Background: an optimization exercise with open tools, aiming at small area. Do not read the settings as production practice.
RTL that was checked went through simulation tests only; none was proved equivalent to the original.
Some runs may be left out. An edit can pass the tests and still lose a function that they never use.
For runs 4, 5 and 7 to 10, only the layout was checked, not whether the RTL still works.
Power and IR drop assume default switching activity.

Fig. 1: run 1, wiring heat map
The die is cut into 27 by 27 equal tiles; black is low, pale yellow is high, scaled to the fullest tile. Values are wire area over tile area, all layers added.
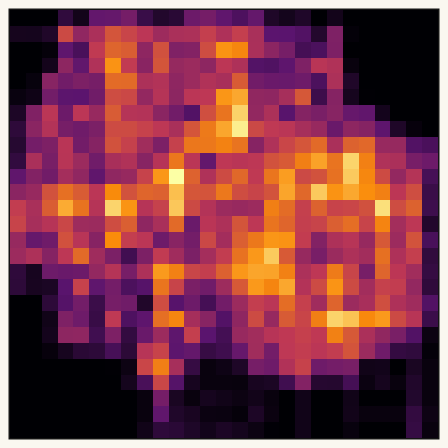
Fig. 2: run 1, sizing map
The bar under the picture is 100 µm long.
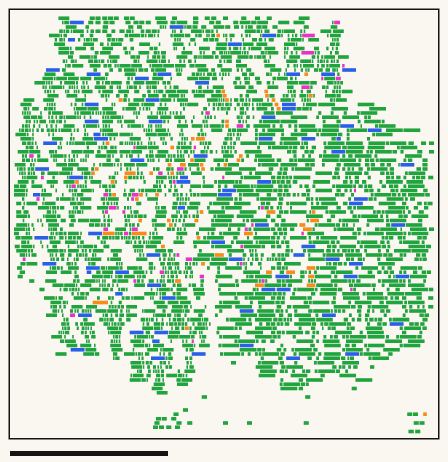
Fig. 3: run 1, placement density heat map
The die is cut into 27 by 27 equal tiles; black is low, pale yellow is high, 0 to 100% covered.
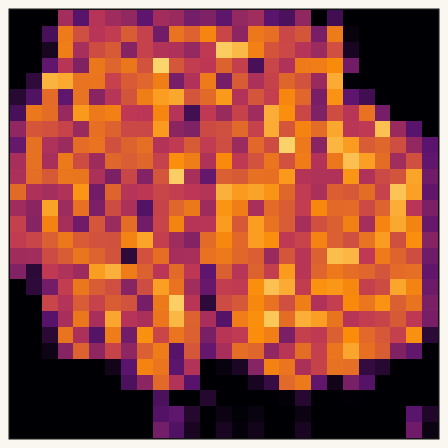
===== design/flow/run.sh =====
#!/bin/bash
# synth_recipe.tcl (not shown) runs the flow's synth.tcl, then flattens the netlist and writes it again
# the make line also repeats each setting of config.mk as NAME=value (left out here)
make -C /OpenROAD-flow-scripts/flow DESIGN_CONFIG=/design/flow/config.mk WORK_HOME=/design/flow/orfs CLKGATE_MAP_FILE= SYNTH_SCRIPT=/design/flow/synth_recipe.tcl finish

===== design/flow/config.mk =====
export PLATFORM = sky130hd
export DESIGN_NAME = debug_controller
export DESIGN_NICKNAME = debug_controller
export VERILOG_FILES = /design/flow/design.v
export SDC_FILE = /design/flow/constraint.sdc
export NUM_CORES = 4
export LEC_CHECK = 0
export CAP_MARGIN = 20
export CORE_MARGIN = 2
export CORE_UTILIZATION = 40
export SLEW_MARGIN = 20

===== design/flow/constraint.sdc =====
create_clock -name core_clock -period 7.0 [get_ports {clk}]
set_input_delay 1.4000 -clock core_clock [delete_from_list [all_inputs] [get_ports {clk}]]
set_output_delay 1.4000 -clock core_clock [all_outputs]
set_load 0.01 [all_outputs]

===== design/flow/design.v =====
`timescale 1ns / 1ps
module uart_rx #(parameter CLKS_PER_BIT=-1)(
    input        i_Clock,
    input        i_Rst,
    input        i_Rx_Serial,
    output       o_Rx_DV,
    output [7:0] o_Rx_Byte
);
    localparam CNT_SIZE = $clog2(CLKS_PER_BIT);   
    localparam s_IDLE         = 3'b000;
    localparam s_RX_START_BIT = 3'b001;
    localparam s_RX_DATA_BITS = 3'b010;
    localparam s_RX_STOP_BIT  = 3'b011;
    localparam s_CLEANUP      = 3'b100;
    reg r_Rx_Data_R;
    reg r_Rx_Data;
    logic [CNT_SIZE-1:0]  r_Clock_Count;
    logic [2:0]           r_Bit_Index;  
    logic [7:0]           r_Rx_Byte;
    logic                 r_Rx_DV;
    logic [2:0]           r_SM_Main;
    always_ff @(posedge i_Clock) begin
        if (i_Rst) begin
            r_Rx_Data_R <= 1'b1;
            r_Rx_Data   <= 1'b1;
        end
        else begin
            r_Rx_Data_R <= i_Rx_Serial;
            r_Rx_Data   <= r_Rx_Data_R;
        end
    end
    always_ff @(posedge i_Clock) begin
      if (i_Rst) begin
        r_Clock_Count <= 0;
        r_Bit_Index   <= 0;
        r_Rx_Byte     <= 0;
        r_Rx_DV       <= 0;
        r_SM_Main     <= 0;
      end
      else begin
        case (r_SM_Main)
            s_IDLE: begin
                r_Rx_DV       <= 1'b0;
                r_Clock_Count <= 0;
                r_Bit_Index   <= 0;
                if (r_Rx_Data == 1'b0)
                    r_SM_Main <= s_RX_START_BIT;
                else
                    r_SM_Main <= s_IDLE;
            end  
            s_RX_START_BIT: begin
                if (r_Clock_Count == (CLKS_PER_BIT-1)/2) begin
                    if (r_Rx_Data == 1'b0)
                    begin
                        r_Clock_Count <= 0;   
                        r_SM_Main     <= s_RX_DATA_BITS;
                    end
                    else
                        r_SM_Main <= s_IDLE;
                end
                else begin
                    r_Clock_Count <= r_Clock_Count + 1;
                    r_SM_Main     <= s_RX_START_BIT;
                end
            end  
            s_RX_DATA_BITS: begin
                if (r_Clock_Count < CLKS_PER_BIT-1) begin
                    r_Clock_Count <= r_Clock_Count + 1;
                    r_SM_Main     <= s_RX_DATA_BITS;
                end
                else begin
                    r_Clock_Count          <= 0;
                    r_Rx_Byte[r_Bit_Index] <= r_Rx_Data;
                    if (r_Bit_Index < 7) begin
                        r_Bit_Index <= r_Bit_Index + 1;
                        r_SM_Main   <= s_RX_DATA_BITS;
                    end
                    else begin
                        r_Bit_Index <= 0;
                        r_SM_Main   <= s_RX_STOP_BIT;
                    end
                end  
            end  
            s_RX_STOP_BIT: begin
                if (r_Clock_Count < CLKS_PER_BIT-1) begin
                    r_Clock_Count <= r_Clock_Count + 1;
                    r_SM_Main     <= s_RX_STOP_BIT;
                end
                else begin
                    r_Rx_DV       <= 1'b1;
                    r_Clock_Count <= 0;
                    r_SM_Main     <= s_CLEANUP;
                end
            end  
            s_CLEANUP: begin
                r_SM_Main <= s_IDLE;
                r_Rx_DV   <= 1'b0;
            end  
            default: r_SM_Main <= s_IDLE;
        endcase  
      end
    end  
    assign o_Rx_DV   = r_Rx_DV;
    assign o_Rx_Byte = r_Rx_Byte;
endmodule  
`timescale 1ns / 1ps
module uart_rx_word #(
    parameter CLK_RATE = -1,            
    parameter BAUD = -1,                
    parameter IB_TIMEOUT = 200          
    )(
    input clk,
    input rst,
    input srx,
    output ready,   
    output [31:0] rx_word
    );
    localparam TIMEOUT_CLKS = CLK_RATE * IB_TIMEOUT * 1000;
    enum logic [0:0] {
        WAIT_RX_BYTE,
        OUTPUT_WORD
    } state;
    logic [$clog2(TIMEOUT_CLKS+1)-1:0] timeout_counter;
    logic [1:0] num_bytes_recvd;
    logic [23:0] r_rx_bytes;   
    logic [31:0] r_rx_word;   
    wire rx_byte_ready;
    wire [7:0] rx_byte;
    uart_rx #(.CLKS_PER_BIT(CLK_RATE*1_000_000/BAUD)) uart_rx(
        .i_Clock(clk),
        .i_Rst(rst),
        .i_Rx_Serial(srx),
        .o_Rx_DV(rx_byte_ready),
        .o_Rx_Byte(rx_byte)
    );
    assign rx_word = r_rx_word;
    assign ready = (state == OUTPUT_WORD);
    always_ff @(posedge clk) begin
        if (rst) begin
            state <= WAIT_RX_BYTE;
            timeout_counter <= 0;
            num_bytes_recvd <= 0;
            r_rx_bytes <= 0;
            r_rx_word <= 0;
        end
        else begin
            case (state)
                WAIT_RX_BYTE: begin
                    if (rx_byte_ready) begin
                        if (num_bytes_recvd == 3) begin   
                            r_rx_word <= {r_rx_bytes, rx_byte};   
                            num_bytes_recvd <= 0;
                            state <= OUTPUT_WORD;
                        end
                        else begin
                            num_bytes_recvd <= num_bytes_recvd + 1;
                        end
                        r_rx_bytes <= {r_rx_bytes[15:0], rx_byte};   
                        timeout_counter <= 0;
                    end
                    else if (timeout_counter == TIMEOUT_CLKS) begin
                        num_bytes_recvd <= 0;   
                    end
                    else begin
                        timeout_counter <= timeout_counter + 1;
                    end
                end
                OUTPUT_WORD: begin   
                    state <= WAIT_RX_BYTE;
                end
                default:
                    state <= WAIT_RX_BYTE;
            endcase
        end
    end
endmodule
`timescale 1ns / 1ps
module uart_tx #(parameter CLKS_PER_BIT = -1)(
    input        i_Clock,
    input        i_Rst,
    input        i_Tx_DV,
    input [7:0]  i_Tx_Byte,
    output       o_Tx_Active,
    output logic o_Tx_Serial,
    output       o_Tx_Done
);
    localparam CNT_SIZE = $clog2(CLKS_PER_BIT);   
    localparam s_IDLE         = 3'b000;
    localparam s_TX_START_BIT = 3'b001;
    localparam s_TX_DATA_BITS = 3'b010;
    localparam s_TX_STOP_BIT  = 3'b011;
    localparam s_CLEANUP      = 3'b100;
    logic [2:0]           r_SM_Main;
    logic [CNT_SIZE-1:0]  r_Clock_Count;
    logic [2:0]           r_Bit_Index;
    logic [7:0]           r_Tx_Data;
    logic                 r_Tx_Done;
    logic                 r_Tx_Active;
    always_ff @(posedge i_Clock) begin
      if (i_Rst) begin
        o_Tx_Serial   <= 1'b1;
        r_SM_Main     <= 0;
        r_Clock_Count <= 0;
        r_Bit_Index   <= 0;
        r_Tx_Data     <= 0;
        r_Tx_Done     <= 0;
        r_Tx_Active   <= 0;
      end
      else begin
        case (r_SM_Main)
            s_IDLE: begin
                o_Tx_Serial   <= 1'b1;          
                r_Tx_Done     <= 1'b0;
                r_Clock_Count <= 0;
                r_Bit_Index   <= 0;
                if (i_Tx_DV == 1'b1) begin
                    r_Tx_Active <= 1'b1;
                    r_Tx_Data   <= i_Tx_Byte;
                    r_SM_Main   <= s_TX_START_BIT;
                end
                else
                    r_SM_Main <= s_IDLE;
            end  
            s_TX_START_BIT: begin
                o_Tx_Serial <= 1'b0;
                if (r_Clock_Count < CLKS_PER_BIT-1) begin
                    r_Clock_Count <= r_Clock_Count + 1;
                    r_SM_Main     <= s_TX_START_BIT;
                end
                else begin
                    r_Clock_Count <= 0;
                    r_SM_Main     <= s_TX_DATA_BITS;
                end
            end  
            s_TX_DATA_BITS: begin
                o_Tx_Serial <= r_Tx_Data[r_Bit_Index];
                if (r_Clock_Count < CLKS_PER_BIT-1) begin
                    r_Clock_Count <= r_Clock_Count + 1;
                    r_SM_Main     <= s_TX_DATA_BITS;
                end
                else begin
                    r_Clock_Count <= 0;
                    if (r_Bit_Index < 7) begin
                        r_Bit_Index <= r_Bit_Index + 1;
                        r_SM_Main   <= s_TX_DATA_BITS;
                    end
                    else begin
                        r_Bit_Index <= 0;
                        r_SM_Main   <= s_TX_STOP_BIT;
                    end
                end
            end  
            s_TX_STOP_BIT: begin
                o_Tx_Serial <= 1'b1;
                if (r_Clock_Count < CLKS_PER_BIT-1) begin
                    r_Clock_Count <= r_Clock_Count + 1;
                    r_SM_Main     <= s_TX_STOP_BIT;
                end
                else begin
                    r_Tx_Done     <= 1'b1;
                    r_Clock_Count <= 0;
                    r_SM_Main     <= s_CLEANUP;
                    r_Tx_Active   <= 1'b0;
                end
            end  
            s_CLEANUP: begin
                r_Tx_Done <= 1'b1;
                r_SM_Main <= s_IDLE;
            end
            default: r_SM_Main <= s_IDLE;
        endcase  
      end
    end  
    assign o_Tx_Active = r_Tx_Active;
    assign o_Tx_Done   = r_Tx_Done;
endmodule  
`timescale 1ns / 1ps
module uart_tx_word #(
    parameter CLK_RATE = -1,   
    parameter BAUD = -1    
    )(
    input clk,
    input rst,
    input start,   
    input [31:0] tx_word,
    output stx,
    output idle    
    );
    enum logic [1:0] {
        IDLE,
        WAIT_START,
        INIT_TX_BYTE,
        WAIT_TX_BYTE
    } state;
    logic [1:0] sending_byte_num;
    logic [31:0] r_tx_word;
    wire byte_start;
    wire byte_busy;
    uart_tx #(.CLKS_PER_BIT(CLK_RATE*1_000_000/BAUD)) uart_tx(
        .i_Clock(clk),
        .i_Rst(rst),
        .i_Tx_DV(byte_start),
        .i_Tx_Byte(r_tx_word[31:24]),
        .o_Tx_Active(byte_busy),
        .o_Tx_Serial(stx),
        .o_Tx_Done()
    );
    assign byte_start = (state == INIT_TX_BYTE);
    assign idle = (state == IDLE);
    always_ff @(posedge clk) begin
        if (rst) begin
            state <= IDLE;
            sending_byte_num <= 0;
            r_tx_word <= 0;
        end
        else begin
            case (state)
                IDLE: begin
                    if (start) begin
                        r_tx_word <= tx_word;
                        sending_byte_num <= 0;
                        state <= WAIT_START;
                    end
                end
                WAIT_START: begin
                    if (!byte_busy) begin
                        state <= INIT_TX_BYTE;
                    end
                end
                INIT_TX_BYTE: begin
                    state <= WAIT_TX_BYTE;
                end
                WAIT_TX_BYTE: begin
                    if (!byte_busy) begin
                        if (sending_byte_num == 3) begin
                            sending_byte_num <= 0;
                            state <= IDLE;
                        end
                        else begin
                            r_tx_word <= {r_tx_word[23:0], 8'd0};   
                            sending_byte_num <= sending_byte_num + 1;
                            state <= INIT_TX_BYTE;
                        end
                    end
                end
            endcase
        end
    end
endmodule
`timescale 1ns / 1ps
module serial_driver #(
    parameter CLK_RATE = 50,   
    parameter BAUD = 115200,   
    parameter TIMEOUT = 200    
    )(
    input logic             clk,
    input logic             reset,
    input logic             srx,
    output logic            stx,
    input logic              ctrlr_busy,
    input logic       [31:0] d_rd,
    input logic       [1:0]  error,
    output logic [3:0]  cmd,
    output logic [31:0] addr,
    output logic [31:0] d_in,
    output logic        out_valid
);
    localparam PROGRAM        = 4'h000F;
    localparam FN_MEM_WR_WORD = 4'h000C;
    localparam TIMEOUT_COUNT  = TIMEOUT*CLK_RATE*'d1000;
    logic [31:0] l_rx_word;
    logic l_rx_ready;
    uart_rx_word #(.CLK_RATE(CLK_RATE), .BAUD(BAUD)) rx(
        .clk(clk),
        .srx(srx),
        .rst(reset),
        .ready(l_rx_ready),
        .rx_word(l_rx_word)
    );
    logic [31:0] r_tx_word;
    logic r_tx_start;  
    logic l_tx_idle;
    uart_tx_word #(.CLK_RATE(CLK_RATE), .BAUD(BAUD)) tx(
        .clk(clk),
        .rst(reset),
        .start(r_tx_start),
        .tx_word(r_tx_word),
        .stx(stx),
        .idle(l_tx_idle)
    );
    typedef enum logic [3:0] {
        S_WAIT_CMD,
        S_ECHO_CMD,
        S_WAIT_ADDR,
        S_ECHO_ADDR,
        S_WAIT_DATA,
        S_ECHO_DATA,
        S_CTRLR,
        S_SEND_DATA,
        S_SEND_ERROR,
        S_PROG_RCV,
        S_PROG_WR
    } STATE;
    STATE r_ps;
    logic [31:0] r_addr, r_d_in;
    logic [3:0] r_cmd;
    logic r_out_valid;
    logic [31:0] r_time;
    assign out_valid = r_out_valid;
    assign cmd = r_cmd;
    assign d_in = r_d_in;
    assign addr = r_addr;
    always_ff @(posedge clk) begin
      if (reset) begin
        r_ps        <= S_WAIT_CMD;
        r_tx_start  <= 0;
        r_tx_word   <= 0;
        r_out_valid <= 0;
        r_time      <= 0;
        r_addr      <= 0;
        r_d_in      <= 0;
        r_cmd       <= 0;
      end
      else begin
        case(r_ps)
            S_WAIT_CMD: begin
                if (l_rx_ready) begin
                    if (l_rx_word[3:0] == PROGRAM) begin
                        r_ps  <= S_PROG_RCV;
                        r_cmd <= FN_MEM_WR_WORD;
                        r_addr <= 0;
                    end
                    else begin
                        r_cmd <= l_rx_word[3:0];
                        r_ps <= S_ECHO_CMD;
                        r_tx_start <= 1;
                        r_tx_word <= {28'b0, l_rx_word[3:0]};
                    end
                end
            end  
            S_ECHO_CMD: begin
                r_tx_start <= 0;
                if (l_tx_idle && !r_tx_start) begin
                    r_ps <= S_WAIT_ADDR;
                end
            end  
            S_WAIT_ADDR: begin
                r_time <= r_time + 1;
                if (l_rx_ready) begin
                    r_addr <= l_rx_word;
                    r_ps <= S_ECHO_ADDR;
                    r_tx_start <= 1;
                    r_tx_word <= l_rx_word;
                    r_time <= 0;
                end
                else if (r_time > TIMEOUT_COUNT) begin
                    r_time <= 0;
                    r_ps <= S_WAIT_CMD;
                end
            end  
            S_ECHO_ADDR: begin
                r_tx_start <= 0;
                if (l_tx_idle && !r_tx_start) begin
                    r_ps <= S_WAIT_DATA;
                end
            end  
            S_WAIT_DATA: begin
                r_time <= r_time + 1;
                if (l_rx_ready) begin
                    r_d_in <= l_rx_word;
                    r_ps <= S_ECHO_DATA;
                    r_tx_start <= 1;
                    r_tx_word <= l_rx_word;
                    r_time <= 0;
                end
                else if (r_time > TIMEOUT_COUNT) begin
                    r_time <= 0;
                    r_ps <= S_WAIT_CMD;
                end
            end  
            S_ECHO_DATA: begin
                r_tx_start <= 0;
                if (l_tx_idle && !r_tx_start) begin
                    r_ps <= S_CTRLR;
                    r_out_valid <= 1;
                end
            end  
            S_CTRLR: begin
                r_out_valid <= 0;
                if (!ctrlr_busy && !r_out_valid) begin
                    r_ps <= S_SEND_DATA;
                    r_tx_word <= d_rd;
                    r_tx_start <= 1;
                end
            end  
            S_SEND_DATA: begin
                r_tx_start <= 0;
                if (l_tx_idle && !r_tx_start) begin
                    r_ps <= S_SEND_ERROR;
                    r_tx_word <= error;
                    r_tx_start <= 1;
                end
            end  
            S_SEND_ERROR: begin
                r_tx_start <= 0;
                if (l_tx_idle && !r_tx_start) begin
                    r_ps <= S_WAIT_CMD;
                end
            end
            S_PROG_RCV: begin
                if (l_rx_ready) begin
                    r_d_in <= l_rx_word;
                    r_out_valid <= 1;
                    r_time <= 0;
                    r_ps <= S_PROG_WR;
                end
                else if (r_time >= TIMEOUT_COUNT) begin
                    r_time     <= 0;
                    r_ps       <= S_WAIT_CMD;
                end
                else begin
                    r_time <= r_time + 1;
                end
            end
            S_PROG_WR: begin
                r_out_valid <= 0;
                r_addr <= r_addr + 4;
                r_ps <= S_PROG_RCV;
            end
        endcase  
      end
    end  
endmodule  
`timescale 1ns / 1ps
module controller_fsm #(
    parameter CLK_RATE = 50,     
    parameter TIMEOUT  = 200    
    )(
    input logic clk,
    input logic rst,
    input logic [3:0] cmd,
    input logic [31:0] addr,
    input logic in_valid,
    input logic [31:0] pc,
    input logic mcu_busy,
    output logic pause,
    output logic reset,
    output logic resume,
    output logic out_valid,
    output logic reg_rd,
    output logic mem_rd,
    output logic reg_wr,
    output logic mem_wr,
    output logic [1:0] mem_size,
    output logic ctrlr_busy,
    output logic error
);
    localparam FN_NONE         = 4'h0;
    localparam FN_PAUSE        = 4'h1;
    localparam FN_RESUME       = 4'h2;
    localparam FN_STEP         = 4'h3;
    localparam FN_RESET        = 4'h4;
    localparam FN_STATUS       = 4'h5;
    localparam FN_MEM_RD_BYTE  = 4'h6;
    localparam FN_MEM_RD_WORD  = 4'h7;
    localparam FN_REG_RD       = 4'h8;
    localparam FN_BR_PT_ADD    = 4'h9;
    localparam FN_BR_PT_RM     = 4'hA;
    localparam FN_MEM_WR_BYTE  = 4'hB;
    localparam FN_MEM_WR_WORD  = 4'hC;
    localparam FN_REG_WR       = 4'hD;
    localparam TIMEOUT_COUNT  = TIMEOUT*CLK_RATE*'d1000;
    logic r_mcu_paused;
    logic r_ctrlr_busy;
    assign ctrlr_busy = (r_ctrlr_busy || in_valid);
    logic [31:0] r_time;
    localparam MAX_BREAK_PTS = 8;
    logic [32:0] break_pts[MAX_BREAK_PTS];
    logic l_bp_hit;
    logic r_bp_en;
    localparam S_IDLE = 1'b0;
    localparam S_WAIT = 1'b1;
    logic r_ps;
    always_comb begin
        l_bp_hit = 0;
        for (int i = 0; i < MAX_BREAK_PTS; i++) begin
            if ((break_pts[i][32] == 1) && (break_pts[i][31:0] == pc)) begin
                l_bp_hit = 1;
            end
        end
    end
    logic       l_bp_free;
    logic [2:0] l_bp_slot;
    always_comb begin
        l_bp_free = 0;
        l_bp_slot = 0;
        for (int i = MAX_BREAK_PTS-1; i >= 0; i--) begin
            if (break_pts[i][32] == 0) begin
                l_bp_free = 1;
                l_bp_slot = i[2:0];
            end
        end
    end
    always_ff @(posedge clk) begin
      if (rst) begin
        pause        <= 0;
        reset        <= 0;
        resume       <= 0;
        out_valid    <= 0;
        reg_rd       <= 0;
        mem_rd       <= 0;
        reg_wr       <= 0;
        mem_wr       <= 0;
        mem_size     <= 2;
        error        <= 0;
        r_mcu_paused <= 0;
        r_ctrlr_busy <= 0;
        r_time       <= 0;
        r_bp_en      <= 1;
        r_ps         <= S_IDLE;
        for (int i = 0; i < MAX_BREAK_PTS; i++) begin
            break_pts[i] <= 0;
        end
      end
      else begin
        case(r_ps)
            S_IDLE: begin
                if (in_valid) begin
                    r_ctrlr_busy <= 1;
                    case(cmd)
                        FN_PAUSE: begin
                            pause        <= 1;
                            out_valid    <= 1;
                            r_mcu_paused <= 1;
                            r_ps         <= S_WAIT;
                        end
                        FN_RESUME: begin
                            resume       <= 1;
                            out_valid    <= 1;
                            r_bp_en      <= 1;
                            r_mcu_paused <= 0;
                            r_ps         <= S_WAIT;
                        end
                        FN_RESET: begin
                            reset        <= 1;
                            out_valid    <= 1;
                            r_mcu_paused <= 0;
                            r_ps         <= S_IDLE;
                        end
                        FN_BR_PT_ADD: begin
                            r_ps <= S_IDLE;
                            if (l_bp_free) begin
                                break_pts[l_bp_slot][31:0] <= addr;
                                break_pts[l_bp_slot][32]   <= 1'b1;
                            end
                        end
                        FN_BR_PT_RM: begin
                            r_ps <= S_IDLE;
                            if (addr < MAX_BREAK_PTS)
                                break_pts[addr[2:0]][32] <= 0;
                        end
                        FN_MEM_RD_WORD: begin
                            mem_rd    <= 1;
                            mem_size  <= 2;
                            out_valid <= 1;
                            r_ps      <= S_WAIT;
                        end
                        FN_MEM_WR_WORD: begin
                            mem_wr    <= 1;
                            mem_size  <= 2;
                            out_valid <= 1;
                            r_ps      <= S_WAIT;
                        end
                        FN_MEM_RD_BYTE: begin
                            mem_rd    <= 1;
                            mem_size  <= 0;
                            out_valid <= 1;
                            r_ps      <= S_WAIT;
                        end
                        FN_MEM_WR_BYTE: begin
                            mem_wr    <= 1;
                            mem_size  <= 0;
                            out_valid <= 1;
                            r_ps      <= S_WAIT;
                        end
                        FN_REG_RD: begin
                            reg_rd    <= 1;
                            out_valid <= 1;
                            r_ps      <= S_WAIT;
                        end
                        FN_REG_WR: begin
                            reg_wr    <= 1;
                            out_valid <= 1;
                            r_ps      <= S_WAIT;
                        end
                        default: begin
                            reg_wr    <= 0;
                            mem_wr    <= 0;
                        end
                    endcase  
                end  
                else if (!r_mcu_paused && l_bp_hit && r_bp_en) begin
                    pause        <= 1;
                    out_valid    <= 1;
                    r_mcu_paused <= 1;
                    r_bp_en      <= 0;
                    r_ps         <= S_WAIT;
                end
                else begin
                    pause        <= 0;
                    resume       <= 0;
                    reset        <= 0;
                    mem_rd       <= 0;
                    mem_wr       <= 0;
                    reg_rd       <= 0;
                    reg_wr       <= 0;
                    out_valid    <= 0;
                    r_ctrlr_busy <= 0;
                    r_ps         <= S_IDLE;
                end
            end  
            S_WAIT: begin
                out_valid <= 0;
                r_time <= r_time + 1;
                if (!mcu_busy) begin
                    pause        <= 0;
                    resume       <= 0;
                    reset        <= 0;
                    mem_rd       <= 0;
                    mem_wr       <= 0;
                    reg_rd       <= 0;
                    reg_wr       <= 0;
                    error        <= 0;
                    r_time       <= 0;
                    r_ps         <= S_IDLE;
                end
                else if (r_time > TIMEOUT_COUNT) begin
                    error        <= 1;
                    r_time       <= 0;
                    r_ps         <= S_IDLE;
                end
            end
        endcase  
      end
    end  
endmodule  
`timescale 1ns / 1ps
module debug_controller #(
    parameter BAUD = 625000,  
    parameter CLK_RATE = 10,  
    parameter TIMEOUT  = 1    
    )(
    input logic clk,
    input logic rst,
    input logic srx,
    output logic stx,
    input logic [31:0] pc,
    input logic mcu_busy,
    input logic [31:0] d_rd,
    input logic error,
    output logic [31:0] d_in,
    output logic [31:0] addr,
    output logic pause,
    output logic resume,
    output logic reset,
    output logic reg_rd,
    output logic reg_wr,
    output logic mem_rd,
    output logic mem_wr,
    output logic [1:0] mem_size,
    output logic valid
);
    localparam ERR_TIMEOUT = 2;
    localparam ERR_MCU = 1;
    localparam ERR_NONE = 0;
    logic l_ctrlr_busy, l_serial_valid, l_ctrlr_error;
    logic [3:0] r_cmd;
    logic [31:0] r_addr, r_d_in;
    logic [3:0] l_cmd;
    logic [31:0] l_addr, l_d_in;
    logic [1:0] r_ec;
    assign addr = l_addr;
    assign d_in = l_d_in;
    always_ff @(posedge clk) begin
      if (rst) begin
        r_ec <= ERR_NONE;
      end
      else begin
        if (l_serial_valid) begin
            r_cmd <= l_cmd;
            r_addr <= l_addr;
            r_d_in <= l_d_in;
            r_ec <= ERR_NONE;
        end
        if (l_ctrlr_error) begin
            r_ec <= ERR_TIMEOUT;
        end
        if (error) begin
            r_ec <= ERR_MCU;
        end
      end
    end
    serial_driver #(
        .BAUD(BAUD),
        .CLK_RATE(CLK_RATE),
        .TIMEOUT(TIMEOUT)
    ) serial(
        .clk(clk),
        .reset(rst),
        .srx(srx),
        .error(r_ec),
        .ctrlr_busy(l_ctrlr_busy),
        .d_rd(d_rd),
        .stx(stx),
        .cmd(l_cmd),
        .addr(l_addr),
        .d_in(l_d_in),
        .out_valid(l_serial_valid)
    );
    controller_fsm #(
        .CLK_RATE(CLK_RATE),
        .TIMEOUT(TIMEOUT)
    ) fsm(
        .clk(clk),
        .rst(rst),
        .cmd(l_cmd),
        .addr(l_addr),
        .in_valid(l_serial_valid),
        .pc(pc),
        .mcu_busy(mcu_busy),
        .pause(pause),
        .reset(reset),
        .resume(resume),
        .reg_rd(reg_rd),
        .reg_wr(reg_wr),
        .mem_rd(mem_rd),
        .mem_wr(mem_wr),
        .mem_size(mem_size),
        .out_valid(valid),
        .error(l_ctrlr_error),
        .ctrlr_busy(l_ctrlr_busy)
    );
endmodule  

==> results.py, run 1 <==
metrics = {
    "timing": {
        "slew_violations": 0,
        "holdWs_ns": 0.4247,
        "slew_headroom_pct": 28.35,
        "tightest_slew_ns": 1.071,
        "tns_ns": 0,
        "final.min_clock_period_ns": 4.362,
        "timing.final.crit_share_pct": 62.31,
    },
    "synth": {
        "synth_flop_cell": "dfxtp_1",
        "synth_top_area_share_pct": 27.92,
        "netlist.top_cell.by_area": "edfxtp_1",
        "synth_cell_types": 84,
        "synth_edf_count": 264,
        "syn-num-nets": 3002,
        "synth_top_family_by_area": "simple AND/OR/NAND/NOR gates",
        "postSynthAreaPerCell_um2": 9.748,
        "seq_area_frac_synth_pct": 52.10,
        "synthMuxAreaShare_pct": 1.220,
        "yosys_warnings": 7,
        "synthTopCellsByArea": "edfxtp_1 (28%), dfxtp_1 (24%), xor2_1 (7.2%), and2_1 (5.4%), nand2_1 (4.1%)",
        "synth_xor_area_share_pct": 10.15,
    },
    "detailed_routing": {
        "drtAntennaViolNets": 0,
        "vias_per_cell": 5.536,
        "wirelength_um": 87710,
        "drt_iter0_markers": 2118,
        "drc": 0,
        "via_count": 21820,
    },
    "outcome": {
        "status": "complete, no violations",
    },
    "placed_design": {
        "gp_congestion": 0.8993,
        "io_buffers": 142,
        "dp_hpwl_um": 57490,
    },
    "run": {
        "drv_cap": 0,
    },
    "global_route": {
        "use_met2_pct": 38.04,
        "met3_usage_pct": 4.988,
        "grt_use_total_pct": 23.46,
        "grt_use_met1_pct": 30.44,
        "first_global_vias": 21070,
        "grt_pass1_wl_um": 130000,
    },
    "clock_network": {
        "clkTransAtPathRegs_ns": 0.06,
        "clk_latency_ns": 0.62,
        "cts-htree-levels": 3,
        "ctsResizeCount": 0,
        "cts_root_buffer": "clkbuf_16",
    },
    "floorplanning": {
        "row_count": 97,
        "die-area_um2": 73140,
        "initial_core_util_pct": 40.48,
    },
    "min_path": {
        "hold_path_class": "reg -> reg",
    },
    "critical_path": {
        "path_class": "in -> reg",
        "cp.arrival_ns": 4.57,
    },
    "layout": {
        "area_growth_pct": 14.39,
        "nets": 3049,
        "num_antenna_cells": 0,
    },
    "power": {
        "power_density_nw_per_um2": 254.8,
        "power_leakage_nw": 11.19,
        "power_frac_clock_pct": 39.4,
        "intPower_mw": 6.083,
        "seqPwrFrac_pct": 48.9,
    },
}
## Picture notes: Fig. 1
tiles over half the peak	28%
nearly empty tiles	16%
emptiest ninth of the die	lower left
densest ninth of the die	center
mean over tiles	0.20
fullest tile	0.58

## Picture notes: Fig. 2
size	color	cells	most used
x3 and x4	orange	65	buf_4
x1 and smaller	green	2813	dfxtp_1
x6 and larger	blue	79	clkbuf_16
x2	magenta	45	clkinv_2
final worst slack: 2.638 ns
final instance area: 32480 µm²
Non-clk bufs: 189

## Picture notes: Fig. 3
nearly empty tiles	20%
emptiest ninth of the die	lower left
fullest tile	91%
tiles over 75% full	9.6%
mean over tiles	43%
Final Core Density: 46.31%
Core ar.: 70150 µm²

run 1: cells in the final DEF, fill, tap and decap left out, types with 10 or more instances in the layout:
| cell type | count |
|---|---|
| xnor2_1 | 96 |
| edfxtp_1 | 264 |
| a211oi_1 | 65 |
| inv_1 | 32 |
| a22oi_1 | 42 |
| clkdlybuf4s50_1 | 141 |
| clkinv_2 | 10 |
| nand3_1 | 70 |
| a21oi_1 | 201 |
| clkbuf_1 | 19 |
| nor2_1 | 267 |
| nand4_1 | 51 |
| nor3_1 | 61 |
| nor4_1 | 74 |
| o21ai_0 | 63 |
| a31oi_1 | 20 |
| clkbuf_16 | 69 |
| mux2i_1 | 29 |
| xor2_1 | 233 |
| nand2b_1 | 12 |
| dfxtp_1 | 343 |
| or3_1 | 14 |
| and3_1 | 33 |
| and2_1 | 246 |
| nand3b_1 | 17 |
| ha_1 | 19 |
| buf_4 | 46 |
| nand2_1 | 311 |
run 1: metrics by stage:
stage	power, mW	setup WS [ns]	cell area [µm²]	std cells
final	8.277	2.638	32480	3942
after global routing	8.590	2.422	32480	3942
after CTS	8.319	2.678	32450	3941
after detailed placement	5.081	2.044	30490	3830
after global placement	5.049	2.178	30490	3830
after floorplan	4.782	1.641	28400	2913
run 1: registers in the layout, summed over array words and instances, names as in the netlist, 8 cells and up:
| signal | cells |
|---|---|
| serial.r_time | 32 |
| fsm.break_pts | 264 |
| serial.r_d_in | 32 |
| serial.tx.r_tx_word | 32 |
| serial.rx.timeout_counter | 21 |
| serial.r_tx_word | 32 |
| fsm.r_time | 32 |
| serial.rx.uart_rx.r_Rx_Byte | 8 |
| serial.tx.uart_tx.r_Tx_Data | 8 |
| serial.r_addr | 32 |
| serial.rx.r_rx_bytes | 24 |
| serial.rx.r_rx_word | 32 |
run 1: worst max-delay path, stage by stage:
cell and delay (ns):
clkbuf_8 0.32, inv_1 0.22, nand4_2 0.18, nor3_4 0.41
a311oi_1 0.13, a21oi_1 0.19, nand2_1 0.58, o21ai_4 1.06
run 1: final timing paths:
| kind | cells after the start | slack (ns) | to | start |
|---|---|---|---|---|
| max | 8 | 2.64 | fsm.break_pts[5][25] | rst |
| min | 1 | 0.42 | serial.rx.uart_rx.r_Rx_Data | serial.rx.uart_rx.r_Rx_Data_R |
| max reg2reg | 7 | 2.69 | fsm.break_pts[5][25] | serial.r_addr[3] |
| min reg2reg | 1 | 0.42 | serial.rx.uart_rx.r_Rx_Data | serial.rx.uart_rx.r_Rx_Data_R |
run 1: cell families after synthesis:
family,count (synthesis)
flip-flops,607
XOR/XNOR,329
adder cells (fa/ha/maj),20
AO/OA/AOI/OAI,467
buffers and inverters,245
multiplexers,32
other,1
AND/OR/NAND/NOR,1212
run 1: power by group through the flow:
stage	combinational (mW)	sequential (mW)	clock [mW]
3_5_place_dp	0.965	4.12	0
3_3_place_gp	0.944	4.11	0
2_1_floorplan	0.737	4.04	0
6_report	0.973	4.04	3.26
4_1_cts	0.970	4.04	3.31
5_1_grt	1.07	4.07	3.45
run 1: area by class of cell:
type                            instances  area (µm²)
Clock buffer                           93        1867
Clock inverter                         18       90.09
Fill cell                            6628       37660
Inverter                               34       127.6
Multi-Input combinational cell       2061       12640
Sequential cell                       607       14790
Tap cell                              940        1176
Timing Repair Buffer                  189        1785
run 1: metal layers:
metal	part of all wire, %	vias up
li1	-	10230
met1	41	10560
met2	47	839
met3	8.1	195
met4	4.1	2
met5	0.015	-
run 1: Yosys cell counts, drive strengths merged, types with 3 or more instances:
library cell	number
inv	32
and3	33
or4	4
ha	20
a21boi	3
xor2	233
a311oi	6
a31o	4
or2	8
o31ai	7
a221oi	8
nand3b	17
nor4	75
a41oi	4
buf	78
a31oi	20
nand4	53
or3	15
and2	246
nand2	313
mux2i	29
xnor2	96
nor3b	7
clkbuf	133
nor2b	6
a21oi	202
nor2	276
a21o	3
a2111oi	5
a22oi	42
nor3	64
and4	6
nand2b	12
nand3	70
dfxtp	343
a211oi	66
o21ai	74
o211ai	4
edfxtp	264
Fig. 4: run 1, clock wiring as the flow saved it
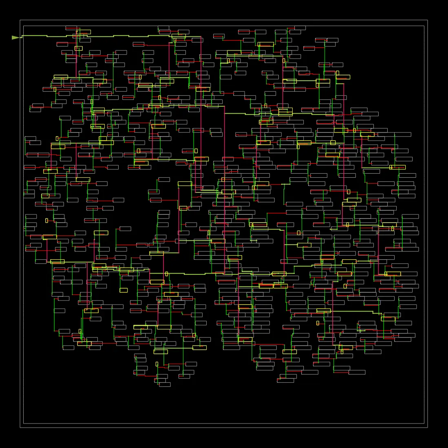

## Run 2: files that changed since run 1, shown whole
removed: design/flow/run.sh
==> design/flow/design.v <==
`timescale 1ns / 1ps
module debug_controller #(
    parameter BAUD = 625000,  
    parameter CLK_RATE = 10,  
    parameter TIMEOUT  = 1    
    )(
    input logic clk,
    input logic rst,
    input logic srx,
    output logic stx,
    input logic [31:0] pc,
    input logic mcu_busy,
    input logic [31:0] d_rd,
    input logic error,
    output logic [31:0] d_in,
    output logic [31:0] addr,
    output logic pause,
    output logic resume,
    output logic reset,
    output logic reg_rd,
    output logic reg_wr,
    output logic mem_rd,
    output logic mem_wr,
    output logic [1:0] mem_size,
    output logic valid
);
    localparam R_IDLE  = 3'd0;
    localparam R_START = 3'd1;
    localparam R_DATA  = 3'd2;
    localparam R_STOP  = 3'd3;
    localparam R_CLEAN = 3'd4;
    logic       rxd1, rxd;
    logic [2:0] rs;
    logic [6:0] rc;
    logic [31:0] rxsr;       
    always_ff @(posedge clk) begin
        if (rst) begin
            rxd1 <= 1'b1;
            rxd  <= 1'b1;
        end
        else begin
            rxd1 <= srx;
            rxd  <= rxd1;
        end
    end
    always_ff @(posedge clk) begin
        if (rst) begin
            rs <= R_IDLE;
            rc <= 0;
        end
        else begin
            case (rs)
                R_IDLE: begin
                    rc <= 0;
                    if (!rxd) rs <= R_START;
                end
                R_START: begin
                    if (rc[2:0] == 3'd7) begin
                        rc <= 0;
                        rs <= rxd ? R_IDLE : R_DATA;
                    end
                    else rc <= rc + 1;
                end
                R_DATA: begin
                    rc <= rc + 1;
                    if (rc == 7'd127) rs <= R_STOP;
                end
                R_STOP: begin
                    rc <= rc + 1;
                    if (rc[3:0] == 4'd15) rs <= R_CLEAN;
                end
                default: rs <= R_IDLE;
            endcase
        end
    end
    always_ff @(posedge clk) begin
        if (rs == R_DATA && rc[3:0] == 4'd15)
            rxsr <= {rxd, rxsr[31:1]};
    end
    wire rx_dv = (rs == R_CLEAN);
    logic [1:0]  nb;
    logic        rdy;
    logic [20:0] ibt;
    wire ibt_hit = (ibt == 21'h1f0f7d);
    always_ff @(posedge clk) begin
        if (rst || rx_dv) ibt <= 21'd1;
        else              ibt <= {ibt[19:0], ibt[20] ^ ibt[18]};
    end
    always_ff @(posedge clk) begin
        if (rst) begin
            nb  <= 0;
            rdy <= 0;
        end
        else begin
            rdy <= rx_dv && (nb == 2'd3);
            if (rx_dv)        nb <= nb + 1;
            else if (ibt_hit) nb <= 0;
        end
    end
    wire [31:0] rxw = {rxsr[7:0], rxsr[15:8], rxsr[23:16], rxsr[31:24]};
    localparam S_WAIT_CMD   = 4'd0;
    localparam S_ECHO_CMD   = 4'd1;
    localparam S_WAIT_ADDR  = 4'd2;
    localparam S_ECHO_ADDR  = 4'd3;
    localparam S_WAIT_DATA  = 4'd4;
    localparam S_ECHO_DATA  = 4'd5;
    localparam S_CTRLR      = 4'd6;
    localparam S_SEND_DATA  = 4'd7;
    localparam S_SEND_ERROR = 4'd8;
    localparam S_PROG_RCV   = 4'd9;
    localparam S_PROG_WR    = 4'd10;
    logic [3:0]  ss;
    logic [31:0] r_addr, r_d_in;
    logic [3:0]  r_cmd;
    logic        s_valid;
    logic [1:0]  r_ec;
    logic        cbusy;       
    logic [7:0]  tr;
    logic [5:0]  th;
    logic        txb;         
    logic [31:0] txsr;        
    wire s_cnt   = (ss == S_WAIT_ADDR) || (ss == S_WAIT_DATA) || (ss == S_PROG_RCV);
    wire tr_wrap = (tr == 8'd161);
    wire to_wait = (th == 6'd61) && (tr == 8'd119);    
    wire to_prog = (th == 6'd61) && (tr == 8'd118);    
    wire ld_echo = rdy && (((ss == S_WAIT_CMD) && (rxw[3:0] != 4'hF)) ||
                           (ss == S_WAIT_ADDR) || (ss == S_WAIT_DATA));
    wire ld_cmd  = (ss == S_WAIT_CMD);
    wire ld_d    = (ss == S_CTRLR) && !cbusy && !s_valid;
    wire ld_e    = (ss == S_SEND_DATA) && !txb;
    wire tx_load = ld_echo || ld_d || ld_e;
    wire tx_shift = txb && (tr[3:0] == 4'd15) && (tr[7:4] != 4'd0) && (tr[7:4] <= 4'd8);
    always_ff @(posedge clk) begin
        if (tx_load) begin
            tr <= 8'd159;
            th <= 0;
        end
        else if (rst || !(s_cnt || txb)) begin
            tr <= 0;
            th <= 0;
        end
        else begin
            tr <= tr_wrap ? 8'd0 : tr + 1;
            th <= th + tr_wrap;
        end
    end
    always_ff @(posedge clk) begin
        if (rst)                              txb <= 0;
        else if (tx_load)                     txb <= 1;
        else if (th == 6'd4 && tr == 8'd160)  txb <= 0;
    end
    always_ff @(posedge clk) begin
        if (ld_echo)
            txsr <= ld_cmd ? {4'b0, rxsr[27:24], 24'b0} : rxsr;
        else if (ld_d)
            txsr <= {d_rd[7:0], d_rd[15:8], d_rd[23:16], d_rd[31:24]};
        else if (ld_e)
            txsr <= {6'b0, r_ec, 24'b0};
        else if (tx_shift)
            txsr <= {1'b0, txsr[31:1]};
    end
    always_ff @(posedge clk) begin
        if (rst) stx <= 1'b1;
        else     stx <= !txb || ((tr[7:4] != 4'd0) && ((tr[7:4] > 4'd8) || txsr[0]));
    end
    always_ff @(posedge clk) begin
        if (rst) begin
            ss      <= S_WAIT_CMD;
            s_valid <= 0;
            r_addr  <= 0;
            r_d_in  <= 0;
            r_cmd   <= 0;
        end
        else begin
            case (ss)
                S_WAIT_CMD: begin
                    if (rdy) begin
                        if (rxw[3:0] == 4'hF) begin
                            ss     <= S_PROG_RCV;
                            r_cmd  <= 4'hC;
                            r_addr <= 0;
                        end
                        else begin
                            r_cmd <= rxw[3:0];
                            ss    <= S_ECHO_CMD;
                        end
                    end
                end
                S_ECHO_CMD:  if (!txb) ss <= S_WAIT_ADDR;
                S_WAIT_ADDR: begin
                    if (rdy) begin
                        r_addr <= rxw;
                        ss     <= S_ECHO_ADDR;
                    end
                    else if (to_wait) ss <= S_WAIT_CMD;
                end
                S_ECHO_ADDR: if (!txb) ss <= S_WAIT_DATA;
                S_WAIT_DATA: begin
                    if (rdy) begin
                        r_d_in <= rxw;
                        ss     <= S_ECHO_DATA;
                    end
                    else if (to_wait) ss <= S_WAIT_CMD;
                end
                S_ECHO_DATA: begin
                    if (!txb) begin
                        ss      <= S_CTRLR;
                        s_valid <= 1;
                    end
                end
                S_CTRLR: begin
                    s_valid <= 0;
                    if (!cbusy && !s_valid) ss <= S_SEND_DATA;
                end
                S_SEND_DATA:  if (!txb) ss <= S_SEND_ERROR;
                S_SEND_ERROR: if (!txb) ss <= S_WAIT_CMD;
                S_PROG_RCV: begin
                    if (rdy) begin
                        r_d_in  <= rxw;
                        s_valid <= 1;
                        ss      <= S_PROG_WR;
                    end
                    else if (to_prog) ss <= S_WAIT_CMD;
                end
                S_PROG_WR: begin
                    s_valid <= 0;
                    r_addr  <= r_addr + 4;
                    ss      <= S_PROG_RCV;
                end
                default: ss <= S_WAIT_CMD;
            endcase
        end
    end
    assign addr = r_addr;
    assign d_in = r_d_in;
    localparam FN_PAUSE        = 4'h1;
    localparam FN_RESUME       = 4'h2;
    localparam FN_RESET        = 4'h4;
    localparam FN_MEM_RD_BYTE  = 4'h6;
    localparam FN_MEM_RD_WORD  = 4'h7;
    localparam FN_REG_RD       = 4'h8;
    localparam FN_BR_PT_ADD    = 4'h9;
    localparam FN_BR_PT_RM     = 4'hA;
    localparam FN_MEM_WR_BYTE  = 4'hB;
    localparam FN_MEM_WR_WORD  = 4'hC;
    localparam FN_REG_WR       = 4'hD;
    logic        c_wait;      
    logic        c_err;
    logic        mcu_paused;
    logic        bp_en;
    logic        ms1;
    logic [13:0] ct;          
    wire c_to = (ct == 14'h11bb);    
    logic [7:0]  bpv;
    logic [31:0] bpa [8];
    logic        bp_hit;
    logic        bp_free;
    logic [2:0]  bp_slot;
    always_comb begin
        bp_hit = 0;
        for (int i = 0; i < 8; i++)
            if (bpv[i] && (bpa[i] == pc)) bp_hit = 1;
    end
    always_comb begin
        bp_free = 0;
        bp_slot = 0;
        for (int i = 7; i >= 0; i--) begin
            if (!bpv[i]) begin
                bp_free = 1;
                bp_slot = i[2:0];
            end
        end
    end
    wire c_cmd  = !c_wait && s_valid;
    wire bp_add = c_cmd && (r_cmd == FN_BR_PT_ADD) && bp_free;
    wire bp_rm  = c_cmd && (r_cmd == FN_BR_PT_RM) && (r_addr[31:3] == 0);
    always_ff @(posedge clk) begin
        if (rst) bpv <= 0;
        else begin
            if (bp_add) bpv[bp_slot] <= 1'b1;
            if (bp_rm)  bpv[r_addr[2:0]] <= 1'b0;
        end
    end
    always_ff @(posedge clk) begin
        for (int i = 0; i < 8; i++)
            if (bp_add && bp_slot == i) bpa[i] <= r_addr;
    end
    always_ff @(posedge clk) begin
        if (!c_wait) ct <= 14'd1;
        else         ct <= {ct[12:0], ct[13] ^ ct[12]};
    end
    always_ff @(posedge clk) begin
        if (rst) begin
            pause      <= 0;
            reset      <= 0;
            resume     <= 0;
            valid      <= 0;
            reg_rd     <= 0;
            mem_rd     <= 0;
            reg_wr     <= 0;
            mem_wr     <= 0;
            ms1        <= 1;
            c_err      <= 0;
            mcu_paused <= 0;
            cbusy      <= 0;
            bp_en      <= 1;
            c_wait     <= 0;
        end
        else if (!c_wait) begin
            if (s_valid) begin
                cbusy <= 1;
                case (r_cmd)
                    FN_PAUSE: begin
                        pause      <= 1;
                        valid      <= 1;
                        mcu_paused <= 1;
                        c_wait     <= 1;
                    end
                    FN_RESUME: begin
                        resume     <= 1;
                        valid      <= 1;
                        bp_en      <= 1;
                        mcu_paused <= 0;
                        c_wait     <= 1;
                    end
                    FN_RESET: begin
                        reset      <= 1;
                        valid      <= 1;
                        mcu_paused <= 0;
                    end
                    FN_BR_PT_ADD, FN_BR_PT_RM: ;
                    FN_MEM_RD_WORD: begin
                        mem_rd <= 1;
                        ms1    <= 1;
                        valid  <= 1;
                        c_wait <= 1;
                    end
                    FN_MEM_WR_WORD: begin
                        mem_wr <= 1;
                        ms1    <= 1;
                        valid  <= 1;
                        c_wait <= 1;
                    end
                    FN_MEM_RD_BYTE: begin
                        mem_rd <= 1;
                        ms1    <= 0;
                        valid  <= 1;
                        c_wait <= 1;
                    end
                    FN_MEM_WR_BYTE: begin
                        mem_wr <= 1;
                        ms1    <= 0;
                        valid  <= 1;
                        c_wait <= 1;
                    end
                    FN_REG_RD: begin
                        reg_rd <= 1;
                        valid  <= 1;
                        c_wait <= 1;
                    end
                    FN_REG_WR: begin
                        reg_wr <= 1;
                        valid  <= 1;
                        c_wait <= 1;
                    end
                    default: begin
                        reg_wr <= 0;
                        mem_wr <= 0;
                    end
                endcase
            end
            else if (!mcu_paused && bp_hit && bp_en) begin
                pause      <= 1;
                valid      <= 1;
                mcu_paused <= 1;
                bp_en      <= 0;
                c_wait     <= 1;
            end
            else begin
                pause  <= 0;
                resume <= 0;
                reset  <= 0;
                mem_rd <= 0;
                mem_wr <= 0;
                reg_rd <= 0;
                reg_wr <= 0;
                valid  <= 0;
                cbusy  <= 0;
            end
        end
        else begin
            valid <= 0;
            if (!mcu_busy) begin
                pause  <= 0;
                resume <= 0;
                reset  <= 0;
                mem_rd <= 0;
                mem_wr <= 0;
                reg_rd <= 0;
                reg_wr <= 0;
                c_err  <= 0;
                c_wait <= 0;
            end
            else if (c_to) begin
                c_err  <= 1;
                c_wait <= 0;
            end
        end
    end
    assign mem_size = {ms1, 1'b0};
    always_ff @(posedge clk) begin
        if (rst) r_ec <= 0;
        else begin
            if (s_valid) r_ec <= 2'd0;
            if (c_err)   r_ec <= 2'd2;
            if (error)   r_ec <= 2'd1;
        end
    end
endmodule  
==> design/flow/flow/run.sh <==
#!/bin/bash
set -euo pipefail
export BUFFER_PORTS_ARGS="-buffer_cell sky130_fd_sc_hd__buf_1"
export CTS_ARGS="-sink_clustering_enable -repair_clock_nets -dont_use_dummy_load -buf_list {sky130_fd_sc_hd__clkbuf_4 sky130_fd_sc_hd__clkbuf_8}"
bash standard.sh > flow.log 2>&1
==> design/flow/standard.sh <==
#!/bin/bash
# synth_recipe.tcl (not shown) runs the flow's synth.tcl, then flattens the netlist and writes it again
# the make line also repeats each setting of config.mk as NAME=value (left out here)
make -C /OpenROAD-flow-scripts/flow DESIGN_CONFIG=/design/flow/config.mk WORK_HOME=/design/flow/orfs CLKGATE_MAP_FILE= SYNTH_SCRIPT=/design/flow/synth_recipe.tcl "${@:-finish}"
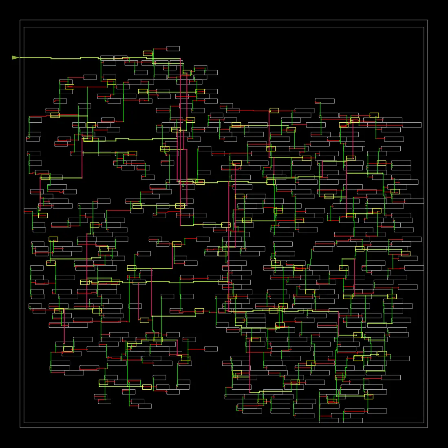
Fig. 5. Clock wiring as the flow saved it (run 2).
clkbuf count: 82
CTS Buf Count: 82
Clock Latency Late Sink: 0.67 ns

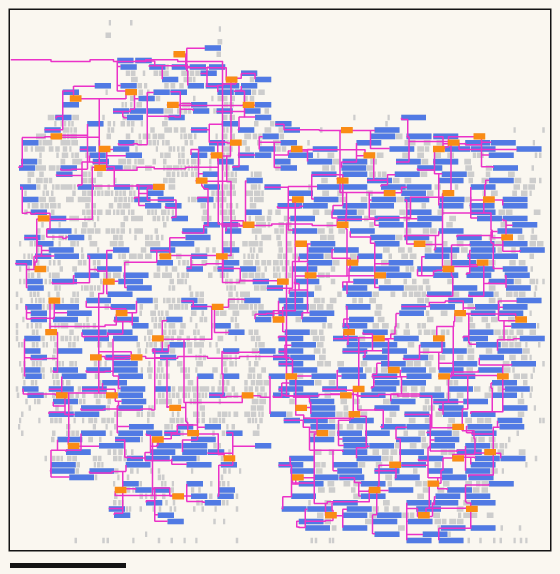
Fig. 6. Clock distribution (run 2).
The bar under the picture is 50 µm long.
[clock wires] magenta | length: 6260 µm
[flip-flops] blue | count: 483
[clock-net drivers] orange | count: 82
routed clock nets	83
flops lie	widely spread
Fin Clk Skew: 0.06184 ns
Clk network pwr share: 36.5%
Clk. pwr: 2.04 mW

==> run 2 against run 1 <==
Against the previous run:
- clock power down 37%
- critical path depth up 2
- sequential power down 23%
- largest power group unchanged
- non-clock buffer count down 6
- maximum frequency up 9.3%
- critical path type unchanged
- first-iteration DRC count down 36%
==> results.py, run 2 <==
metrics = {
    "critical_path": {
        "cp.arrival_ns": 4.52,
        "crit_top_cell": "nand4_1",
        "path_class": "in -> reg",
        "cp_slowest_cell": "nor4_1",
        "crit_chain": "buf_1 > xnor2_1 > nand4_1 > nor4_1 > nand4_1 > o22ai_1 > o41ai_2 > buf_4 > o211a_1 > o221a_1",
        "critPathTopFamily": "simple AND/OR/NAND/NOR gates",
        "cp_slowest_stage_delay_ns": 0.81,
        "cp_num_buf_inv": 2,
    },
    "timing": {
        "timing.final.crit_share_pct": 57.03,
        "tns_ns": 0,
        "slew_headroom_pct": 36.54,
        "tightest_slew_ns": 0.9520,
        "holdWs_ns": 0.4173,
        "setup_ws_ns": 3.008,
        "final.min_clock_period_ns": 3.992,
    },
    "global_route": {
        "grt_use_total_pct": 22.38,
        "grt_pass1_wl_um": 90370,
        "first_global_vias": 14350,
        "grt_overflow_total": 0,
    },
    "layout": {
        "area_growth_pct": 11.55,
        "final_area_um2": 23320,
        "num-fill-cells": 4847,
        "stdcell_count": 2638,
        "largest_reg_flops": 256,
        "layout_common_cells": "edfxtp_1 (320), xnor2_1 (213), nand2_1 (174)",
        "postLayoutCoreUtil_pct": 45.27,
        "regMostFlops": "bpa",
        "nets": 2049,
        "final_common_cell": "edfxtp_1",
    },
    "detailed_routing": {
        "wirelength_um": 60260,
        "drc": 0,
        "drt_iter0_markers": 1345,
        "drtAntennaViolNets": 0,
        "drt-pass1-iter-count": 6,
        "via_count": 14740,
        "vias_per_cell": 5.588,
        "post_drt_wl_per_cell_um": 22.84,
    },
    "synth": {
        "yosysMostFrequentCell": "edfxtp_1",
        "netlist.top_cell.by_area": "edfxtp_1",
        "postSynthAreaPerCell_um2": 11.64,
        "synth_flop_cell": "edfxtp_1",
        "syn-num-nets": 1886,
        "seq_area_frac_synth_pct": 61.59,
        "synth_cell_types": 73,
        "netlist_top_cells_count": "edfxtp_1 (320), xnor2_1 (213), nand2_1 (174)",
        "synthTopCellsByArea": "edfxtp_1 (46%), dfxtp_1 (16%), xnor2_1 (8.9%), nand2_1 (3.1%), a21oi_1 (3.0%)",
        "yosys_warnings": 2,
        "synth_edf_count": 320,
    },
    "placed_design": {
        "gp_congestion": 0.9237,
        "place_inst": 2555,
        "io_buffers": 142,
        "dp_slack_ns": 2.450,
        "postPlaceCellArea_um2": 22190,
        "dp_hpwl_um": 40290,
    },
    "floorplanning": {
        "initial_core_util_pct": 40.58,
        "coreArea_um2": 51510,
        "row_count": 83,
        "die_w_um": 232.6,
        "die-area_um2": 54100,
    },
    "power": {
        "power_leakage_nw": 7.608,
        "irDropWorstVdd_mv": 0.1019,
        "power_density_nw_per_um2": 239.1,
        "p_total_mw": 5.575,
    },
    "clock_network": {
        "clkTransAtPathRegs_ns": 0.06,
        "ctsResizeCount": 0,
        "cts-htree-levels": 3,
        "cts_root_buffer": "clkbuf_8",
    },
    "run": {
        "drv_cap": 0,
    },
    "outcome": {
        "status": "complete, no violations",
    },
    "min_path": {
        "hold_path_class": "reg -> reg",
    },
}
[run 2: routing by layer]
layer	up-vias	wire [µm]	GRT usage (%)
met5	-	0	0
met4	0	1503	6.927
met3	92	4586	4.400
met2	608	28780	36.39
met1	7297	25380	30.16
li1	6743	-	-
[run 2: path summary, 6_finish.rpt]
kind | startpoint | to | slack, ns | depth (start not counted)
setup / recovery | pc[22] | mem_wr | 3.01 | 10
hold / removal | rxd1 | rxd | 0.42 | 1
setup reg to reg | ss[1] | txsr[21] | 3.37 | 8
hold reg to reg | rxd1 | rxd | 0.42 | 1
[run 2: layout make-up]
type	instances	area (µm²)	area share, %
multi-input combinational	1185	7527	32.28
antenna	1	2.502	0.01073
timing repair buffer	183	844.6	3.622
clock buffer	82	1129	4.840
tap	680	850.8	3.649
inverter	24	90.09	0.3864
sequential	483	12870	55.21
[run 2: where the power goes]
part | total [mW] | leakage, nW | switching [mW] | internal (mW)
clock network | 2.04 | 0.590 | 1.01 | 1.03
logic | 0.436 | 2.76 | 0.274 | 0.162
registers | 3.10 | 4.26 | 0.0597 | 3.04
[run 2: cells by family after synthesis]
family                     Yosys count  share of synthesized area [%]
and+or+nand+nor                    594                          14.41
DFF                                483                          61.59
AOI/OAI and AO/OA                  283                          8.165
xor gates and xnor gates           281                          11.77
buffers and inverters              128                          2.544
adders and majority gates           22                          1.305
muxes                                4                         0.1916
other                                1                        0.01794
[run 2: worst register-to-register path: stages (launching register included)]
cell	delay (ns)
dfxtp_1	0.69
nand2b_1	0.33
nand2_1	0.16
and3_1	0.17
buf_4	0.30
a21o_1	0.76
nor2_2	0.33
nand2_1	0.14
buf_4	0.39
Fig. 7: run 2, sizing map
The bar under the picture is 50 µm long.
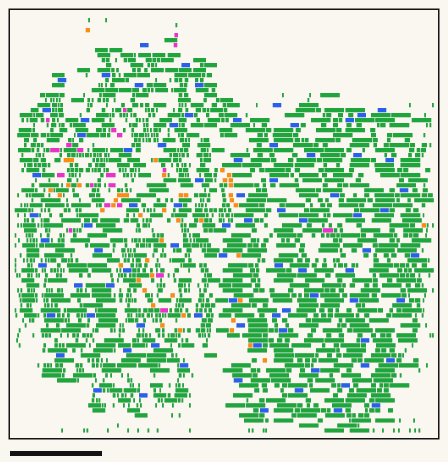

## Run 3: what changed since run 2
==> design/flow/run.sh (new file) <==
#!/bin/bash
# synth_recipe.tcl (not shown) runs the flow's synth.tcl, then flattens the netlist and writes it again
# the make line also repeats each setting of config.mk as NAME=value (left out here)
make -C /OpenROAD-flow-scripts/flow DESIGN_CONFIG=/design/flow/config.mk WORK_HOME=/design/flow/orfs CLKGATE_MAP_FILE= SYNTH_SCRIPT=/design/flow/synth_recipe.tcl finish
removed: design/flow/flow/run.sh
removed: design/flow/standard.sh
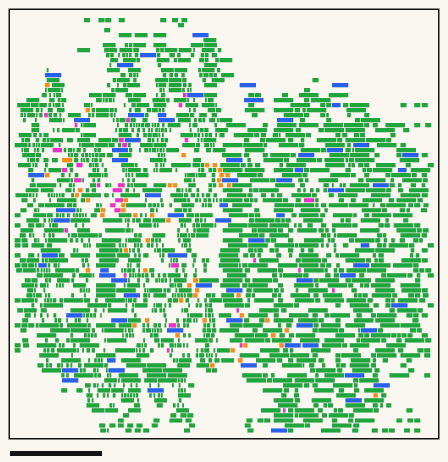
Fig. 8. Sizing map (run 3).
The bar under the picture is 50 µm long.
size	color	cells	most used
x3 and x4	orange	50	buf_4
x1 and smaller	green	1824	edfxtp_1
x6 and larger	blue	69	clkbuf_16
x2	magenta	30	clkinv_2

==> run 3 against run 2 <==
Against the previous run:
- power grew 15%
- non-clock buffer count grew 3
- clock skew down 0.047 ns
- flip-flop and latch count unchanged
- utilization increased by 3.0 points
- register-to-register slack better by 0.17 ns
- sequential power barely moved
- synthesized area is the same
- highest routed layer unchanged
==> results.py, run 3 <==
metrics = {
    "global_route": {
        "grt_overflow_total": 0,
        "grt_pass1_wl_um": 89880,
        "first_global_vias": 14070,
    },
    "synth": {
        "synth_top_family_by_area": "simple AND/OR/NAND/NOR gates",
        "synth_fa_ha_area_share_pct": 1.305,
        "yosys.area_share.simple_pct": 14.41,
        "seq_area_frac_synth_pct": 61.59,
        "synth_xor_area_share_pct": 11.77,
        "yosys_warnings": 2,
        "synth_compound_area_share_pct": 8.165,
        "synth_flop_cell": "edfxtp_1",
        "synth_cell_types": 73,
        "netlist.top_cell.by_area": "edfxtp_1",
        "yosysMostFrequentCell": "edfxtp_1",
        "netlist_top_cells_count": "edfxtp_1 (320), xnor2_1 (213), nand2_1 (174)",
        "syn-num-nets": 1886,
        "synthMuxAreaShare_pct": 0.1916,
        "synthTopCellsByArea": "edfxtp_1 (46%), dfxtp_1 (16%), xnor2_1 (8.9%), nand2_1 (3.1%), a21oi_1 (3.0%)",
        "postSynthAreaPerCell_um2": 11.64,
    },
    "placed_design": {
        "gp_congestion": 0.8823,
        "place_inst": 2558,
        "io_buffers": 142,
        "postPlaceCellArea_um2": 23080,
        "dp_hpwl_um": 40130,
    },
    "clock_network": {
        "cts_buffers": 51,
        "clkTransAtPathRegs_ns": 0.06,
        "ctsResizeCount": 0,
        "clk_latency_ns": 0.60,
        "cts_root_buffer": "clkbuf_16",
        "cts-htree-levels": 2,
    },
    "detailed_routing": {
        "drc": 0,
        "vias_per_cell": 5.505,
        "drt_iter0_markers": 1356,
        "drt-pass1-iter-count": 7,
        "drtAntennaViolNets": 0,
    },
    "floorplanning": {
        "die-area_um2": 54100,
        "initial_core_util_pct": 40.58,
        "coreArea_um2": 51510,
        "die_w_um": 232.6,
        "die_h_um": 232.6,
        "row_count": 83,
    },
    "critical_path": {
        "crit_top_cell": "nand4_1",
        "path_class": "in -> reg",
        "cp.arrival_ns": 4.80,
        "cp_slowest_stage_delay_ns": 0.82,
        "cp_slowest_cell": "nor4_1",
    },
    "timing": {
        "finClkSkew_ns": 0.01445,
        "final.min_clock_period_ns": 4.318,
        "setup_ws_ns": 2.682,
        "grt_setup_unrepaired": "no",
        "slew_headroom_pct": 23.82,
        "timing.final.crit_share_pct": 61.69,
        "tns_ns": 0,
        "tightest_slew_ns": 1.130,
    },
    "power": {
        "power_density_nw_per_um2": 257.1,
        "power_leakage_nw": 8.245,
        "irDropWorstVdd_mv": 0.1786,
    },
    "layout": {
        "nets": 2021,
        "area_growth_pct": 18.86,
        "final_common_cell": "edfxtp_1",
        "final_area_um2": 24840,
        "postLayoutCoreUtil_pct": 48.23,
        "largest_reg_flops": 256,
        "layout_common_cells": "edfxtp_1 (320), xnor2_1 (213), nand2_1 (174)",
        "num_antenna_cells": 0,
        "stdcell_count": 2653,
    },
    "outcome": {
        "status": "complete, no violations",
    },
    "min_path": {
        "hold_path_class": "reg -> reg",
    },
    "run": {
        "drv_cap": 0,
    },
}
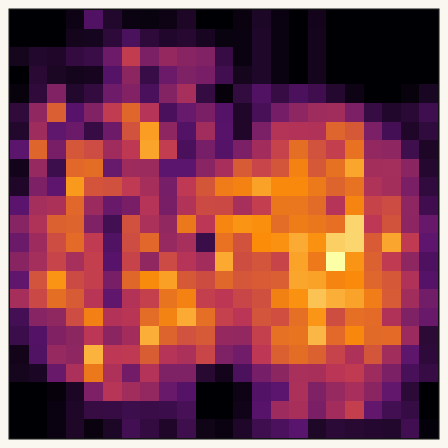
Fig. 9. Wiring heat map (run 3).
The die is cut into 23 by 23 equal tiles; black is low, pale yellow is high, scaled to the fullest tile. Values are wire area over tile area, all layers added.
nearly empty tiles	10%
fullest tile	0.49
tiles over half the peak	32%
mean over tiles	0.18
emptiest ninth of the die	upper right
WL final: 59800 µm
GRT Total Usage: 22.17%
WL/cell: 22.54 µm
vias: 14600

run 3: cell counts after synthesis:
No cell type changed its count.
run 3: cells by family (layout without fill, tap and decap cells):
logic type | after synthesis | in the layout
buffers and inverters | 128 | 305
flip-flops | 483 | 483
AO/OA/AOI/OAI | 283 | 283
other | 1 | 1
AND/OR/NAND/NOR | 594 | 594
adder cells (fa/ha/maj) | 22 | 22
multiplexers | 4 | 4
XOR/XNOR | 281 | 281
run 3: area by class of cell:
| cell class | instances | area, µm² |
|---|---|---|
| inverter | 24 | 90.09 |
| clock inverter | 19 | 203.9 |
| fill | 4618 | 26670 |
| sequential | 483 | 12870 |
| clock buffer | 76 | 1555 |
| tap | 680 | 850.8 |
| timing repair buffer | 186 | 1749 |
| multi-input combinational | 1185 | 7521 |
run 3: critical path: cells and delay by family:
| kind | cells | cell delay, ns |
|---|---|---|
| buffers and inverters | 1 | 0.80 |
| and+or+nand+nor | 3 | 1.25 |
| AOI/OAI and AO/OA | 4 | 0.97 |
| xor gates and xnor gates | 1 | 0.36 |
run 3: path summary, 6_finish.rpt:
path	start	endpoint	slack [ns]	cells after the start
worst max-delay path	pc[12]	mem_wr	2.68	9
worst min-delay path	rxd1	rxd	0.42	1
worst max register to register	ss[2]	tr[4]	3.54	10
worst min register to register	rxd1	rxd	0.42	1
run 3: where the power goes:
group / internal, mW / switching [mW]
sequential: 3.04 / 0.0588
clock: 1.68 / 1.14
combinational: 0.189 / 0.278
run 3: through the flow:
step | hold slack, ns | power (mW)
3_3_place_gp | 0.4057 | 3.613
6_report | 0.4181 | 6.387
3_5_place_dp | 0.4044 | 3.622
5_1_grt | 0.4249 | 6.589
2_1_floorplan | 0.3895 | 3.466
4_1_cts | 0.4206 | 6.434
run 3: layer usage:
| layer | global-route usage (%) | part of all wire [%] | vias up |
|---|---|---|---|
| met1 | 30.45 | 43 | 7240 |
| li1 | - | - | 6747 |
| met5 | 0 | 0 | - |
| met2 | 36.68 | 48 | 537 |
| met3 | 3.125 | 6.5 | 80 |
| met4 | 6.131 | 2.3 | 0 |
Fig. 10: run 3, placement density heat map
The die is cut into 23 by 23 equal tiles; black is low, pale yellow is high, 0 to 100% covered.
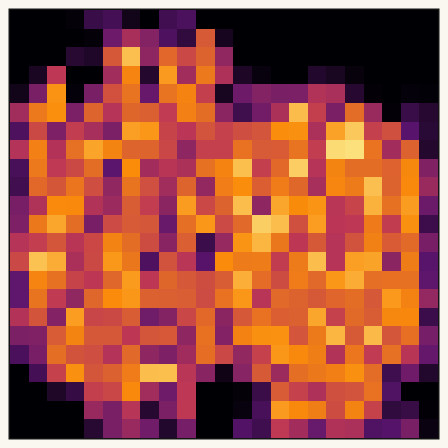

## Run 4: what changed since run 3
--- a/design/flow/design.v
+++ b/design/flow/design.v
@@ -254,3 +254,6 @@
     logic [7:0]  bpv;
-    logic [31:0] bpa [8];
+    logic [31:0] ring [8];
+    logic [2:0]  rot;
+    logic        pend;
+    logic [2:0]  pk;
     logic        bp_hit;
@@ -258,6 +261,9 @@
     logic [2:0]  bp_slot;
+    wire [15:0] vv    = {bpv, bpv} << rot;
+    wire [7:0]  vphys = vv[15:8];           
+    wire        ins   = pend && ((pk + rot) == 3'd7);
     always_comb begin
-        bp_hit = 0;
-        for (int i = 0; i < 8; i++)
-            if (bpv[i] && (bpa[i] == pc)) bp_hit = 1;
+        bp_hit = pend && (r_addr == pc);
+        for (int p = 0; p < 8; p++)
+            if (vphys[p] && (ring[p] == pc)) bp_hit = 1;
     end
@@ -277,6 +283,15 @@
     always_ff @(posedge clk) begin
-        if (rst) bpv <= 0;
+        if (rst) begin
+            bpv  <= 0;
+            pend <= 0;
+            rot  <= 0;
+        end
         else begin
-            if (bp_add) bpv[bp_slot] <= 1'b1;
-            if (bp_rm)  bpv[r_addr[2:0]] <= 1'b0;
+            rot <= rot + 1;
+            if (bp_add) pend <= 1'b1;
+            if (ins) begin
+                pend     <= 1'b0;
+                bpv[pk]  <= 1'b1;
+            end
+            if (bp_rm) bpv[r_addr[2:0]] <= 1'b0;
         end
@@ -284,4 +299,7 @@
     always_ff @(posedge clk) begin
-        for (int i = 0; i < 8; i++)
-            if (bp_add && bp_slot == i) bpa[i] <= r_addr;
+        if (bp_add) pk <= bp_slot;
+    end
+    always_ff @(posedge clk) begin
+        ring[0] <= ins ? r_addr : ring[7];
+        for (int p = 1; p < 8; p++) ring[p] <= ring[p-1];
     end
==> design/flow/flow/run.sh (new file) <==
#!/bin/bash
set -euo pipefail
export BUFFER_PORTS_ARGS="-buffer_cell sky130_fd_sc_hd__buf_1"
export CTS_ARGS="-sink_clustering_enable -repair_clock_nets -dont_use_dummy_load -sink_clustering_size 20 -sink_clustering_max_diameter 60 -buf_list {sky130_fd_sc_hd__clkbuf_8 sky130_fd_sc_hd__clkbuf_16}"
bash standard.sh > flow.log 2>&1
==> design/flow/standard.sh (new file) <==
#!/bin/bash
# synth_recipe.tcl (not shown) runs the flow's synth.tcl, then flattens the netlist and writes it again
# the make line also repeats each setting of config.mk as NAME=value (left out here)
make -C /OpenROAD-flow-scripts/flow DESIGN_CONFIG=/design/flow/config.mk WORK_HOME=/design/flow/orfs CLKGATE_MAP_FILE= SYNTH_SCRIPT=/design/flow/synth_recipe.tcl "${@:-finish}"
removed: design/flow/run.sh
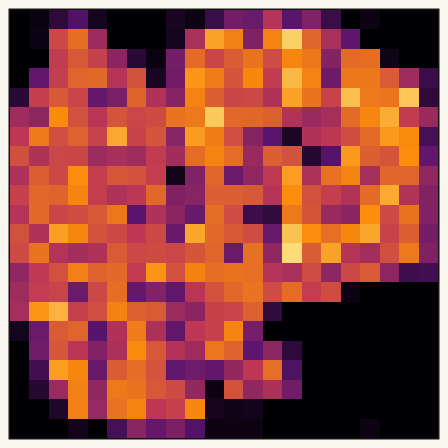
Fig. 11. Placement density heat map (run 4).
The die is cut into 22 by 22 equal tiles; black is low, pale yellow is high, 0 to 100% covered.
fullest tile	93%
mean over tiles	41%
tiles over 75% full	6.2%
nearly empty tiles	18%
emptiest ninth of the die	lower right
Starting Density: 40.60%
Core ar.: 47850 µm²

==> run 4 against run 3 <==
Against the previous run:
- critical path depth unchanged
- via count is 6.4% lower
- maximum frequency grew 3.7%
- global-route usage down 0.29 points
- sequential share of layout area is 2.6 points lower
- still clean on timing, DRC and antenna
- worst setup slack better by 0.15 ns
- largest cell class unchanged
- clock-buffer cell count shrank 38
- synthesized cell count rose by 2.2%
- die area decreased by 6.9%
- critical path type unchanged
==> results.py, run 4 <==
metrics = {
    "critical_path": {
        "cp.arrival_ns": 4.60,
        "path_class": "in -> reg",
        "cp_slowest_cell": "nor4_1",
        "cp_slowest_stage_delay_ns": 0.99,
        "cp_num_buf_inv": 1,
    },
    "power": {
        "power_leakage_nw": 8.037,
        "intPower_mw": 3.989,
        "pwr-share-comb_pct": 8.3,
        "power_density_nw_per_um2": 248.8,
    },
    "synth": {
        "postSynthAreaPerCell_um2": 10.59,
        "netlist.top_cell.by_area": "dfxtp_1",
        "seq_area_frac_synth_pct": 53.95,
        "synth_cell_types": 72,
        "yosys_warnings": 2,
        "syn-num-nets": 1925,
        "synth_flop_cell": "dfxtp_1",
        "netlist_top_cells_count": "dfxtp_1 (423), xor2_1 (295), nor2_1 (142)",
    },
    "layout": {
        "nets": 2001,
        "postLayoutCoreUtil_pct": 44.48,
        "layout_common_cells": "dfxtp_1 (423), xor2_1 (295), buf_1 (141)",
        "area_growth_pct": 9.552,
        "final_common_cell": "dfxtp_1",
        "num_antenna_cells": 0,
        "largest_reg_flops": 256,
        "stdcell_count": 2524,
    },
    "floorplanning": {
        "die_h_um": 224.4,
    },
    "detailed_routing": {
        "wl_met1_um": 25000,
        "dr_wl_met3_um": 4203,
        "dr.max_layer_used": "met5",
        "drtAntennaViolNets": 0,
        "drt_iter0_markers": 967,
        "vias_per_cell": 5.416,
        "wl_met2_um": 24280,
        "drc": 0,
    },
    "timing": {
        "slew_headroom_pct": 22.79,
        "tns_ns": 0,
        "finClkSkew_ns": 0.03801,
        "final.min_clock_period_ns": 4.165,
        "timing.final.crit_share_pct": 59.49,
        "grt_setup_unrepaired": "no",
    },
    "global_route": {
        "first_global_vias": 13360,
        "grt_overflow_total": 0,
    },
    "placed_design": {
        "gp_congestion": 0.9529,
        "place_inst": 2486,
    },
    "outcome": {
        "status": "complete, no violations",
    },
    "clock_network": {
        "cts-htree-levels": 2,
        "ctsResizeCount": 0,
        "clkTransAtPathRegs_ns": 0.07,
    },
    "run": {
        "drv_cap": 0,
    },
}
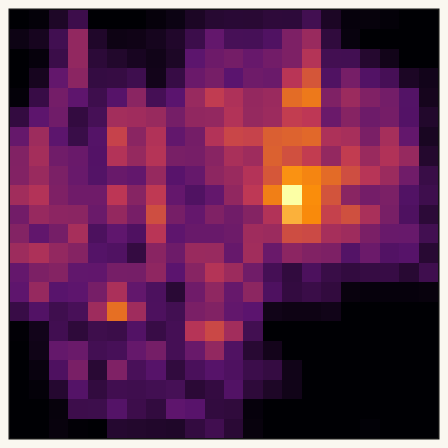
Fig. 12. Wiring heat map (run 4).
The die is cut into 22 by 22 equal tiles; black is low, pale yellow is high, scaled to the fullest tile. Values are wire area over tile area, all layers added.
emptiest ninth of the die	lower right
densest ninth of the die	center
tiles over half the peak	7.4%
nearly empty tiles	19%
mean over tiles	0.18
WL final: 55370 µm
GRT Total Usage: 21.88%
WL/cell: 21.94 µm
vias: 13670

## run 4: cell types whose count changed in the layout (fill, tap and decap cells not counted), sizes merged, moves of 55 or more
cell           before  now
edfxtp            320   67
nand2             174   90
dfxtp             163  423
xnor2             213   26
buf                45  158
a21oi             127   72
xor2               68  295
and3               70   14
clkdlybuf4s50     141    0
## run 4: metrics by stage
step                setup WS, ns  cell area [µm²]  hold WS (ns)
floorplan                  3.368            19420        0.3487
global placement           2.372            20320        0.3503
detailed placement         2.434            20320        0.3531
CTS                        2.966            21280        0.3383
global route               2.771            21280        0.3321
finish                     2.835            21280        0.3337
## run 4: cells by family (layout without fill, tap and decap cells)
group | count (synthesis) | count (layout) | synth area share [%]
AO/OA/AOI/OAI | 249 | 249 | 7.981
XOR/XNOR | 321 | 321 | 14.47
adder cells (fa/ha/maj) | 22 | 22 | 1.443
buffers and inverters | 140 | 214 | 3.259
flip-flops | 490 | 490 | 53.95
multiplexers | 84 | 84 | 5.056
other | 1 | 1 | 0.01931
AND/OR/NAND/NOR | 528 | 528 | 13.82
## run 4: power by group through the flow
stage / Sequential (mW) / Clock [mW] / Combinational [mW]
after global routing: 2.96 / 2.06 / 0.488
after floorplan: 2.97 / 0 / 0.341
after global placement: 3.01 / 0 / 0.432
after detailed placement: 3.01 / 0 / 0.433
after CTS: 2.95 / 1.95 / 0.436
final: 2.95 / 1.91 / 0.438
## run 4: area by class of cell
type,instances,area (µm²)
inverters,17,63.81
flip-flops and latches,490,10480
well taps,615,769.5
clock buffers,38,950.9
fillers,4531,26570
repair buffers,159,664.4
multi-input cells,1205,8352
## run 4: final timing paths
kind | end | startpoint | cells after the start | slack (ns)
setup / recovery | bp_en | pc[25] | 9 | 2.84
setup reg to reg | txsr[9] | ss[1] | 7 | 3.34
hold reg to reg | ring[2][9] | ring[1][9] | 0 | 0.33
hold / removal | ring[2][9] | ring[1][9] | 0 | 0.33
## run 4: metal layers
metal | global-route usage (%) | up-vias
met2 | 33.27 | 466
li1 | - | 6525
met3 | 5.069 | 89
met5 | 0 | -
met1 | 30.22 | 6586
met4 | 8.396 | 4
Fig. 13: run 4, clock wiring as the flow saved it
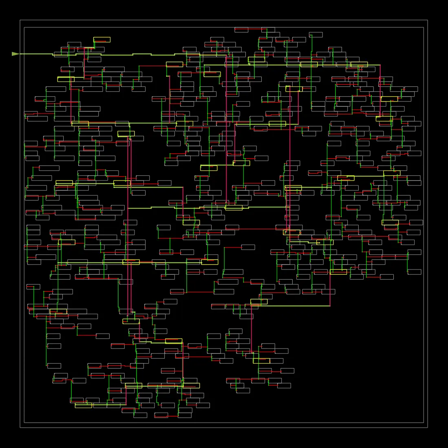

## Run 5: what changed since run 4
==> design/flow/flow/run.sh (replaced) <==
#!/bin/bash
set -euo pipefail
export BUFFER_PORTS_ARGS="-buffer_cell sky130_fd_sc_hd__buf_1"
export CTS_ARGS="-sink_clustering_enable -repair_clock_nets -dont_use_dummy_load -sink_clustering_size 30 -sink_clustering_max_diameter 100 -buf_list {sky130_fd_sc_hd__clkbuf_16}"
bash standard.sh > flow.log 2>&1
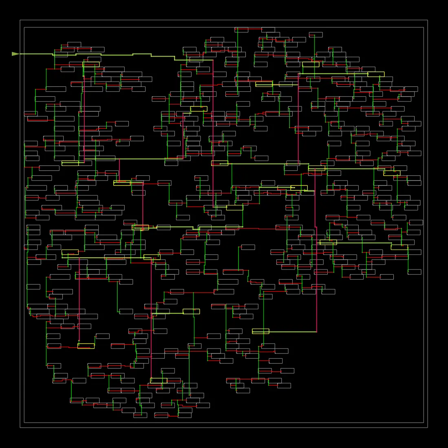
Fig. 14. Clock wiring as the flow saved it (run 5).
Clk. pwr: 1.40 mW
clkbuf count: 21
CTS Buf Count: 21
Clock Latency Late Sink: 0.56 ns

==> run 5 against run 4 <==
Against the previous run:
- power decreased by 9.6%
- sequential power about the same
- clock-buffer cell count decreased by 17
- clock skew increased by 0.00078 ns
- worst hold slack improved by 0.022 ns
- sequential share of layout area increased by 1.0 points
- critical endpoint unchanged
==> results.py, run 5 <==
metrics = {
    "global_route": {
        "grt_pass1_wl_um": 82630,
        "grt_use_total_pct": 21.60,
        "grt_overflow_total": 0,
        "grt_max_degree": 67,
        "first_global_vias": 13230,
        "antenna_found_initial": 2,
    },
    "critical_path": {
        "cp_slowest_cell": "nor4_1",
        "cp-end-kind": "flop",
        "critPathLaunchType": "input pin",
        "crit_chain": "buf_1 > xor2_1 > nor4_1 > nand4_1 > nor3_1 > nor3_1 > a311oi_2 > nand2_2 > a221o_1",
        "cp_slowest_stage_delay_ns": 0.76,
        "path_max_fanout": 9,
        "worstPathRequired_ns": 7.47,
        "cp.arrival_ns": 4.45,
        "path_class": "in -> reg",
    },
    "outcome": {
        "status": "complete, no violations",
    },
    "layout": {
        "num_antenna_cells": 0,
        "stdcell_count": 2507,
        "layout_common_cells": "dfxtp_1 (423), xor2_1 (295), buf_1 (141)",
        "regMostFlops": "ring",
        "final_area_um2": 20860,
        "area_growth_pct": 7.362,
        "nets": 1984,
        "final_common_cell": "dfxtp_1",
        "largest_reg_flops": 256,
        "drive_gt1_share_pct": 5.497,
    },
    "clock_network": {
        "cts-htree-levels": 1,
        "clkTransAtPathRegs_ns": 0.11,
        "cts_sinks": 490,
        "hold_buffers": 0,
        "cts_setup_buffers": 0,
        "ctsResizeCount": 0,
        "clock_path_buffers": 3,
        "cts_root_buffer": "clkbuf_16",
        "cts_tree": "built",
    },
    "placed_design": {
        "postPlaceCellArea_um2": 20320,
        "dp_hpwl_um": 41450,
        "place_inst": 2486,
        "io_buffers": 142,
        "gp_congestion": 0.9529,
        "dp_slack_ns": 2.434,
    },
    "detailed_routing": {
        "post_drt_wl_per_cell_um": 21.98,
        "drc": 0,
        "vias_per_cell": 5.396,
        "drt-pass1-iter-count": 5,
        "via_count": 13530,
        "drtAntennaViolNets": 0,
        "wirelength_um": 55100,
        "drt_iter0_markers": 1074,
    },
    "synth": {
        "postSynthAreaPerCell_um2": 10.59,
        "synth_top_area_share_pct": 43.59,
        "synth_cell_types": 72,
        "yosysMostFrequentCell": "dfxtp_1",
        "netlist_top_cells_count": "dfxtp_1 (423), xor2_1 (295), nor2_1 (142)",
        "seq_area_frac_synth_pct": 53.95,
        "synthCells": 1835,
        "async_flop_share_pct": 0,
        "syn-cell-area_um2": 19420,
        "netlist.top_cell.by_area": "dfxtp_1",
        "yosys_warnings": 2,
        "synthTopCellsByArea": "dfxtp_1 (44%), xor2_1 (13%), edfxtp_1 (10%), nor2_1 (2.7%), nor4_1 (2.6%)",
        "ys_ff_latch": 490,
        "synth_flop_cell": "dfxtp_1",
        "syn-num-nets": 1925,
        "synth_edf_count": 67,
    },
    "power": {
        "power_density_nw_per_um2": 229.6,
        "irDropWorstVdd_mv": 0.1586,
        "power_leakage_nw": 7.828,
    },
    "floorplanning": {
        "die_h_um": 224.4,
        "ios": 144,
        "row_count": 80,
        "coreArea_um2": 47850,
        "die_w_um": 224.4,
        "initial_core_util_pct": 40.60,
    },
    "timing": {
        "slew_headroom_pct": 30.31,
        "finClkSkew_ns": 0.03879,
        "tns_ns": 0,
        "hold_viol": 0,
        "grt_setup_unrepaired": "no",
        "slew_violations": 0,
        "timing.final.crit_share_pct": 56.95,
        "fmax_mhz": 250.8,
        "setup_viol": 0,
        "setup_ws_ns": 3.013,
        "final.min_clock_period_ns": 3.987,
        "tightest_slew_ns": 1.045,
    },
    "run": {
        "drv_cap": 0,
    },
}
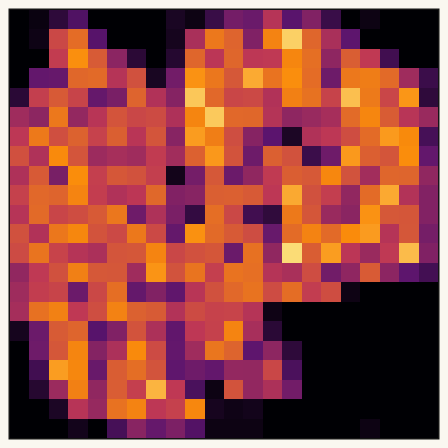
Fig. 15. Placement density heat map (run 5).
The die is cut into 22 by 22 equal tiles; black is low, pale yellow is high, 0 to 100% covered.
mean over tiles	40%
emptiest ninth of the die	lower right
fullest tile	93%
nearly empty tiles	19%
tiles over 75% full	5.4%
Final Core Density: 43.59%

[run 5: cell families (layout without fill, tap and decap cells)]
logic type / count (synthesis) / in the layout / synth area share (%)
simple gates: 528 / 528 / 13.82
fa+ha+maj: 22 / 22 / 1.443
xor+xnor: 321 / 321 / 14.47
compound gates: 249 / 249 / 7.981
other cells: 1 / 1 / 0.01931
mux: 84 / 84 / 5.056
flops: 490 / 490 / 53.95
buf+inv: 140 / 197 / 3.259
[run 5: worst max-delay path, delay by kind of cell]
kind	cells	cell delay, ns
and+or+nand+nor	5	1.44
AOI/OAI and AO/OA	2	0.86
buffers and inverters	1	0.50
xor gates and xnor gates	1	0.24
[run 5: worst paths after layout]
path / slack (ns) / depth (start not counted) / endpoint / startpoint
hold / removal: 0.36 / 0 / ring[2][4] / ring[1][4]
setup reg to reg: 3.34 / 7 / txsr[15] / ss[1]
setup / recovery: 3.01 / 9 / bp_en / pc[16]
hold reg to reg: 0.36 / 0 / ring[2][4] / ring[1][4]
[run 5: power by group]
part | internal, mW | switching [mW] | leakage [nW]
clock network | 0.543 | 0.858 | 0.259
logic | 0.150 | 0.288 | 3.56
registers | 2.88 | 0.0692 | 4.01
[run 5: metal layers]
layer,part of all wire [%],global-route usage [%],vias up,wire [µm]
met5,0.049,0,-,27
met2,44,33.40,388,24400
met1,46,30.24,6583,25090
li1,-,-,6479,-
met3,7.1,4.742,73,3916
met4,3.0,6.409,4,1667
[run 5: area by class of cell]
cell class | count | area, µm²
multi-input combinational | 1205 | 8352
inverter | 17 | 63.81
timing repair buffer | 159 | 664.4
tap | 615 | 769.5
clock buffer | 21 | 525.5
fill | 4568 | 26990
sequential | 490 | 10480
[run 5: metrics by stage]
stage	hold slack, ns	power (mW)
after floorplan	0.3487	3.311
after global placement	0.3503	3.443
after detailed placement	0.3531	3.445
after CTS	0.3568	4.819
after global routing	0.3538	4.987
final	0.3552	4.787
Fig. 16: run 5, clock distribution
The bar under the picture is 50 µm long.
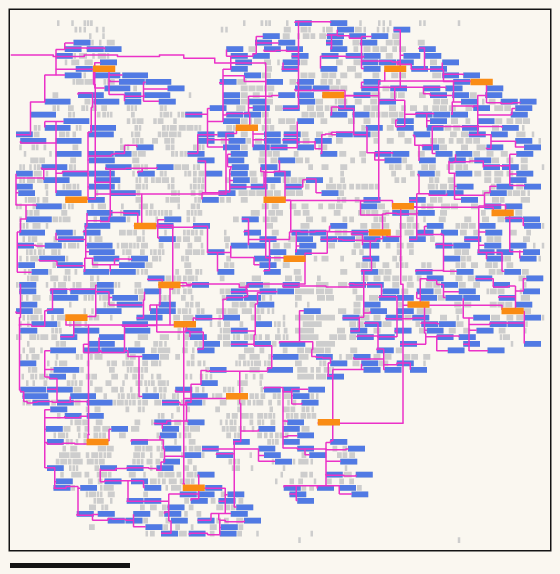

## Run 6: what changed since run 5
--- a/design/flow/design.v
+++ b/design/flow/design.v
@@ -256,4 +256,2 @@
     logic [2:0]  rot;
-    logic        pend;
-    logic [2:0]  pk;
     logic        bp_hit;
@@ -263,5 +261,4 @@
     wire [7:0]  vphys = vv[15:8];           
-    wire        ins   = pend && ((pk + rot) == 3'd7);
     always_comb begin
-        bp_hit = pend && (r_addr == pc);
+        bp_hit = 0;
         for (int p = 0; p < 8; p++)
@@ -280,9 +277,10 @@
     wire c_cmd  = !c_wait && s_valid;
-    wire bp_add = c_cmd && (r_cmd == FN_BR_PT_ADD) && bp_free;
+    wire is_add = (r_cmd == FN_BR_PT_ADD);
+    wire bp_add = c_cmd && is_add && bp_free;
     wire bp_rm  = c_cmd && (r_cmd == FN_BR_PT_RM) && (r_addr[31:3] == 0);
+    wire ins    = is_add && bp_free && ((bp_slot + rot) == 3'd7);
     always_ff @(posedge clk) begin
         if (rst) begin
-            bpv  <= 0;
-            pend <= 0;
-            rot  <= 0;
+            bpv <= 0;
+            rot <= 0;
         end
@@ -290,13 +288,6 @@
             rot <= rot + 1;
-            if (bp_add) pend <= 1'b1;
-            if (ins) begin
-                pend     <= 1'b0;
-                bpv[pk]  <= 1'b1;
-            end
-            if (bp_rm) bpv[r_addr[2:0]] <= 1'b0;
+            if (bp_add) bpv[bp_slot] <= 1'b1;
+            if (bp_rm)  bpv[r_addr[2:0]] <= 1'b0;
         end
     end
-    always_ff @(posedge clk) begin
-        if (bp_add) pk <= bp_slot;
-    end
     always_ff @(posedge clk) begin
==> design/flow/flow/run.sh (replaced) <==
#!/bin/bash
set -euo pipefail
export BUFFER_PORTS_ARGS="-buffer_cell sky130_fd_sc_hd__buf_1"
export CTS_ARGS="-sink_clustering_enable -repair_clock_nets -dont_use_dummy_load -sink_clustering_size 25 -sink_clustering_max_diameter 80 -buf_list {sky130_fd_sc_hd__clkbuf_16}"
bash standard.sh > flow.log 2>&1
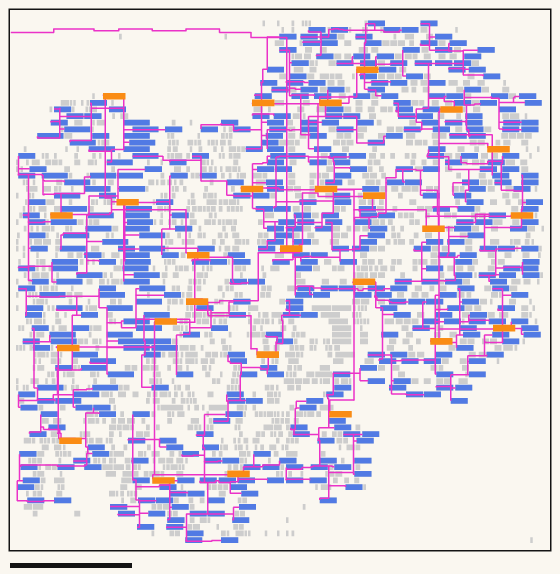
Fig. 17. Clock distribution (run 6).
The bar under the picture is 50 µm long.
[flip-flops] blue | count: 486
[clock-net drivers] orange | count: 26
[clock wires] magenta | length: 5110 µm
flops lie	widely spread
Fin Clk Skew: 0.06660 ns
Clk. pwr: 1.53 mW
Clock Latency Late Sink: 0.60 ns

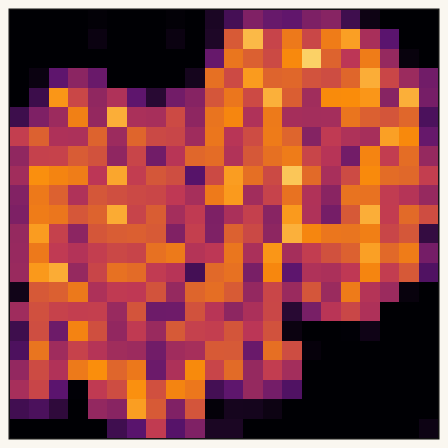
Fig. 18. Placement density heat map (run 6).
The die is cut into 22 by 22 equal tiles; black is low, pale yellow is high, 0 to 100% covered.
emptiest ninth of the die	lower right
nearly empty tiles	20%
mean over tiles	40%
tiles over 75% full	5.8%
fullest tile	90%
Starting Density: 40.64%
Core ar.: 46650 µm²
Final Core Density: 44.04%

==> run 6 against run 5 <==
Against the previous run:
- critical path depth unchanged
- cell area decreased by 1.5%
- clock skew increased by 0.028 ns
- routed wire length decreased by 5.6%
- via count decreased by 2.7%
- power increased by 1.8%
- first-iteration DRC count decreased by 1.7%
- clock-buffer cell count increased by 5
- synthesized cell count decreased by 2.6%
- utilization increased by 0.45 points
- maximum frequency increased by 6.4%
- largest power group unchanged
==> results.py, run 6 <==
metrics = {
    "outcome": {
        "status": "complete, no violations",
    },
    "critical_path": {
        "worstPathRequired_ns": 7.50,
        "cp-startpoint": "pc[16]",
        "regToRegStartpoint": "ss[3]",
        "path_max_fanout": 8,
        "cp_num_buf_inv": 1,
        "critPathTopFamily": "simple AND/OR/NAND/NOR gates",
        "crit_top_cell": "nor4_1",
        "cp-end-kind": "flop",
        "crit_chain": "buf_1 > xor2_1 > nor4_1 > nand4_1 > nor3_1 > nor4_1 > a2111o_1 > a31o_2 > nor2_1",
        "critPathLaunchType": "input pin",
        "cp_slowest_cell": "nor4_1",
        "cp_slowest_stage_delay_ns": 0.73,
        "cp.arrival_ns": 4.25,
        "path_class": "in -> reg",
    },
    "synth": {
        "seq_area_frac_synth_pct": 54.70,
        "synth_cell_types": 67,
        "syn-cell-area_um2": 18960,
        "synth_flop_cell": "dfxtp_1",
        "postSynthAreaPerCell_um2": 10.60,
        "synthTopCellsByArea": "dfxtp_1 (45%), edfxtp_1 (10%), xnor2_1 (6.6%), xor2_1 (6.5%), nor2_1 (2.7%)",
        "synth_top_area_share_pct": 44.56,
        "ys_ff_latch": 486,
        "synthCells": 1788,
        "synth_edf_count": 64,
        "yosysMostFrequentCell": "dfxtp_1",
        "netlist_top_cells_count": "dfxtp_1 (422), xnor2_1 (143), xor2_1 (141)",
        "netlist.top_cell.by_area": "dfxtp_1",
        "yosys_warnings": 2,
        "async_flop_share_pct": 0,
        "syn-num-nets": 1877,
    },
    "timing": {
        "setup_viol": 0,
        "fmax_mhz": 266.9,
        "grt_setup_unrepaired": "no",
        "tightest_slew_ns": 1.017,
        "slew_headroom_pct": 32.23,
        "timing.final.crit_share_pct": 53.52,
        "hold_viol": 0,
        "tns_ns": 0,
        "final.min_clock_period_ns": 3.747,
        "slew_violations": 0,
    },
    "power": {
        "power_density_nw_per_um2": 237.3,
        "power_leakage_nw": 7.171,
        "p_total_mw": 4.875,
        "irDropWorstVdd_mv": 0.1992,
    },
    "clock_network": {
        "clkTransAtPathRegs_ns": 0.09,
        "clock_path_buffers": 3,
        "ctsResizeCount": 0,
        "cts_buffers": 26,
        "hold_buffers": 0,
        "cts_sinks": 486,
        "cts_root_buffer": "clkbuf_16",
        "cts_tree": "built",
        "cts-htree-levels": 1,
        "cts_setup_buffers": 0,
    },
    "layout": {
        "largest_reg_flops": 256,
        "nets": 1953,
        "num-fill-cells": 4494,
        "multi_input_area_um2": 8023,
        "regArea_um2": 10370,
        "final_common_cell": "dfxtp_1",
        "drive_gt1_share_pct": 5.693,
        "final_area_um2": 20540,
        "layout_common_cells": "dfxtp_1 (422), xnor2_1 (143), xor2_1 (141), buf_1 (141), nor2_1 (134)",
        "area_growth_pct": 8.361,
        "regMostFlops": "ring",
    },
    "detailed_routing": {
        "vias_per_cell": 5.328,
        "wirelength_um": 51990,
        "via_count": 13160,
        "post_drt_wl_per_cell_um": 21.05,
        "drc": 0,
        "drtAntennaViolNets": 0,
        "drt_iter0_markers": 1056,
        "drt-pass1-iter-count": 21,
    },
    "floorplanning": {
        "die_w_um": 221.7,
        "die-area_um2": 49160,
        "ios": 144,
        "die_h_um": 221.7,
        "row_count": 79,
    },
    "run": {
        "drv_cap": 0,
    },
    "global_route": {
        "antenna_found_initial": 1,
        "grt_max_degree": 79,
        "grt_use_total_pct": 20.83,
        "grt_pass1_wl_um": 79240,
        "first_global_vias": 12930,
        "grt_overflow_total": 0,
    },
    "placed_design": {
        "dp_hpwl_um": 38760,
        "postPlaceCellArea_um2": 19890,
        "gp_congestion": 0.9612,
        "io_buffers": 142,
    },
    "min_path": {
        "hp-start": "ring[1][7]",
        "hold_path_class": "reg -> reg",
    },
}
## run 6: metal layers
layer | part of all wire, % | vias to the layer above | GRT usage, % | wire [µm]
met5 | 0 | - | 0 | 0
met4 | 2.5 | 0 | 5.558 | 1301
met3 | 5.8 | 57 | 3.021 | 3020
met2 | 46 | 403 | 33.69 | 23920
met1 | 46 | 6358 | 29.16 | 23750
li1 | - | 6341 | - | -
## run 6: cells by family after synthesis
family          after synthesis  synth area share (%)
compound gates              242                 8.012
xor+xnor                    284                 13.12
fa+ha+maj                    21                 1.412
buf+inv                     132                 3.227
flops                       486                 54.70
mux                          83                 5.141
other cells                   1               0.01978
simple gates                539                 14.37
## run 6: metrics by stage
step / cells / hold WS (ns) / setup slack, ns
after CTS: 2469 / 0.3356 / 3.270
after detailed placement: 2443 / 0.3539 / 2.673
after global routing: 2469 / 0.3334 / 2.953
after global placement: 2443 / 0.3519 / 2.622
final: 2470 / 0.3317 / 3.253
after floorplan: 1788 / 0.3487 / 3.566
## run 6: final timing paths
kind / endpoint / slack (ns) / cells after the start
hold / removal: ring[2][7] / 0.33 / 0
hold reg to reg: ring[2][7] / 0.33 / 0
setup reg to reg: txsr[13] / 3.28 / 8
setup / recovery: reg_wr / 3.25 / 9
## run 6: power by group
group | switching, mW | internal [mW]
registers | 0.0670 | 2.85
logic | 0.271 | 0.163
clock network | 0.865 | 0.661
## run 6: worst register-to-register path: cells and delay by family (launching register included)
family,cells,cell delay (ns)
flops,1,0.51
buf+inv,2,0.61
compound gates,1,0.89
simple gates,5,1.32
## run 6: cell type report
| type | count | area share [%] |
|---|---|---|
| sequential | 486 | 50.47 |
| antenna | 1 | 0.01218 |
| tap | 607 | 3.697 |
| inverter | 22 | 0.4019 |
| timing repair buffer | 158 | 3.197 |
| clock buffer | 26 | 3.167 |
| multi-input combinational | 1170 | 39.05 |
Fig. 19: run 6, clock wiring as the flow saved it
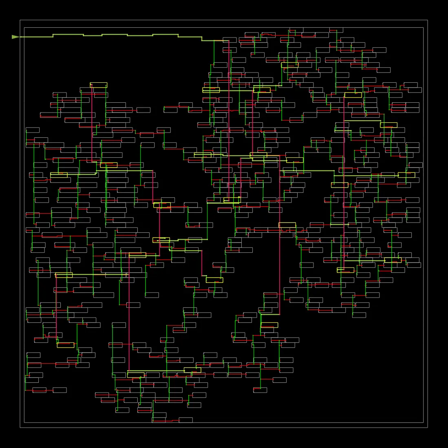

## Run 7: what changed since run 6
--- a/design/flow/design.v
+++ b/design/flow/design.v
@@ -151,11 +151,11 @@
     end
+    wire [31:0] tx_rx  = rxsr & {{4{!ld_cmd}}, 4'hF, {24{!ld_cmd}}};
+    wire [31:0] tx_drd = {d_rd[7:0], d_rd[15:8], d_rd[23:16], d_rd[31:24]};
+    wire [31:0] tx_ec  = {6'b0, r_ec, 24'b0};
     always_ff @(posedge clk) begin
-        if (ld_echo)
-            txsr <= ld_cmd ? {4'b0, rxsr[27:24], 24'b0} : rxsr;
-        else if (ld_d)
-            txsr <= {d_rd[7:0], d_rd[15:8], d_rd[23:16], d_rd[31:24]};
-        else if (ld_e)
-            txsr <= {6'b0, r_ec, 24'b0};
-        else if (tx_shift)
-            txsr <= {1'b0, txsr[31:1]};
+        if (tx_load || tx_shift)
+            txsr <= ({32{ld_echo}}  & tx_rx) |
+                    ({32{ld_d}}     & tx_drd) |
+                    ({32{ld_e}}     & tx_ec) |
+                    ({32{tx_shift}} & {1'b0, txsr[31:1]});
     end
@@ -169,3 +169,2 @@
             s_valid <= 0;
-            r_addr  <= 0;
             r_d_in  <= 0;
@@ -180,3 +179,2 @@
                             r_cmd  <= 4'hC;
-                            r_addr <= 0;
                         end
@@ -191,3 +189,2 @@
                     if (rdy) begin
-                        r_addr <= rxw;
                         ss     <= S_ECHO_ADDR;
@@ -226,3 +223,2 @@
                     s_valid <= 0;
-                    r_addr  <= r_addr + 4;
                     ss      <= S_PROG_RCV;
@@ -233,2 +229,11 @@
     end
+    wire        a_clr = (ss == S_WAIT_CMD) && rdy && (rxw[3:0] == 4'hF);
+    wire        a_ld  = (ss == S_WAIT_ADDR) && rdy;
+    wire        a_inc = (ss == S_PROG_WR);
+    wire [29:0] a_nx  = r_addr[31:2] + 30'd1;
+    always_ff @(posedge clk) begin
+        if (rst || a_clr)  r_addr <= 0;
+        else if (a_ld)     r_addr <= rxw;
+        else if (a_inc)    r_addr[31:2] <= a_nx;
+    end
     assign addr = r_addr;
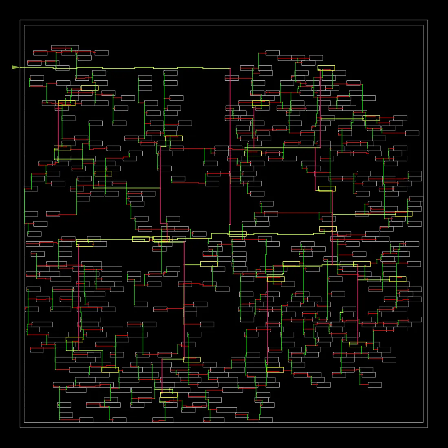
Fig. 20. Clock wiring as the flow saved it (run 7).
clock sinks: 486
Fin Clk Skew: 0.03807 ns
FFs & Latches: 486

==> run 7 against run 6 <==
Against the previous run:
- critical path depth unchanged
- flip-flop and latch count unchanged
- clock power about the same
- still clean on timing, DRC and antenna
- clock skew down 0.029 ns
- routed wire length up 1.4%
- critical endpoint is now bp_en
- highest routed layer is now met5
- global-route usage up 0.62 points
- synthesized area down 1.2%
- largest cell class unchanged
- clock-buffer cell count up 1
- die area down 1.2%
- critical path type unchanged
- register-to-register slack better by 0.40 ns
==> results.py, run 7 <==
metrics = {
    "outcome": {
        "status": "complete, no violations",
    },
    "detailed_routing": {
        "drtAntennaViolNets": 0,
        "via_count": 13130,
        "drt-pass1-iter-count": 8,
    },
    "critical_path": {
        "worstPathRequired_ns": 7.46,
        "cp-end-kind": "flop",
        "critPathLaunchType": "input pin",
    },
    "synth": {
        "yosysMostFrequentCell": "dfxtp_1",
        "netlist.top_cell.by_area": "dfxtp_1",
        "yosys_warnings": 2,
        "synth_top_area_share_pct": 45.10,
        "postSynthAreaPerCell_um2": 10.63,
        "ys_ff_latch": 486,
        "async_flop_share_pct": 0,
        "syn-num-nets": 1851,
    },
    "layout": {
        "area_growth_pct": 8.943,
        "postLayoutCoreUtil_pct": 44.02,
        "drive_gt1_share_pct": 6.049,
        "largest_reg_flops": 256,
        "regMostFlops": "ring",
    },
    "global_route": {
        "grt_overflow_total": 0,
        "grt_pass1_wl_um": 78530,
        "grt_use_total_pct": 21.45,
        "first_global_vias": 12920,
    },
    "clock_network": {
        "ctsResizeCount": 0,
        "clk_latency_ns": 0.58,
        "clock_path_buffers": 3,
        "hold_buffers": 0,
    },
    "timing": {
        "holdWs_ns": 0.3496,
        "hold_viol": 0,
        "slew_violations": 0,
        "final.min_clock_period_ns": 4.093,
        "timing.final.crit_share_pct": 58.47,
        "setup_viol": 0,
    },
    "power": {
        "power_switching_mw": 1.004,
        "power_density_nw_per_um2": 223.8,
        "seqPwrFrac_pct": 62.0,
        "power_frac_clock_pct": 34.1,
        "irDropWorstVdd_mv": 0.2131,
    },
    "placed_design": {
        "io_buffers": 142,
        "place_inst": 2415,
        "dp_hpwl_um": 39600,
    },
    "floorplanning": {
        "initial_core_util_pct": 40.41,
        "ios": 144,
        "coreArea_um2": 46360,
        "die_h_um": 220.4,
    },
}
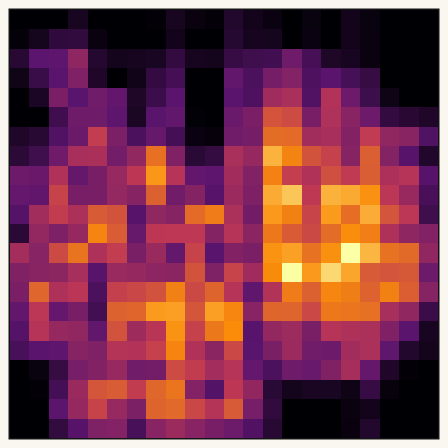
Fig. 21. Wiring heat map (run 7).
The die is cut into 22 by 22 equal tiles; black is low, pale yellow is high, scaled to the fullest tile. Values are wire area over tile area, all layers added.
WL final: 52700 µm
WL/cell: 21.56 µm

[run 7: final timing paths]
check | from | endpoint | slack (ns) | cells after the start
min reg2reg | ring[1][11] | ring[2][11] | 0.35 | 0
max | pc[9] | bp_en | 2.91 | 9
min | ring[1][11] | ring[2][11] | 0.35 | 0
max reg2reg | bpv[6] | ring[0][7] | 3.68 | 12
[run 7: area by class of cell]
class,instances,area (µm²)
clock buffers,27,675.6
multi-input cells,1114,7756
repair buffers,158,654.4
inverters,50,187.7
well taps,607,759.5
flip-flops and latches,486,10370
fillers,4394,25950
diodes,2,5.005
[run 7: layer usage]
metal	up-vias	share of wire [%]
met3	74	5.1
met5	-	0.021
met4	2	3.4
li1	6277	-
met1	6415	44
met2	363	48
[run 7: power by group through the flow]
stage / Clock, mW / Combinational, mW / Sequential, mW
after CTS: 1.60 / 0.181 / 2.83
after global routing: 1.69 / 0.193 / 2.83
final: 1.56 / 0.180 / 2.83
after detailed placement: 0 / 0.179 / 2.90
after floorplan: 0 / 0.128 / 2.89
after global placement: 0 / 0.179 / 2.90
[run 7: through the flow]
step	setup slack [ns]	power, mW	area (µm²)
2_1_floorplan	3.568	3.014	18730
3_3_place_gp	2.472	3.075	19720
3_5_place_dp	2.469	3.074	19720
4_1_cts	3.064	4.614	20400
5_1_grt	2.936	4.711	20400
6_report	2.907	4.567	20410
[run 7: cell families after synthesis]
family                     share of synthesized area [%]
DFF                                                55.36
and+or+nand+nor                                    14.34
adders and majority gates                          1.429
xor gates and xnor gates                           13.18
buffers and inverters                              3.440
AOI/OAI and AO/OA                                  8.523
other                                            0.02002
muxes                                              3.707
[run 7: worst max-delay path, cell delays in order]
cell and delay, ns:
buf_1 0.53, xor2_1 0.14, nor4_1 0.76, nand4_1 0.28
nor3_1 0.30, nor4_1 0.11, a21oi_1 0.39, nand3_1 0.28
a211o_1 0.35
Fig. 22: run 7, placement density heat map
The die is cut into 22 by 22 equal tiles; black is low, pale yellow is high, 0 to 100% covered.
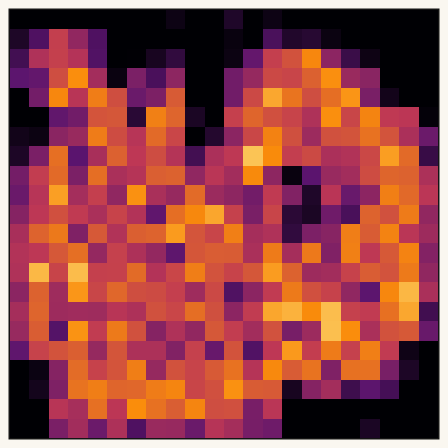

## Run 8: what changed since run 7
--- a/design/flow/design.v
+++ b/design/flow/design.v
@@ -232,3 +232,11 @@
     wire        a_inc = (ss == S_PROG_WR);
-    wire [29:0] a_nx  = r_addr[31:2] + 30'd1;
+    logic [29:0] a_nx;
+    logic [30:0] a_cy;
+    always_comb begin
+        a_cy[0] = 1'b1;
+        for (int i = 0; i < 30; i++) begin
+            a_nx[i]   = r_addr[i+2] ^ a_cy[i];
+            a_cy[i+1] = r_addr[i+2] & a_cy[i];
+        end
+    end
     always_ff @(posedge clk) begin
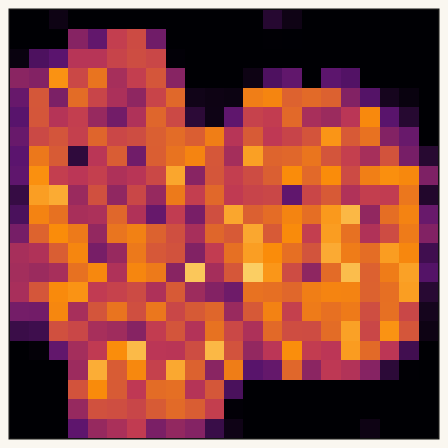
Fig. 23. Placement density heat map (run 8).
The die is cut into 22 by 22 equal tiles; black is low, pale yellow is high, 0 to 100% covered.
fullest tile	89%
tiles over 75% full	6.6%
nearly empty tiles	22%
Starting Density: 40.76%
Final Core Density: 44.27%
Core ar.: 45580 µm²

==> run 8 against run 7 <==
Against the previous run:
- still clean
- die area decreased by 0.82%
- cell count decreased by 3.1%
- worst hold slack got worse by 0.0027 ns
- via count decreased by 3.8%
- combinational power increased by 21%
- clock skew increased by 0.0048 ns
- global-route usage decreased by 0.98 points
- sequential power about the same
- worst setup slack got worse by 1.8 ns
- register-to-register slack got worse by 2.6 ns
- routed wire length decreased by 5.7%
- sequential share of layout area increased by 0.59 points
- largest cell class unchanged
- highest routed layer unchanged
==> results.py, run 8 <==
metrics = {
    "clock_network": {
        "cts_sinks": 486,
        "clk_latency_ns": 0.59,
        "clock_path_buffers": 3,
        "ctsResizeCount": 0,
        "hold_buffers": 0,
    },
    "power": {
        "power_density_nw_per_um2": 228.1,
        "irDropWorstVdd_mv": 0.2004,
        "power_leakage_nw": 7.929,
    },
    "detailed_routing": {
        "drt-pass1-iter-count": 7,
        "drtAntennaViolNets": 0,
    },
    "synth": {
        "ys_ff_latch": 486,
        "yosys_warnings": 2,
        "async_flop_share_pct": 0,
        "synth_top_area_share_pct": 45.48,
        "synth_flop_cell": "dfxtp_1",
        "yosysMostFrequentCell": "dfxtp_1",
        "netlist.top_cell.by_area": "dfxtp_1",
        "postSynthAreaPerCell_um2": 11.01,
        "syn-num-nets": 1803,
    },
    "timing": {
        "setup_ws_ns": 1.062,
        "slew_violations": 0,
        "tns_ns": 0,
        "setup_viol": 0,
        "timing.final.crit_share_pct": 84.82,
        "tightest_slew_ns": 0.9084,
        "final.min_clock_period_ns": 5.938,
        "finClkSkew_ns": 0.04289,
        "hold_viol": 0,
    },
    "placed_design": {
        "dp_hpwl_um": 37840,
        "io_buffers": 142,
        "dp_slack_ns": 1.053,
        "postPlaceCellArea_um2": 19520,
    },
    "layout": {
        "regMostFlops": "ring",
        "largest_reg_flops": 256,
        "drive_gt1_share_pct": 5.147,
        "num-fill-cells": 4348,
        "area_growth_pct": 8.615,
    },
    "global_route": {
        "grt_pass1_wl_um": 74000,
        "grt_overflow_total": 0,
        "first_global_vias": 12190,
    },
    "critical_path": {
        "cp_slowest_stage_delay_ns": 0.37,
        "worstPathRequired_ns": 7.45,
        "cp.arrival_ns": 6.38,
        "cp_slowest_cell": "dfxtp_1",
        "crit_top_cell": "ha_1",
        "critPathLaunchType": "flop",
        "cp-end-kind": "flop",
    },
    "floorplanning": {
        "ios": 144,
        "die_h_um": 219.5,
    },
    "outcome": {
        "status": "complete, no violations",
    },
}
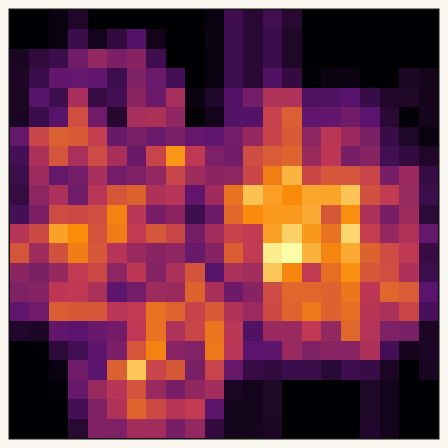
Fig. 24. Wiring heat map (run 8).
The die is cut into 22 by 22 equal tiles; black is low, pale yellow is high, scaled to the fullest tile. Values are wire area over tile area, all layers added.
tiles over half the peak	26%
nearly empty tiles	15%
emptiest ninth of the die	upper right
fullest tile	0.51
mean over tiles	0.17
WL/cell: 20.97 µm
vias: 12630
GRT Total Usage: 20.47%
WL final: 49690 µm

==> run 8: worst paths after layout <==
| kind | start | end | slack, ns | depth (start not counted) |
|---|---|---|---|---|
| worst max-delay path | r_addr[2] | r_addr[30] | 1.06 | 30 |
| worst min register to register | ring[1][31] | ring[2][31] | 0.35 | 0 |
| worst max register to register | r_addr[2] | r_addr[30] | 1.06 | 30 |
| worst min-delay path | ring[1][31] | ring[2][31] | 0.35 | 0 |
==> run 8: power by group <==
part	internal, mW	switching (mW)
Clock	0.661	0.867
Combinational	0.0777	0.140
Sequential	2.82	0.0321
==> run 8: layout make-up <==
type	instances	area, µm²	share of cell area, %
Sequential cell	486	10370	51.40
Multi-Input combinational cell	1050	7571	37.53
Tap cell	600	750.7	3.721
Clock buffer	26	650.6	3.225
Timing Repair Buffer	155	639.4	3.169
Inverter	51	191.4	0.9488
Antenna cell	1	2.502	0.01240
==> run 8: cell families after synthesis <==
family,count (synthesis),synth area share [%]
DFF,486,55.83
adders and majority gates,48,3.260
AOI/OAI and AO/OA,234,8.285
xor gates and xnor gates,281,13.25
buffers and inverters,151,3.610
muxes,52,3.718
other,1,0.02019
and+or+nand+nor,434,12.03
==> run 8: metal layers <==
layer | global-route usage, % | wire, µm
met4 | 7.342 | 1862
met2 | 33.33 | 23160
met5 | 0 | 10
met3 | 3.216 | 2695
met1 | 27.54 | 21960
==> run 8: worst max-delay path: cells and delay by family, from the launching register on <==
family / cells / cell delay, ns
flops: 1 / 0.37
fa+ha+maj: 28 / 5.20
compound gates: 2 / 0.25
==> run 8: through the flow <==
step	power, mW	hold WS [ns]	instances	util (%)
after floorplan	3.077	0.3487	1687	-
after global placement	3.135	0.3510	2341	42.79
after detailed placement	3.138	0.3534	2342	42.83
after CTS	4.639	0.3521	2368	44.25
after global routing	4.752	0.3466	2369	44.27
final	4.602	0.3469	2369	44.27
Fig. 25: run 8, clock wiring as the flow saved it
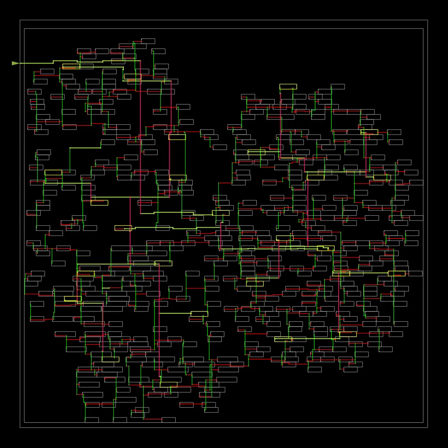

## Run 9: what changed since run 8
==> design/flow/flow/run.sh (replaced) <==
#!/bin/bash
set -euo pipefail
export BUFFER_PORTS_ARGS="-buffer_cell sky130_fd_sc_hd__buf_1"
export CTS_ARGS="-sink_clustering_enable -repair_clock_nets -dont_use_dummy_load -sink_clustering_size 10 -sink_clustering_max_diameter 40 -buf_list {sky130_fd_sc_hd__clkbuf_4}"
bash standard.sh > flow.log 2>&1
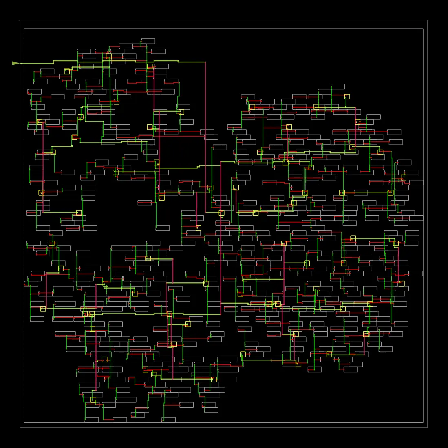
Fig. 26. Clock wiring as the flow saved it (run 9).
clkbuf count: 71
Clk. pwr: 1.37 mW

==> run 9 against run 8 <==
Against the previous run:
- largest cell class unchanged
- synthesized cell count unchanged
- global-route usage up 0.56 points
- clock power down about 10%
- utilization down 0.24 points
- power down 3.4%
- still clean on timing, DRC and antenna
==> results.py, run 9 <==
metrics = {
    "critical_path": {
        "critPathLaunchType": "flop",
        "cp_num_buf_inv": 0,
        "critPathTopFamily": "adder cells",
        "cp.arrival_ns": 6.61,
        "crit_top_cell": "ha_1",
        "worstPathRequired_ns": 7.63,
        "cp-end-kind": "flop",
        "cp_slowest_stage_delay_ns": 0.38,
        "path_class": "reg -> reg",
        "path_max_fanout": 7,
        "cp_slowest_cell": "dfxtp_1",
    },
    "timing": {
        "slew_violations": 0,
        "tns_ns": 0,
        "timing.final.crit_share_pct": 85.49,
        "holdWs_ns": 0.2926,
        "slew_headroom_pct": 37.58,
        "grt_setup_unrepaired": "no",
        "hold_viol": 0,
        "setup_viol": 0,
        "tightest_slew_ns": 0.9363,
        "finClkSkew_ns": 0.08523,
        "final.min_clock_period_ns": 5.984,
        "fmax_mhz": 167.1,
    },
    "detailed_routing": {
        "wl_met2_um": 23380,
        "wl_met1_um": 22080,
        "drtAntennaViolNets": 0,
        "post_drt_wl_per_cell_um": 20.87,
        "dr.max_layer_used": "met5",
        "drt-pass1-iter-count": 7,
        "wirelength_um": 50450,
        "dr_wl_met3_um": 3079,
        "vias_per_cell": 5.311,
        "via_count": 12840,
        "drt_iter0_markers": 995,
        "drc": 0,
    },
    "min_path": {
        "hold_path_class": "reg -> reg",
    },
    "power": {
        "p_total_mw": 4.448,
        "irDropWorstVdd_mv": 0.1135,
        "power_density_nw_per_um2": 221.6,
        "power_leakage_nw": 7.935,
    },
    "outcome": {
        "status": "complete, no violations",
    },
    "global_route": {
        "grt_pass1_wl_um": 75290,
        "grt_overflow_total": 0,
        "first_global_vias": 12610,
        "grt_max_degree": 43,
        "antenna_found_initial": 5,
        "grt_use_total_pct": 21.03,
    },
    "synth": {
        "postSynthAreaPerCell_um2": 11.01,
        "synth_edf_count": 64,
        "synth_flop_cell": "dfxtp_1",
        "synthCells": 1687,
        "yosysMostFrequentCell": "dfxtp_1",
        "async_flop_share_pct": 0,
        "seq_area_frac_synth_pct": 55.83,
        "synthTopCellsByArea": "dfxtp_1 (45%), xor2_1 (12%), edfxtp_1 (10%), ha_1 (3.1%), a21oi_1 (2.7%)",
        "netlist.top_cell.by_area": "dfxtp_1",
        "yosys_warnings": 2,
        "synth_cell_types": 65,
        "synth_top_area_share_pct": 45.48,
        "ys_ff_latch": 486,
        "syn-cell-area_um2": 18580,
        "netlist_top_cells_count": "dfxtp_1 (422), xor2_1 (263), nand2_1 (128)",
        "syn-num-nets": 1803,
    },
    "placed_design": {
        "gp_congestion": 0.9266,
        "io_buffers": 142,
        "dp_hpwl_um": 37840,
        "dp_slack_ns": 1.053,
    },
    "clock_network": {
        "clkTransAtPathRegs_ns": 0.10,
        "cts_sinks": 486,
        "cts-htree-levels": 3,
        "cts_tree": "built",
        "cts_root_buffer": "clkbuf_4",
        "clock_path_buffers": 3,
        "cts_buffers": 71,
        "clk_latency_ns": 0.78,
        "ctsResizeCount": 0,
        "hold_buffers": 0,
        "cts_setup_buffers": 0,
    },
    "layout": {
        "final_common_cell": "dfxtp_1",
        "postLayoutCoreUtil_pct": 44.03,
        "largest_reg_flops": 256,
        "regMostFlops": "ring",
        "nets": 1931,
        "drive_gt1_share_pct": 7.501,
        "layout_common_cells": "dfxtp_1 (422), xor2_1 (263), buf_1 (141)",
    },
    "floorplanning": {
        "initial_core_util_pct": 40.76,
        "coreArea_um2": 45580,
        "row_count": 78,
        "die_w_um": 219.5,
        "ios": 144,
        "die_h_um": 219.5,
        "die-area_um2": 48180,
    },
    "run": {
        "drv_cap": 0,
    },
}
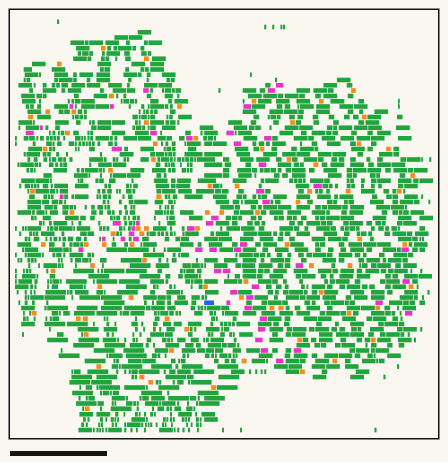
Fig. 27. Sizing map (run 9).
The bar under the picture is 50 µm long.
final worst slack: 1.016 ns
Non-clk bufs: 155
final instance area: 20070 µm²
area delta synth->final: 8.036%

-- run 9: cell count changes in the layout (fill, tap and decap cells not counted) --
cell | previous run | this run
clkbuf_16 | 26 | 0
diode_2 | 1 | 5
clkbuf_4 | 0 | 71
-- run 9: final cells by class --
type | instances | area (µm²)
fill | 4401 | 25510
sequential | 486 | 10370
tap | 600 | 750.7
antenna | 5 | 12.51
multi-input combinational | 1050 | 7571
inverter | 51 | 191.4
timing repair buffer | 155 | 639.4
clock buffer | 71 | 533.0
-- run 9: per-stage QoR --
step,std cells,instance area [µm²]
6_report,2418,20070
3_5_place_dp,2342,19520
4_1_cts,2413,20050
2_1_floorplan,1687,18580
5_1_grt,2418,20070
3_3_place_gp,2341,19500
-- run 9: final timing paths --
check         startpoint  slack, ns     endpoint  depth (start not counted)
max            r_addr[2]       1.02   r_addr[30]                         30
min reg2reg  ring[1][23]       0.29  ring[2][23]                          0
min          ring[1][23]       0.29  ring[2][23]                          0
max reg2reg    r_addr[2]       1.02   r_addr[30]                         30
-- run 9: logic make-up after synthesis --
| family | synth area share, % |
|---|---|
| AOI/OAI and AO/OA | 8.285 |
| xor gates and xnor gates | 13.25 |
| adders and majority gates | 3.260 |
| buffers and inverters | 3.610 |
| DFF | 55.83 |
| muxes | 3.718 |
| other | 0.02019 |
| and+or+nand+nor | 12.03 |
-- run 9: routing by layer --
| layer | vias up | GRT usage, % |
|---|---|---|
| met1 | 6209 | 27.78 |
| met4 | 2 | 8.694 |
| met2 | 390 | 33.30 |
| met3 | 98 | 4.651 |
| met5 | - | 0 |
| li1 | 6143 | - |
-- run 9: report_power, final --
| group | internal (mW) | switching, mW | leakage (nW) |
|---|---|---|---|
| logic | 0.0776 | 0.140 | 3.68 |
| clock network | 0.467 | 0.907 | 0.327 |
| registers | 2.82 | 0.0322 | 3.92 |
Fig. 28: run 9, clock distribution
The bar under the picture is 50 µm long.
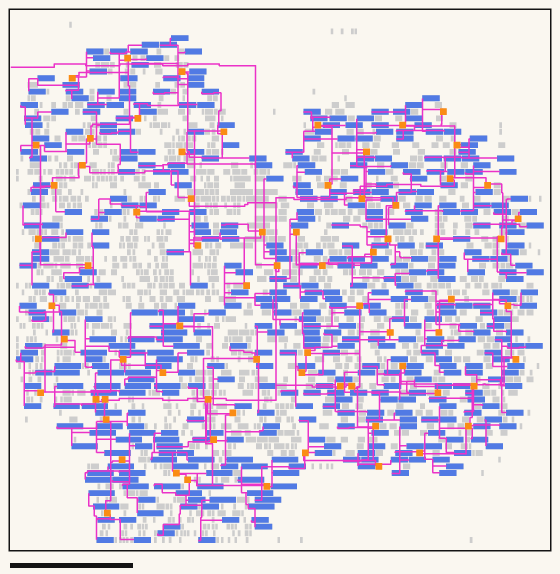

## Run 10: what changed since run 9
--- a/design/flow/design.v
+++ b/design/flow/design.v
@@ -232,11 +232,3 @@
     wire        a_inc = (ss == S_PROG_WR);
-    logic [29:0] a_nx;
-    logic [30:0] a_cy;
-    always_comb begin
-        a_cy[0] = 1'b1;
-        for (int i = 0; i < 30; i++) begin
-            a_nx[i]   = r_addr[i+2] ^ a_cy[i];
-            a_cy[i+1] = r_addr[i+2] & a_cy[i];
-        end
-    end
+    wire [29:0] a_nx  = r_addr[31:2] + 30'd1;
     always_ff @(posedge clk) begin
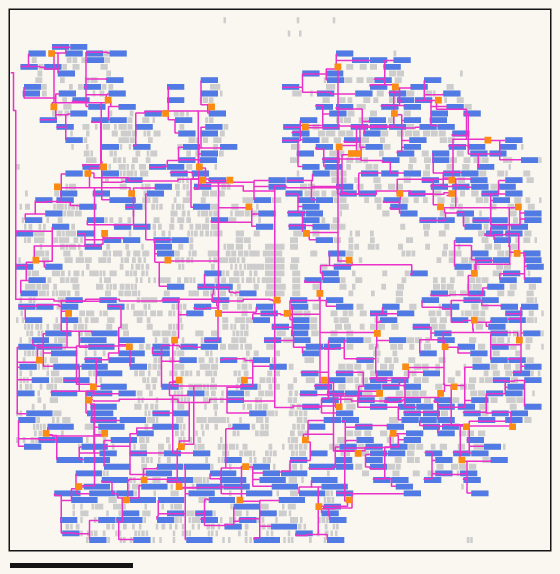
Fig. 29. Clock distribution (run 10).
The bar under the picture is 50 µm long.
[flip-flops] blue | count: 486
[clock wires] magenta | length: 5960 µm
[clock-net drivers] orange | count: 73
routed clock nets	74
flops lie	widely spread

==> run 10 against run 9 <==
Against the previous run:
- cell area up 1.1%
- global-route usage grew 1.0 points
- clock skew is 0.0085 ns higher
- maximum frequency up 52%
- routed wire length up 5.8%
- clock-buffer cell count increased by 2
- critical endpoint is now bp_en
==> results.py, run 10 <==
metrics = {
    "min_path": {
        "hold_path_class": "reg -> reg",
    },
    "layout": {
        "area_growth_pct": 8.302,
        "final_common_cell": "dfxtp_1",
        "largest_reg_flops": 256,
        "drive_gt1_share_pct": 8.347,
        "regMostFlops": "ring",
        "multi_input_area_um2": 7756,
        "layout_common_cells": "dfxtp_1 (422), xor2_1 (265), buf_1 (141)",
        "regArea_um2": 10370,
        "nets": 1972,
        "stdcell_count": 2493,
        "postLayoutCoreUtil_pct": 43.76,
    },
    "synth": {
        "synth_flop_cell": "dfxtp_1",
        "synth_cell_types": 75,
        "seq_area_frac_synth_pct": 55.36,
        "synth_top_area_share_pct": 45.10,
        "synthTopCellsByArea": "dfxtp_1 (45%), xor2_1 (12%), edfxtp_1 (10%), nor4_1 (2.7%), a21oi_1 (2.6%)",
        "async_flop_share_pct": 0,
        "netlist.top_cell.by_area": "dfxtp_1",
        "synthCells": 1762,
        "yosysMostFrequentCell": "dfxtp_1",
        "postSynthAreaPerCell_um2": 10.63,
        "syn-cell-area_um2": 18730,
        "yosys_warnings": 2,
        "netlist_top_cells_count": "dfxtp_1 (422), xor2_1 (265), nand2_1 (131)",
        "ys_ff_latch": 486,
        "synth_edf_count": 64,
        "syn-num-nets": 1851,
    },
    "clock_network": {
        "clkTransAtPathRegs_ns": 0.09,
        "cts-htree-levels": 3,
        "hold_buffers": 0,
        "cts_root_buffer": "clkbuf_4",
        "cts_sinks": 486,
        "clk_latency_ns": 0.83,
        "clock_path_buffers": 3,
        "ctsResizeCount": 0,
        "cts_tree": "built",
    },
    "placed_design": {
        "io_buffers": 142,
        "dp_hpwl_um": 39600,
        "place_inst": 2415,
        "gp_congestion": 0.9327,
    },
    "critical_path": {
        "path_class": "in -> reg",
        "cp-end-kind": "flop",
        "path_max_fanout": 8,
        "worstPathRequired_ns": 7.63,
        "cp_slowest_stage_delay_ns": 0.76,
        "crit_top_cell": "nor4_1",
        "cp.arrival_ns": 4.56,
        "cp_slowest_cell": "nor4_1",
    },
    "floorplanning": {
        "die-area_um2": 48580,
        "die_h_um": 220.4,
        "ios": 144,
        "initial_core_util_pct": 40.41,
        "die_w_um": 220.4,
        "coreArea_um2": 46360,
        "row_count": 79,
    },
    "power": {
        "p_total_mw": 4.405,
        "irDropWorstVdd_mv": 0.1295,
        "power_density_nw_per_um2": 217.1,
        "power_leakage_nw": 7.870,
    },
    "timing": {
        "final.min_clock_period_ns": 3.928,
        "setup_viol": 0,
        "timing.final.crit_share_pct": 56.12,
        "slew_violations": 0,
        "hold_viol": 0,
        "finClkSkew_ns": 0.09376,
        "grt_setup_unrepaired": "no",
        "holdWs_ns": 0.3300,
        "slew_headroom_pct": 42.49,
        "fmax_mhz": 254.6,
        "tightest_slew_ns": 0.8548,
    },
    "global_route": {
        "antenna_found_initial": 4,
        "first_global_vias": 13210,
        "grt_overflow_total": 0,
        "grt_pass1_wl_um": 80010,
        "grt_use_total_pct": 22.07,
    },
    "detailed_routing": {
        "drc": 0,
        "via_count": 13370,
        "post_drt_wl_per_cell_um": 21.42,
        "drt_iter0_markers": 1072,
        "wirelength_um": 53400,
        "drtAntennaViolNets": 0,
        "vias_per_cell": 5.364,
        "drt-pass1-iter-count": 8,
    },
    "outcome": {
        "status": "complete, no violations",
    },
    "run": {
        "drv_cap": 0,
    },
}
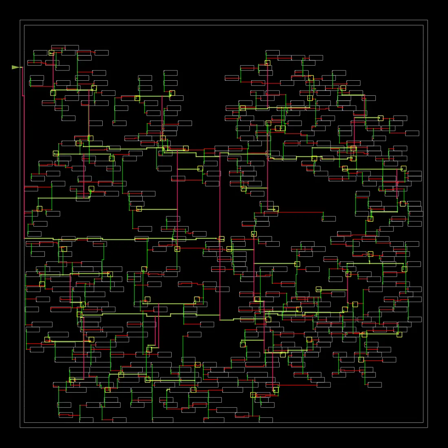
Fig. 30. Clock wiring as the flow saved it (run 10).
Clk. pwr: 1.39 mW
CTS Buf Count: 73

==> run 10: cell types whose count changed in the layout (fill, tap and decap cells not counted), sizes merged, moves of 8 or more <==
cell    delta
a221oi    +11
a22oi     -25
nor2      +30
o21ai     +18
nor2b      -8
and3       +9
ha        -27
==> run 10: metal layers <==
layer  vias up  global-route usage [%]  part of all wire, %  wire length [µm]
met5         -                       0                0.022                12
met2       415                   36.47                   48             25400
met4         2                   7.852                  3.1              1655
li1       6373                       -                    -                 -
met3        85                   4.646                  5.7              3061
met1      6497                   28.55                   44             23270
==> run 10: logic make-up (layout without fill, tap and decap cells) <==
group | Yosys count | count (layout) | share of synthesized area (%)
mux | 55 | 55 | 3.707
buf+inv | 162 | 281 | 3.440
compound gates | 247 | 247 | 8.523
flops | 486 | 486 | 55.36
fa+ha+maj | 21 | 21 | 1.429
simple gates | 508 | 508 | 14.34
xor+xnor | 282 | 282 | 13.18
other cells | 1 | 6 | 0.02002
==> run 10: power breakdown <==
group / leakage (nW) / internal (mW) / switching (mW)
clock: 0.336 / 0.480 / 0.914
combinational: 3.62 / 0.0593 / 0.121
sequential: 3.92 / 2.82 / 0.0117
==> run 10: cell type report <==
cell class              count  share of cell area, %
diodes                      5                0.06167
clock buffers              73                  2.701
inverters                  50                 0.9251
multi-input cells        1114                  38.23
flip-flops and latches    486                  51.11
well taps                 607                  3.743
repair buffers            158                  3.225
==> run 10: worst paths after layout <==
| path | startpoint | cells after the start | end | slack (ns) |
|---|---|---|---|---|
| hold / removal | ring[1][11] | 0 | ring[2][11] | 0.33 |
| setup / recovery | pc[9] | 9 | bp_en | 3.07 |
| setup reg to reg | bpv[6] | 12 | ring[0][7] | 3.69 |
| hold reg to reg | ring[1][11] | 0 | ring[2][11] | 0.33 |
==> run 10: critical path, delay by kind of cell <==
family / cells / cell delay (ns)
buffers and inverters: 1 / 0.52
xor gates and xnor gates: 1 / 0.14
and+or+nand+nor: 5 / 1.74
AOI/OAI and AO/OA: 2 / 0.74
==> run 10: stage by stage <==
step	setup slack (ns)	area (µm²)
floorplan	3.568	18730
global placement	2.472	19720
detailed placement	2.469	19720
CTS	3.276	20270
global route	3.165	20290
finish	3.072	20290

==> screenshots <==
Sizing map.
The bar under the picture is 50 µm long.
image #1
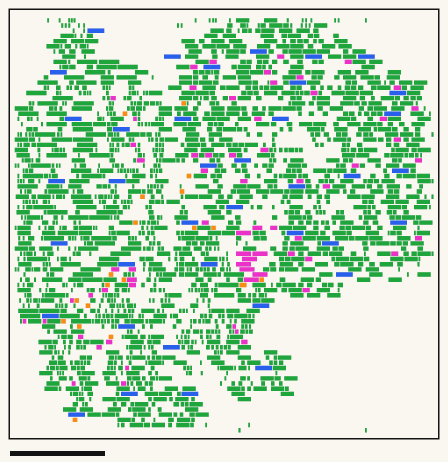
image #2
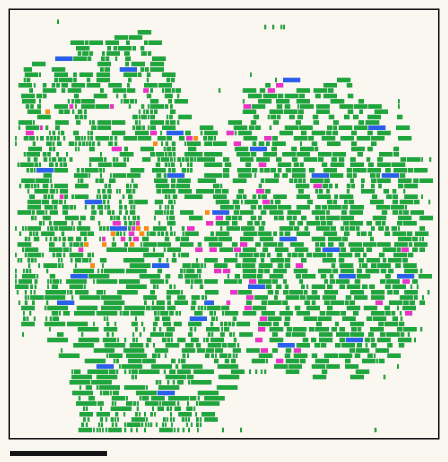
image #3
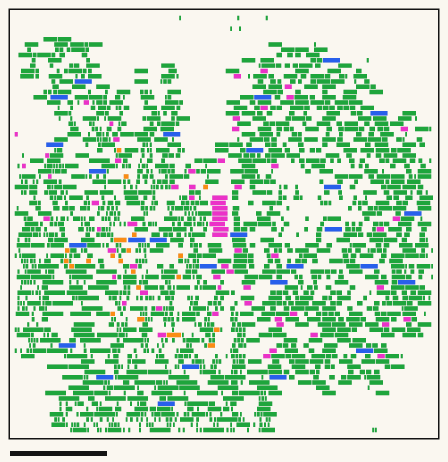
run 8: image #2
run 4: image #1
run 7: image #3

Key to image #3:
size	color	cells	most used
x3 and x4	orange	21	buf_4
x6 and larger	blue	27	clkbuf_16
x2	magenta	63	mux2_2
x1 and smaller	green	1724	dfxtp_1

==> static timing again, ports no longer ideal <==
How much do the figures lean on ideal ports? The routed layouts below were timed once more, with nothing changed but the port constraints.
Step 1 sets driving cells, clkbuf_16 on the clock port and buf_2 on the other inputs (assumed; they add their load-dependent delay and slew).
Step 2 times the ports against the registers' clock, not the clock port: input delays grow and output delays shrink by t, the midpoint of the rising clock arrivals with the driver on.
a / b / c = no drivers / after step 1 / after step 2; a / b = the first two.
| run | t, ns | setup WS [ns] | pins driven straight from the clock port |
|---|---|---|---|
| run 1 | 0.659 | 2.638 / 2.644 / 1.985 | 1 |
| run 2 | 0.690 | 3.008 / 3.030 / 2.340 | 1 |
| run 3 | 0.645 | 2.682 / 2.711 / 2.066 | 1 |
| run 4 | 0.594 | 2.835 / 2.861 / 2.267 | 1 |
| run 5 | 0.601 | 3.013 / 3.026 / 2.425 | 1 |
| run 6 | 0.619 | 3.253 / 3.279 / 2.660 | 1 |
| run 7 | 0.618 | 2.907 / 2.932 / 2.314 | 1 |
| run 8 | 0.625 | 1.062 / 1.062 / 1.062 | 1 |
| run 9 | 0.798 | 1.016 / 1.016 / 1.016 | 1 |
| run 10 | 0.835 | 3.072 / 3.091 / 2.256 | 1 |
After both steps setup and hold are still met in every run listed. For run 10, which loses most, drivers alone change the setup slack by +0.019 ns; drivers and shift together by -0.816 ns.
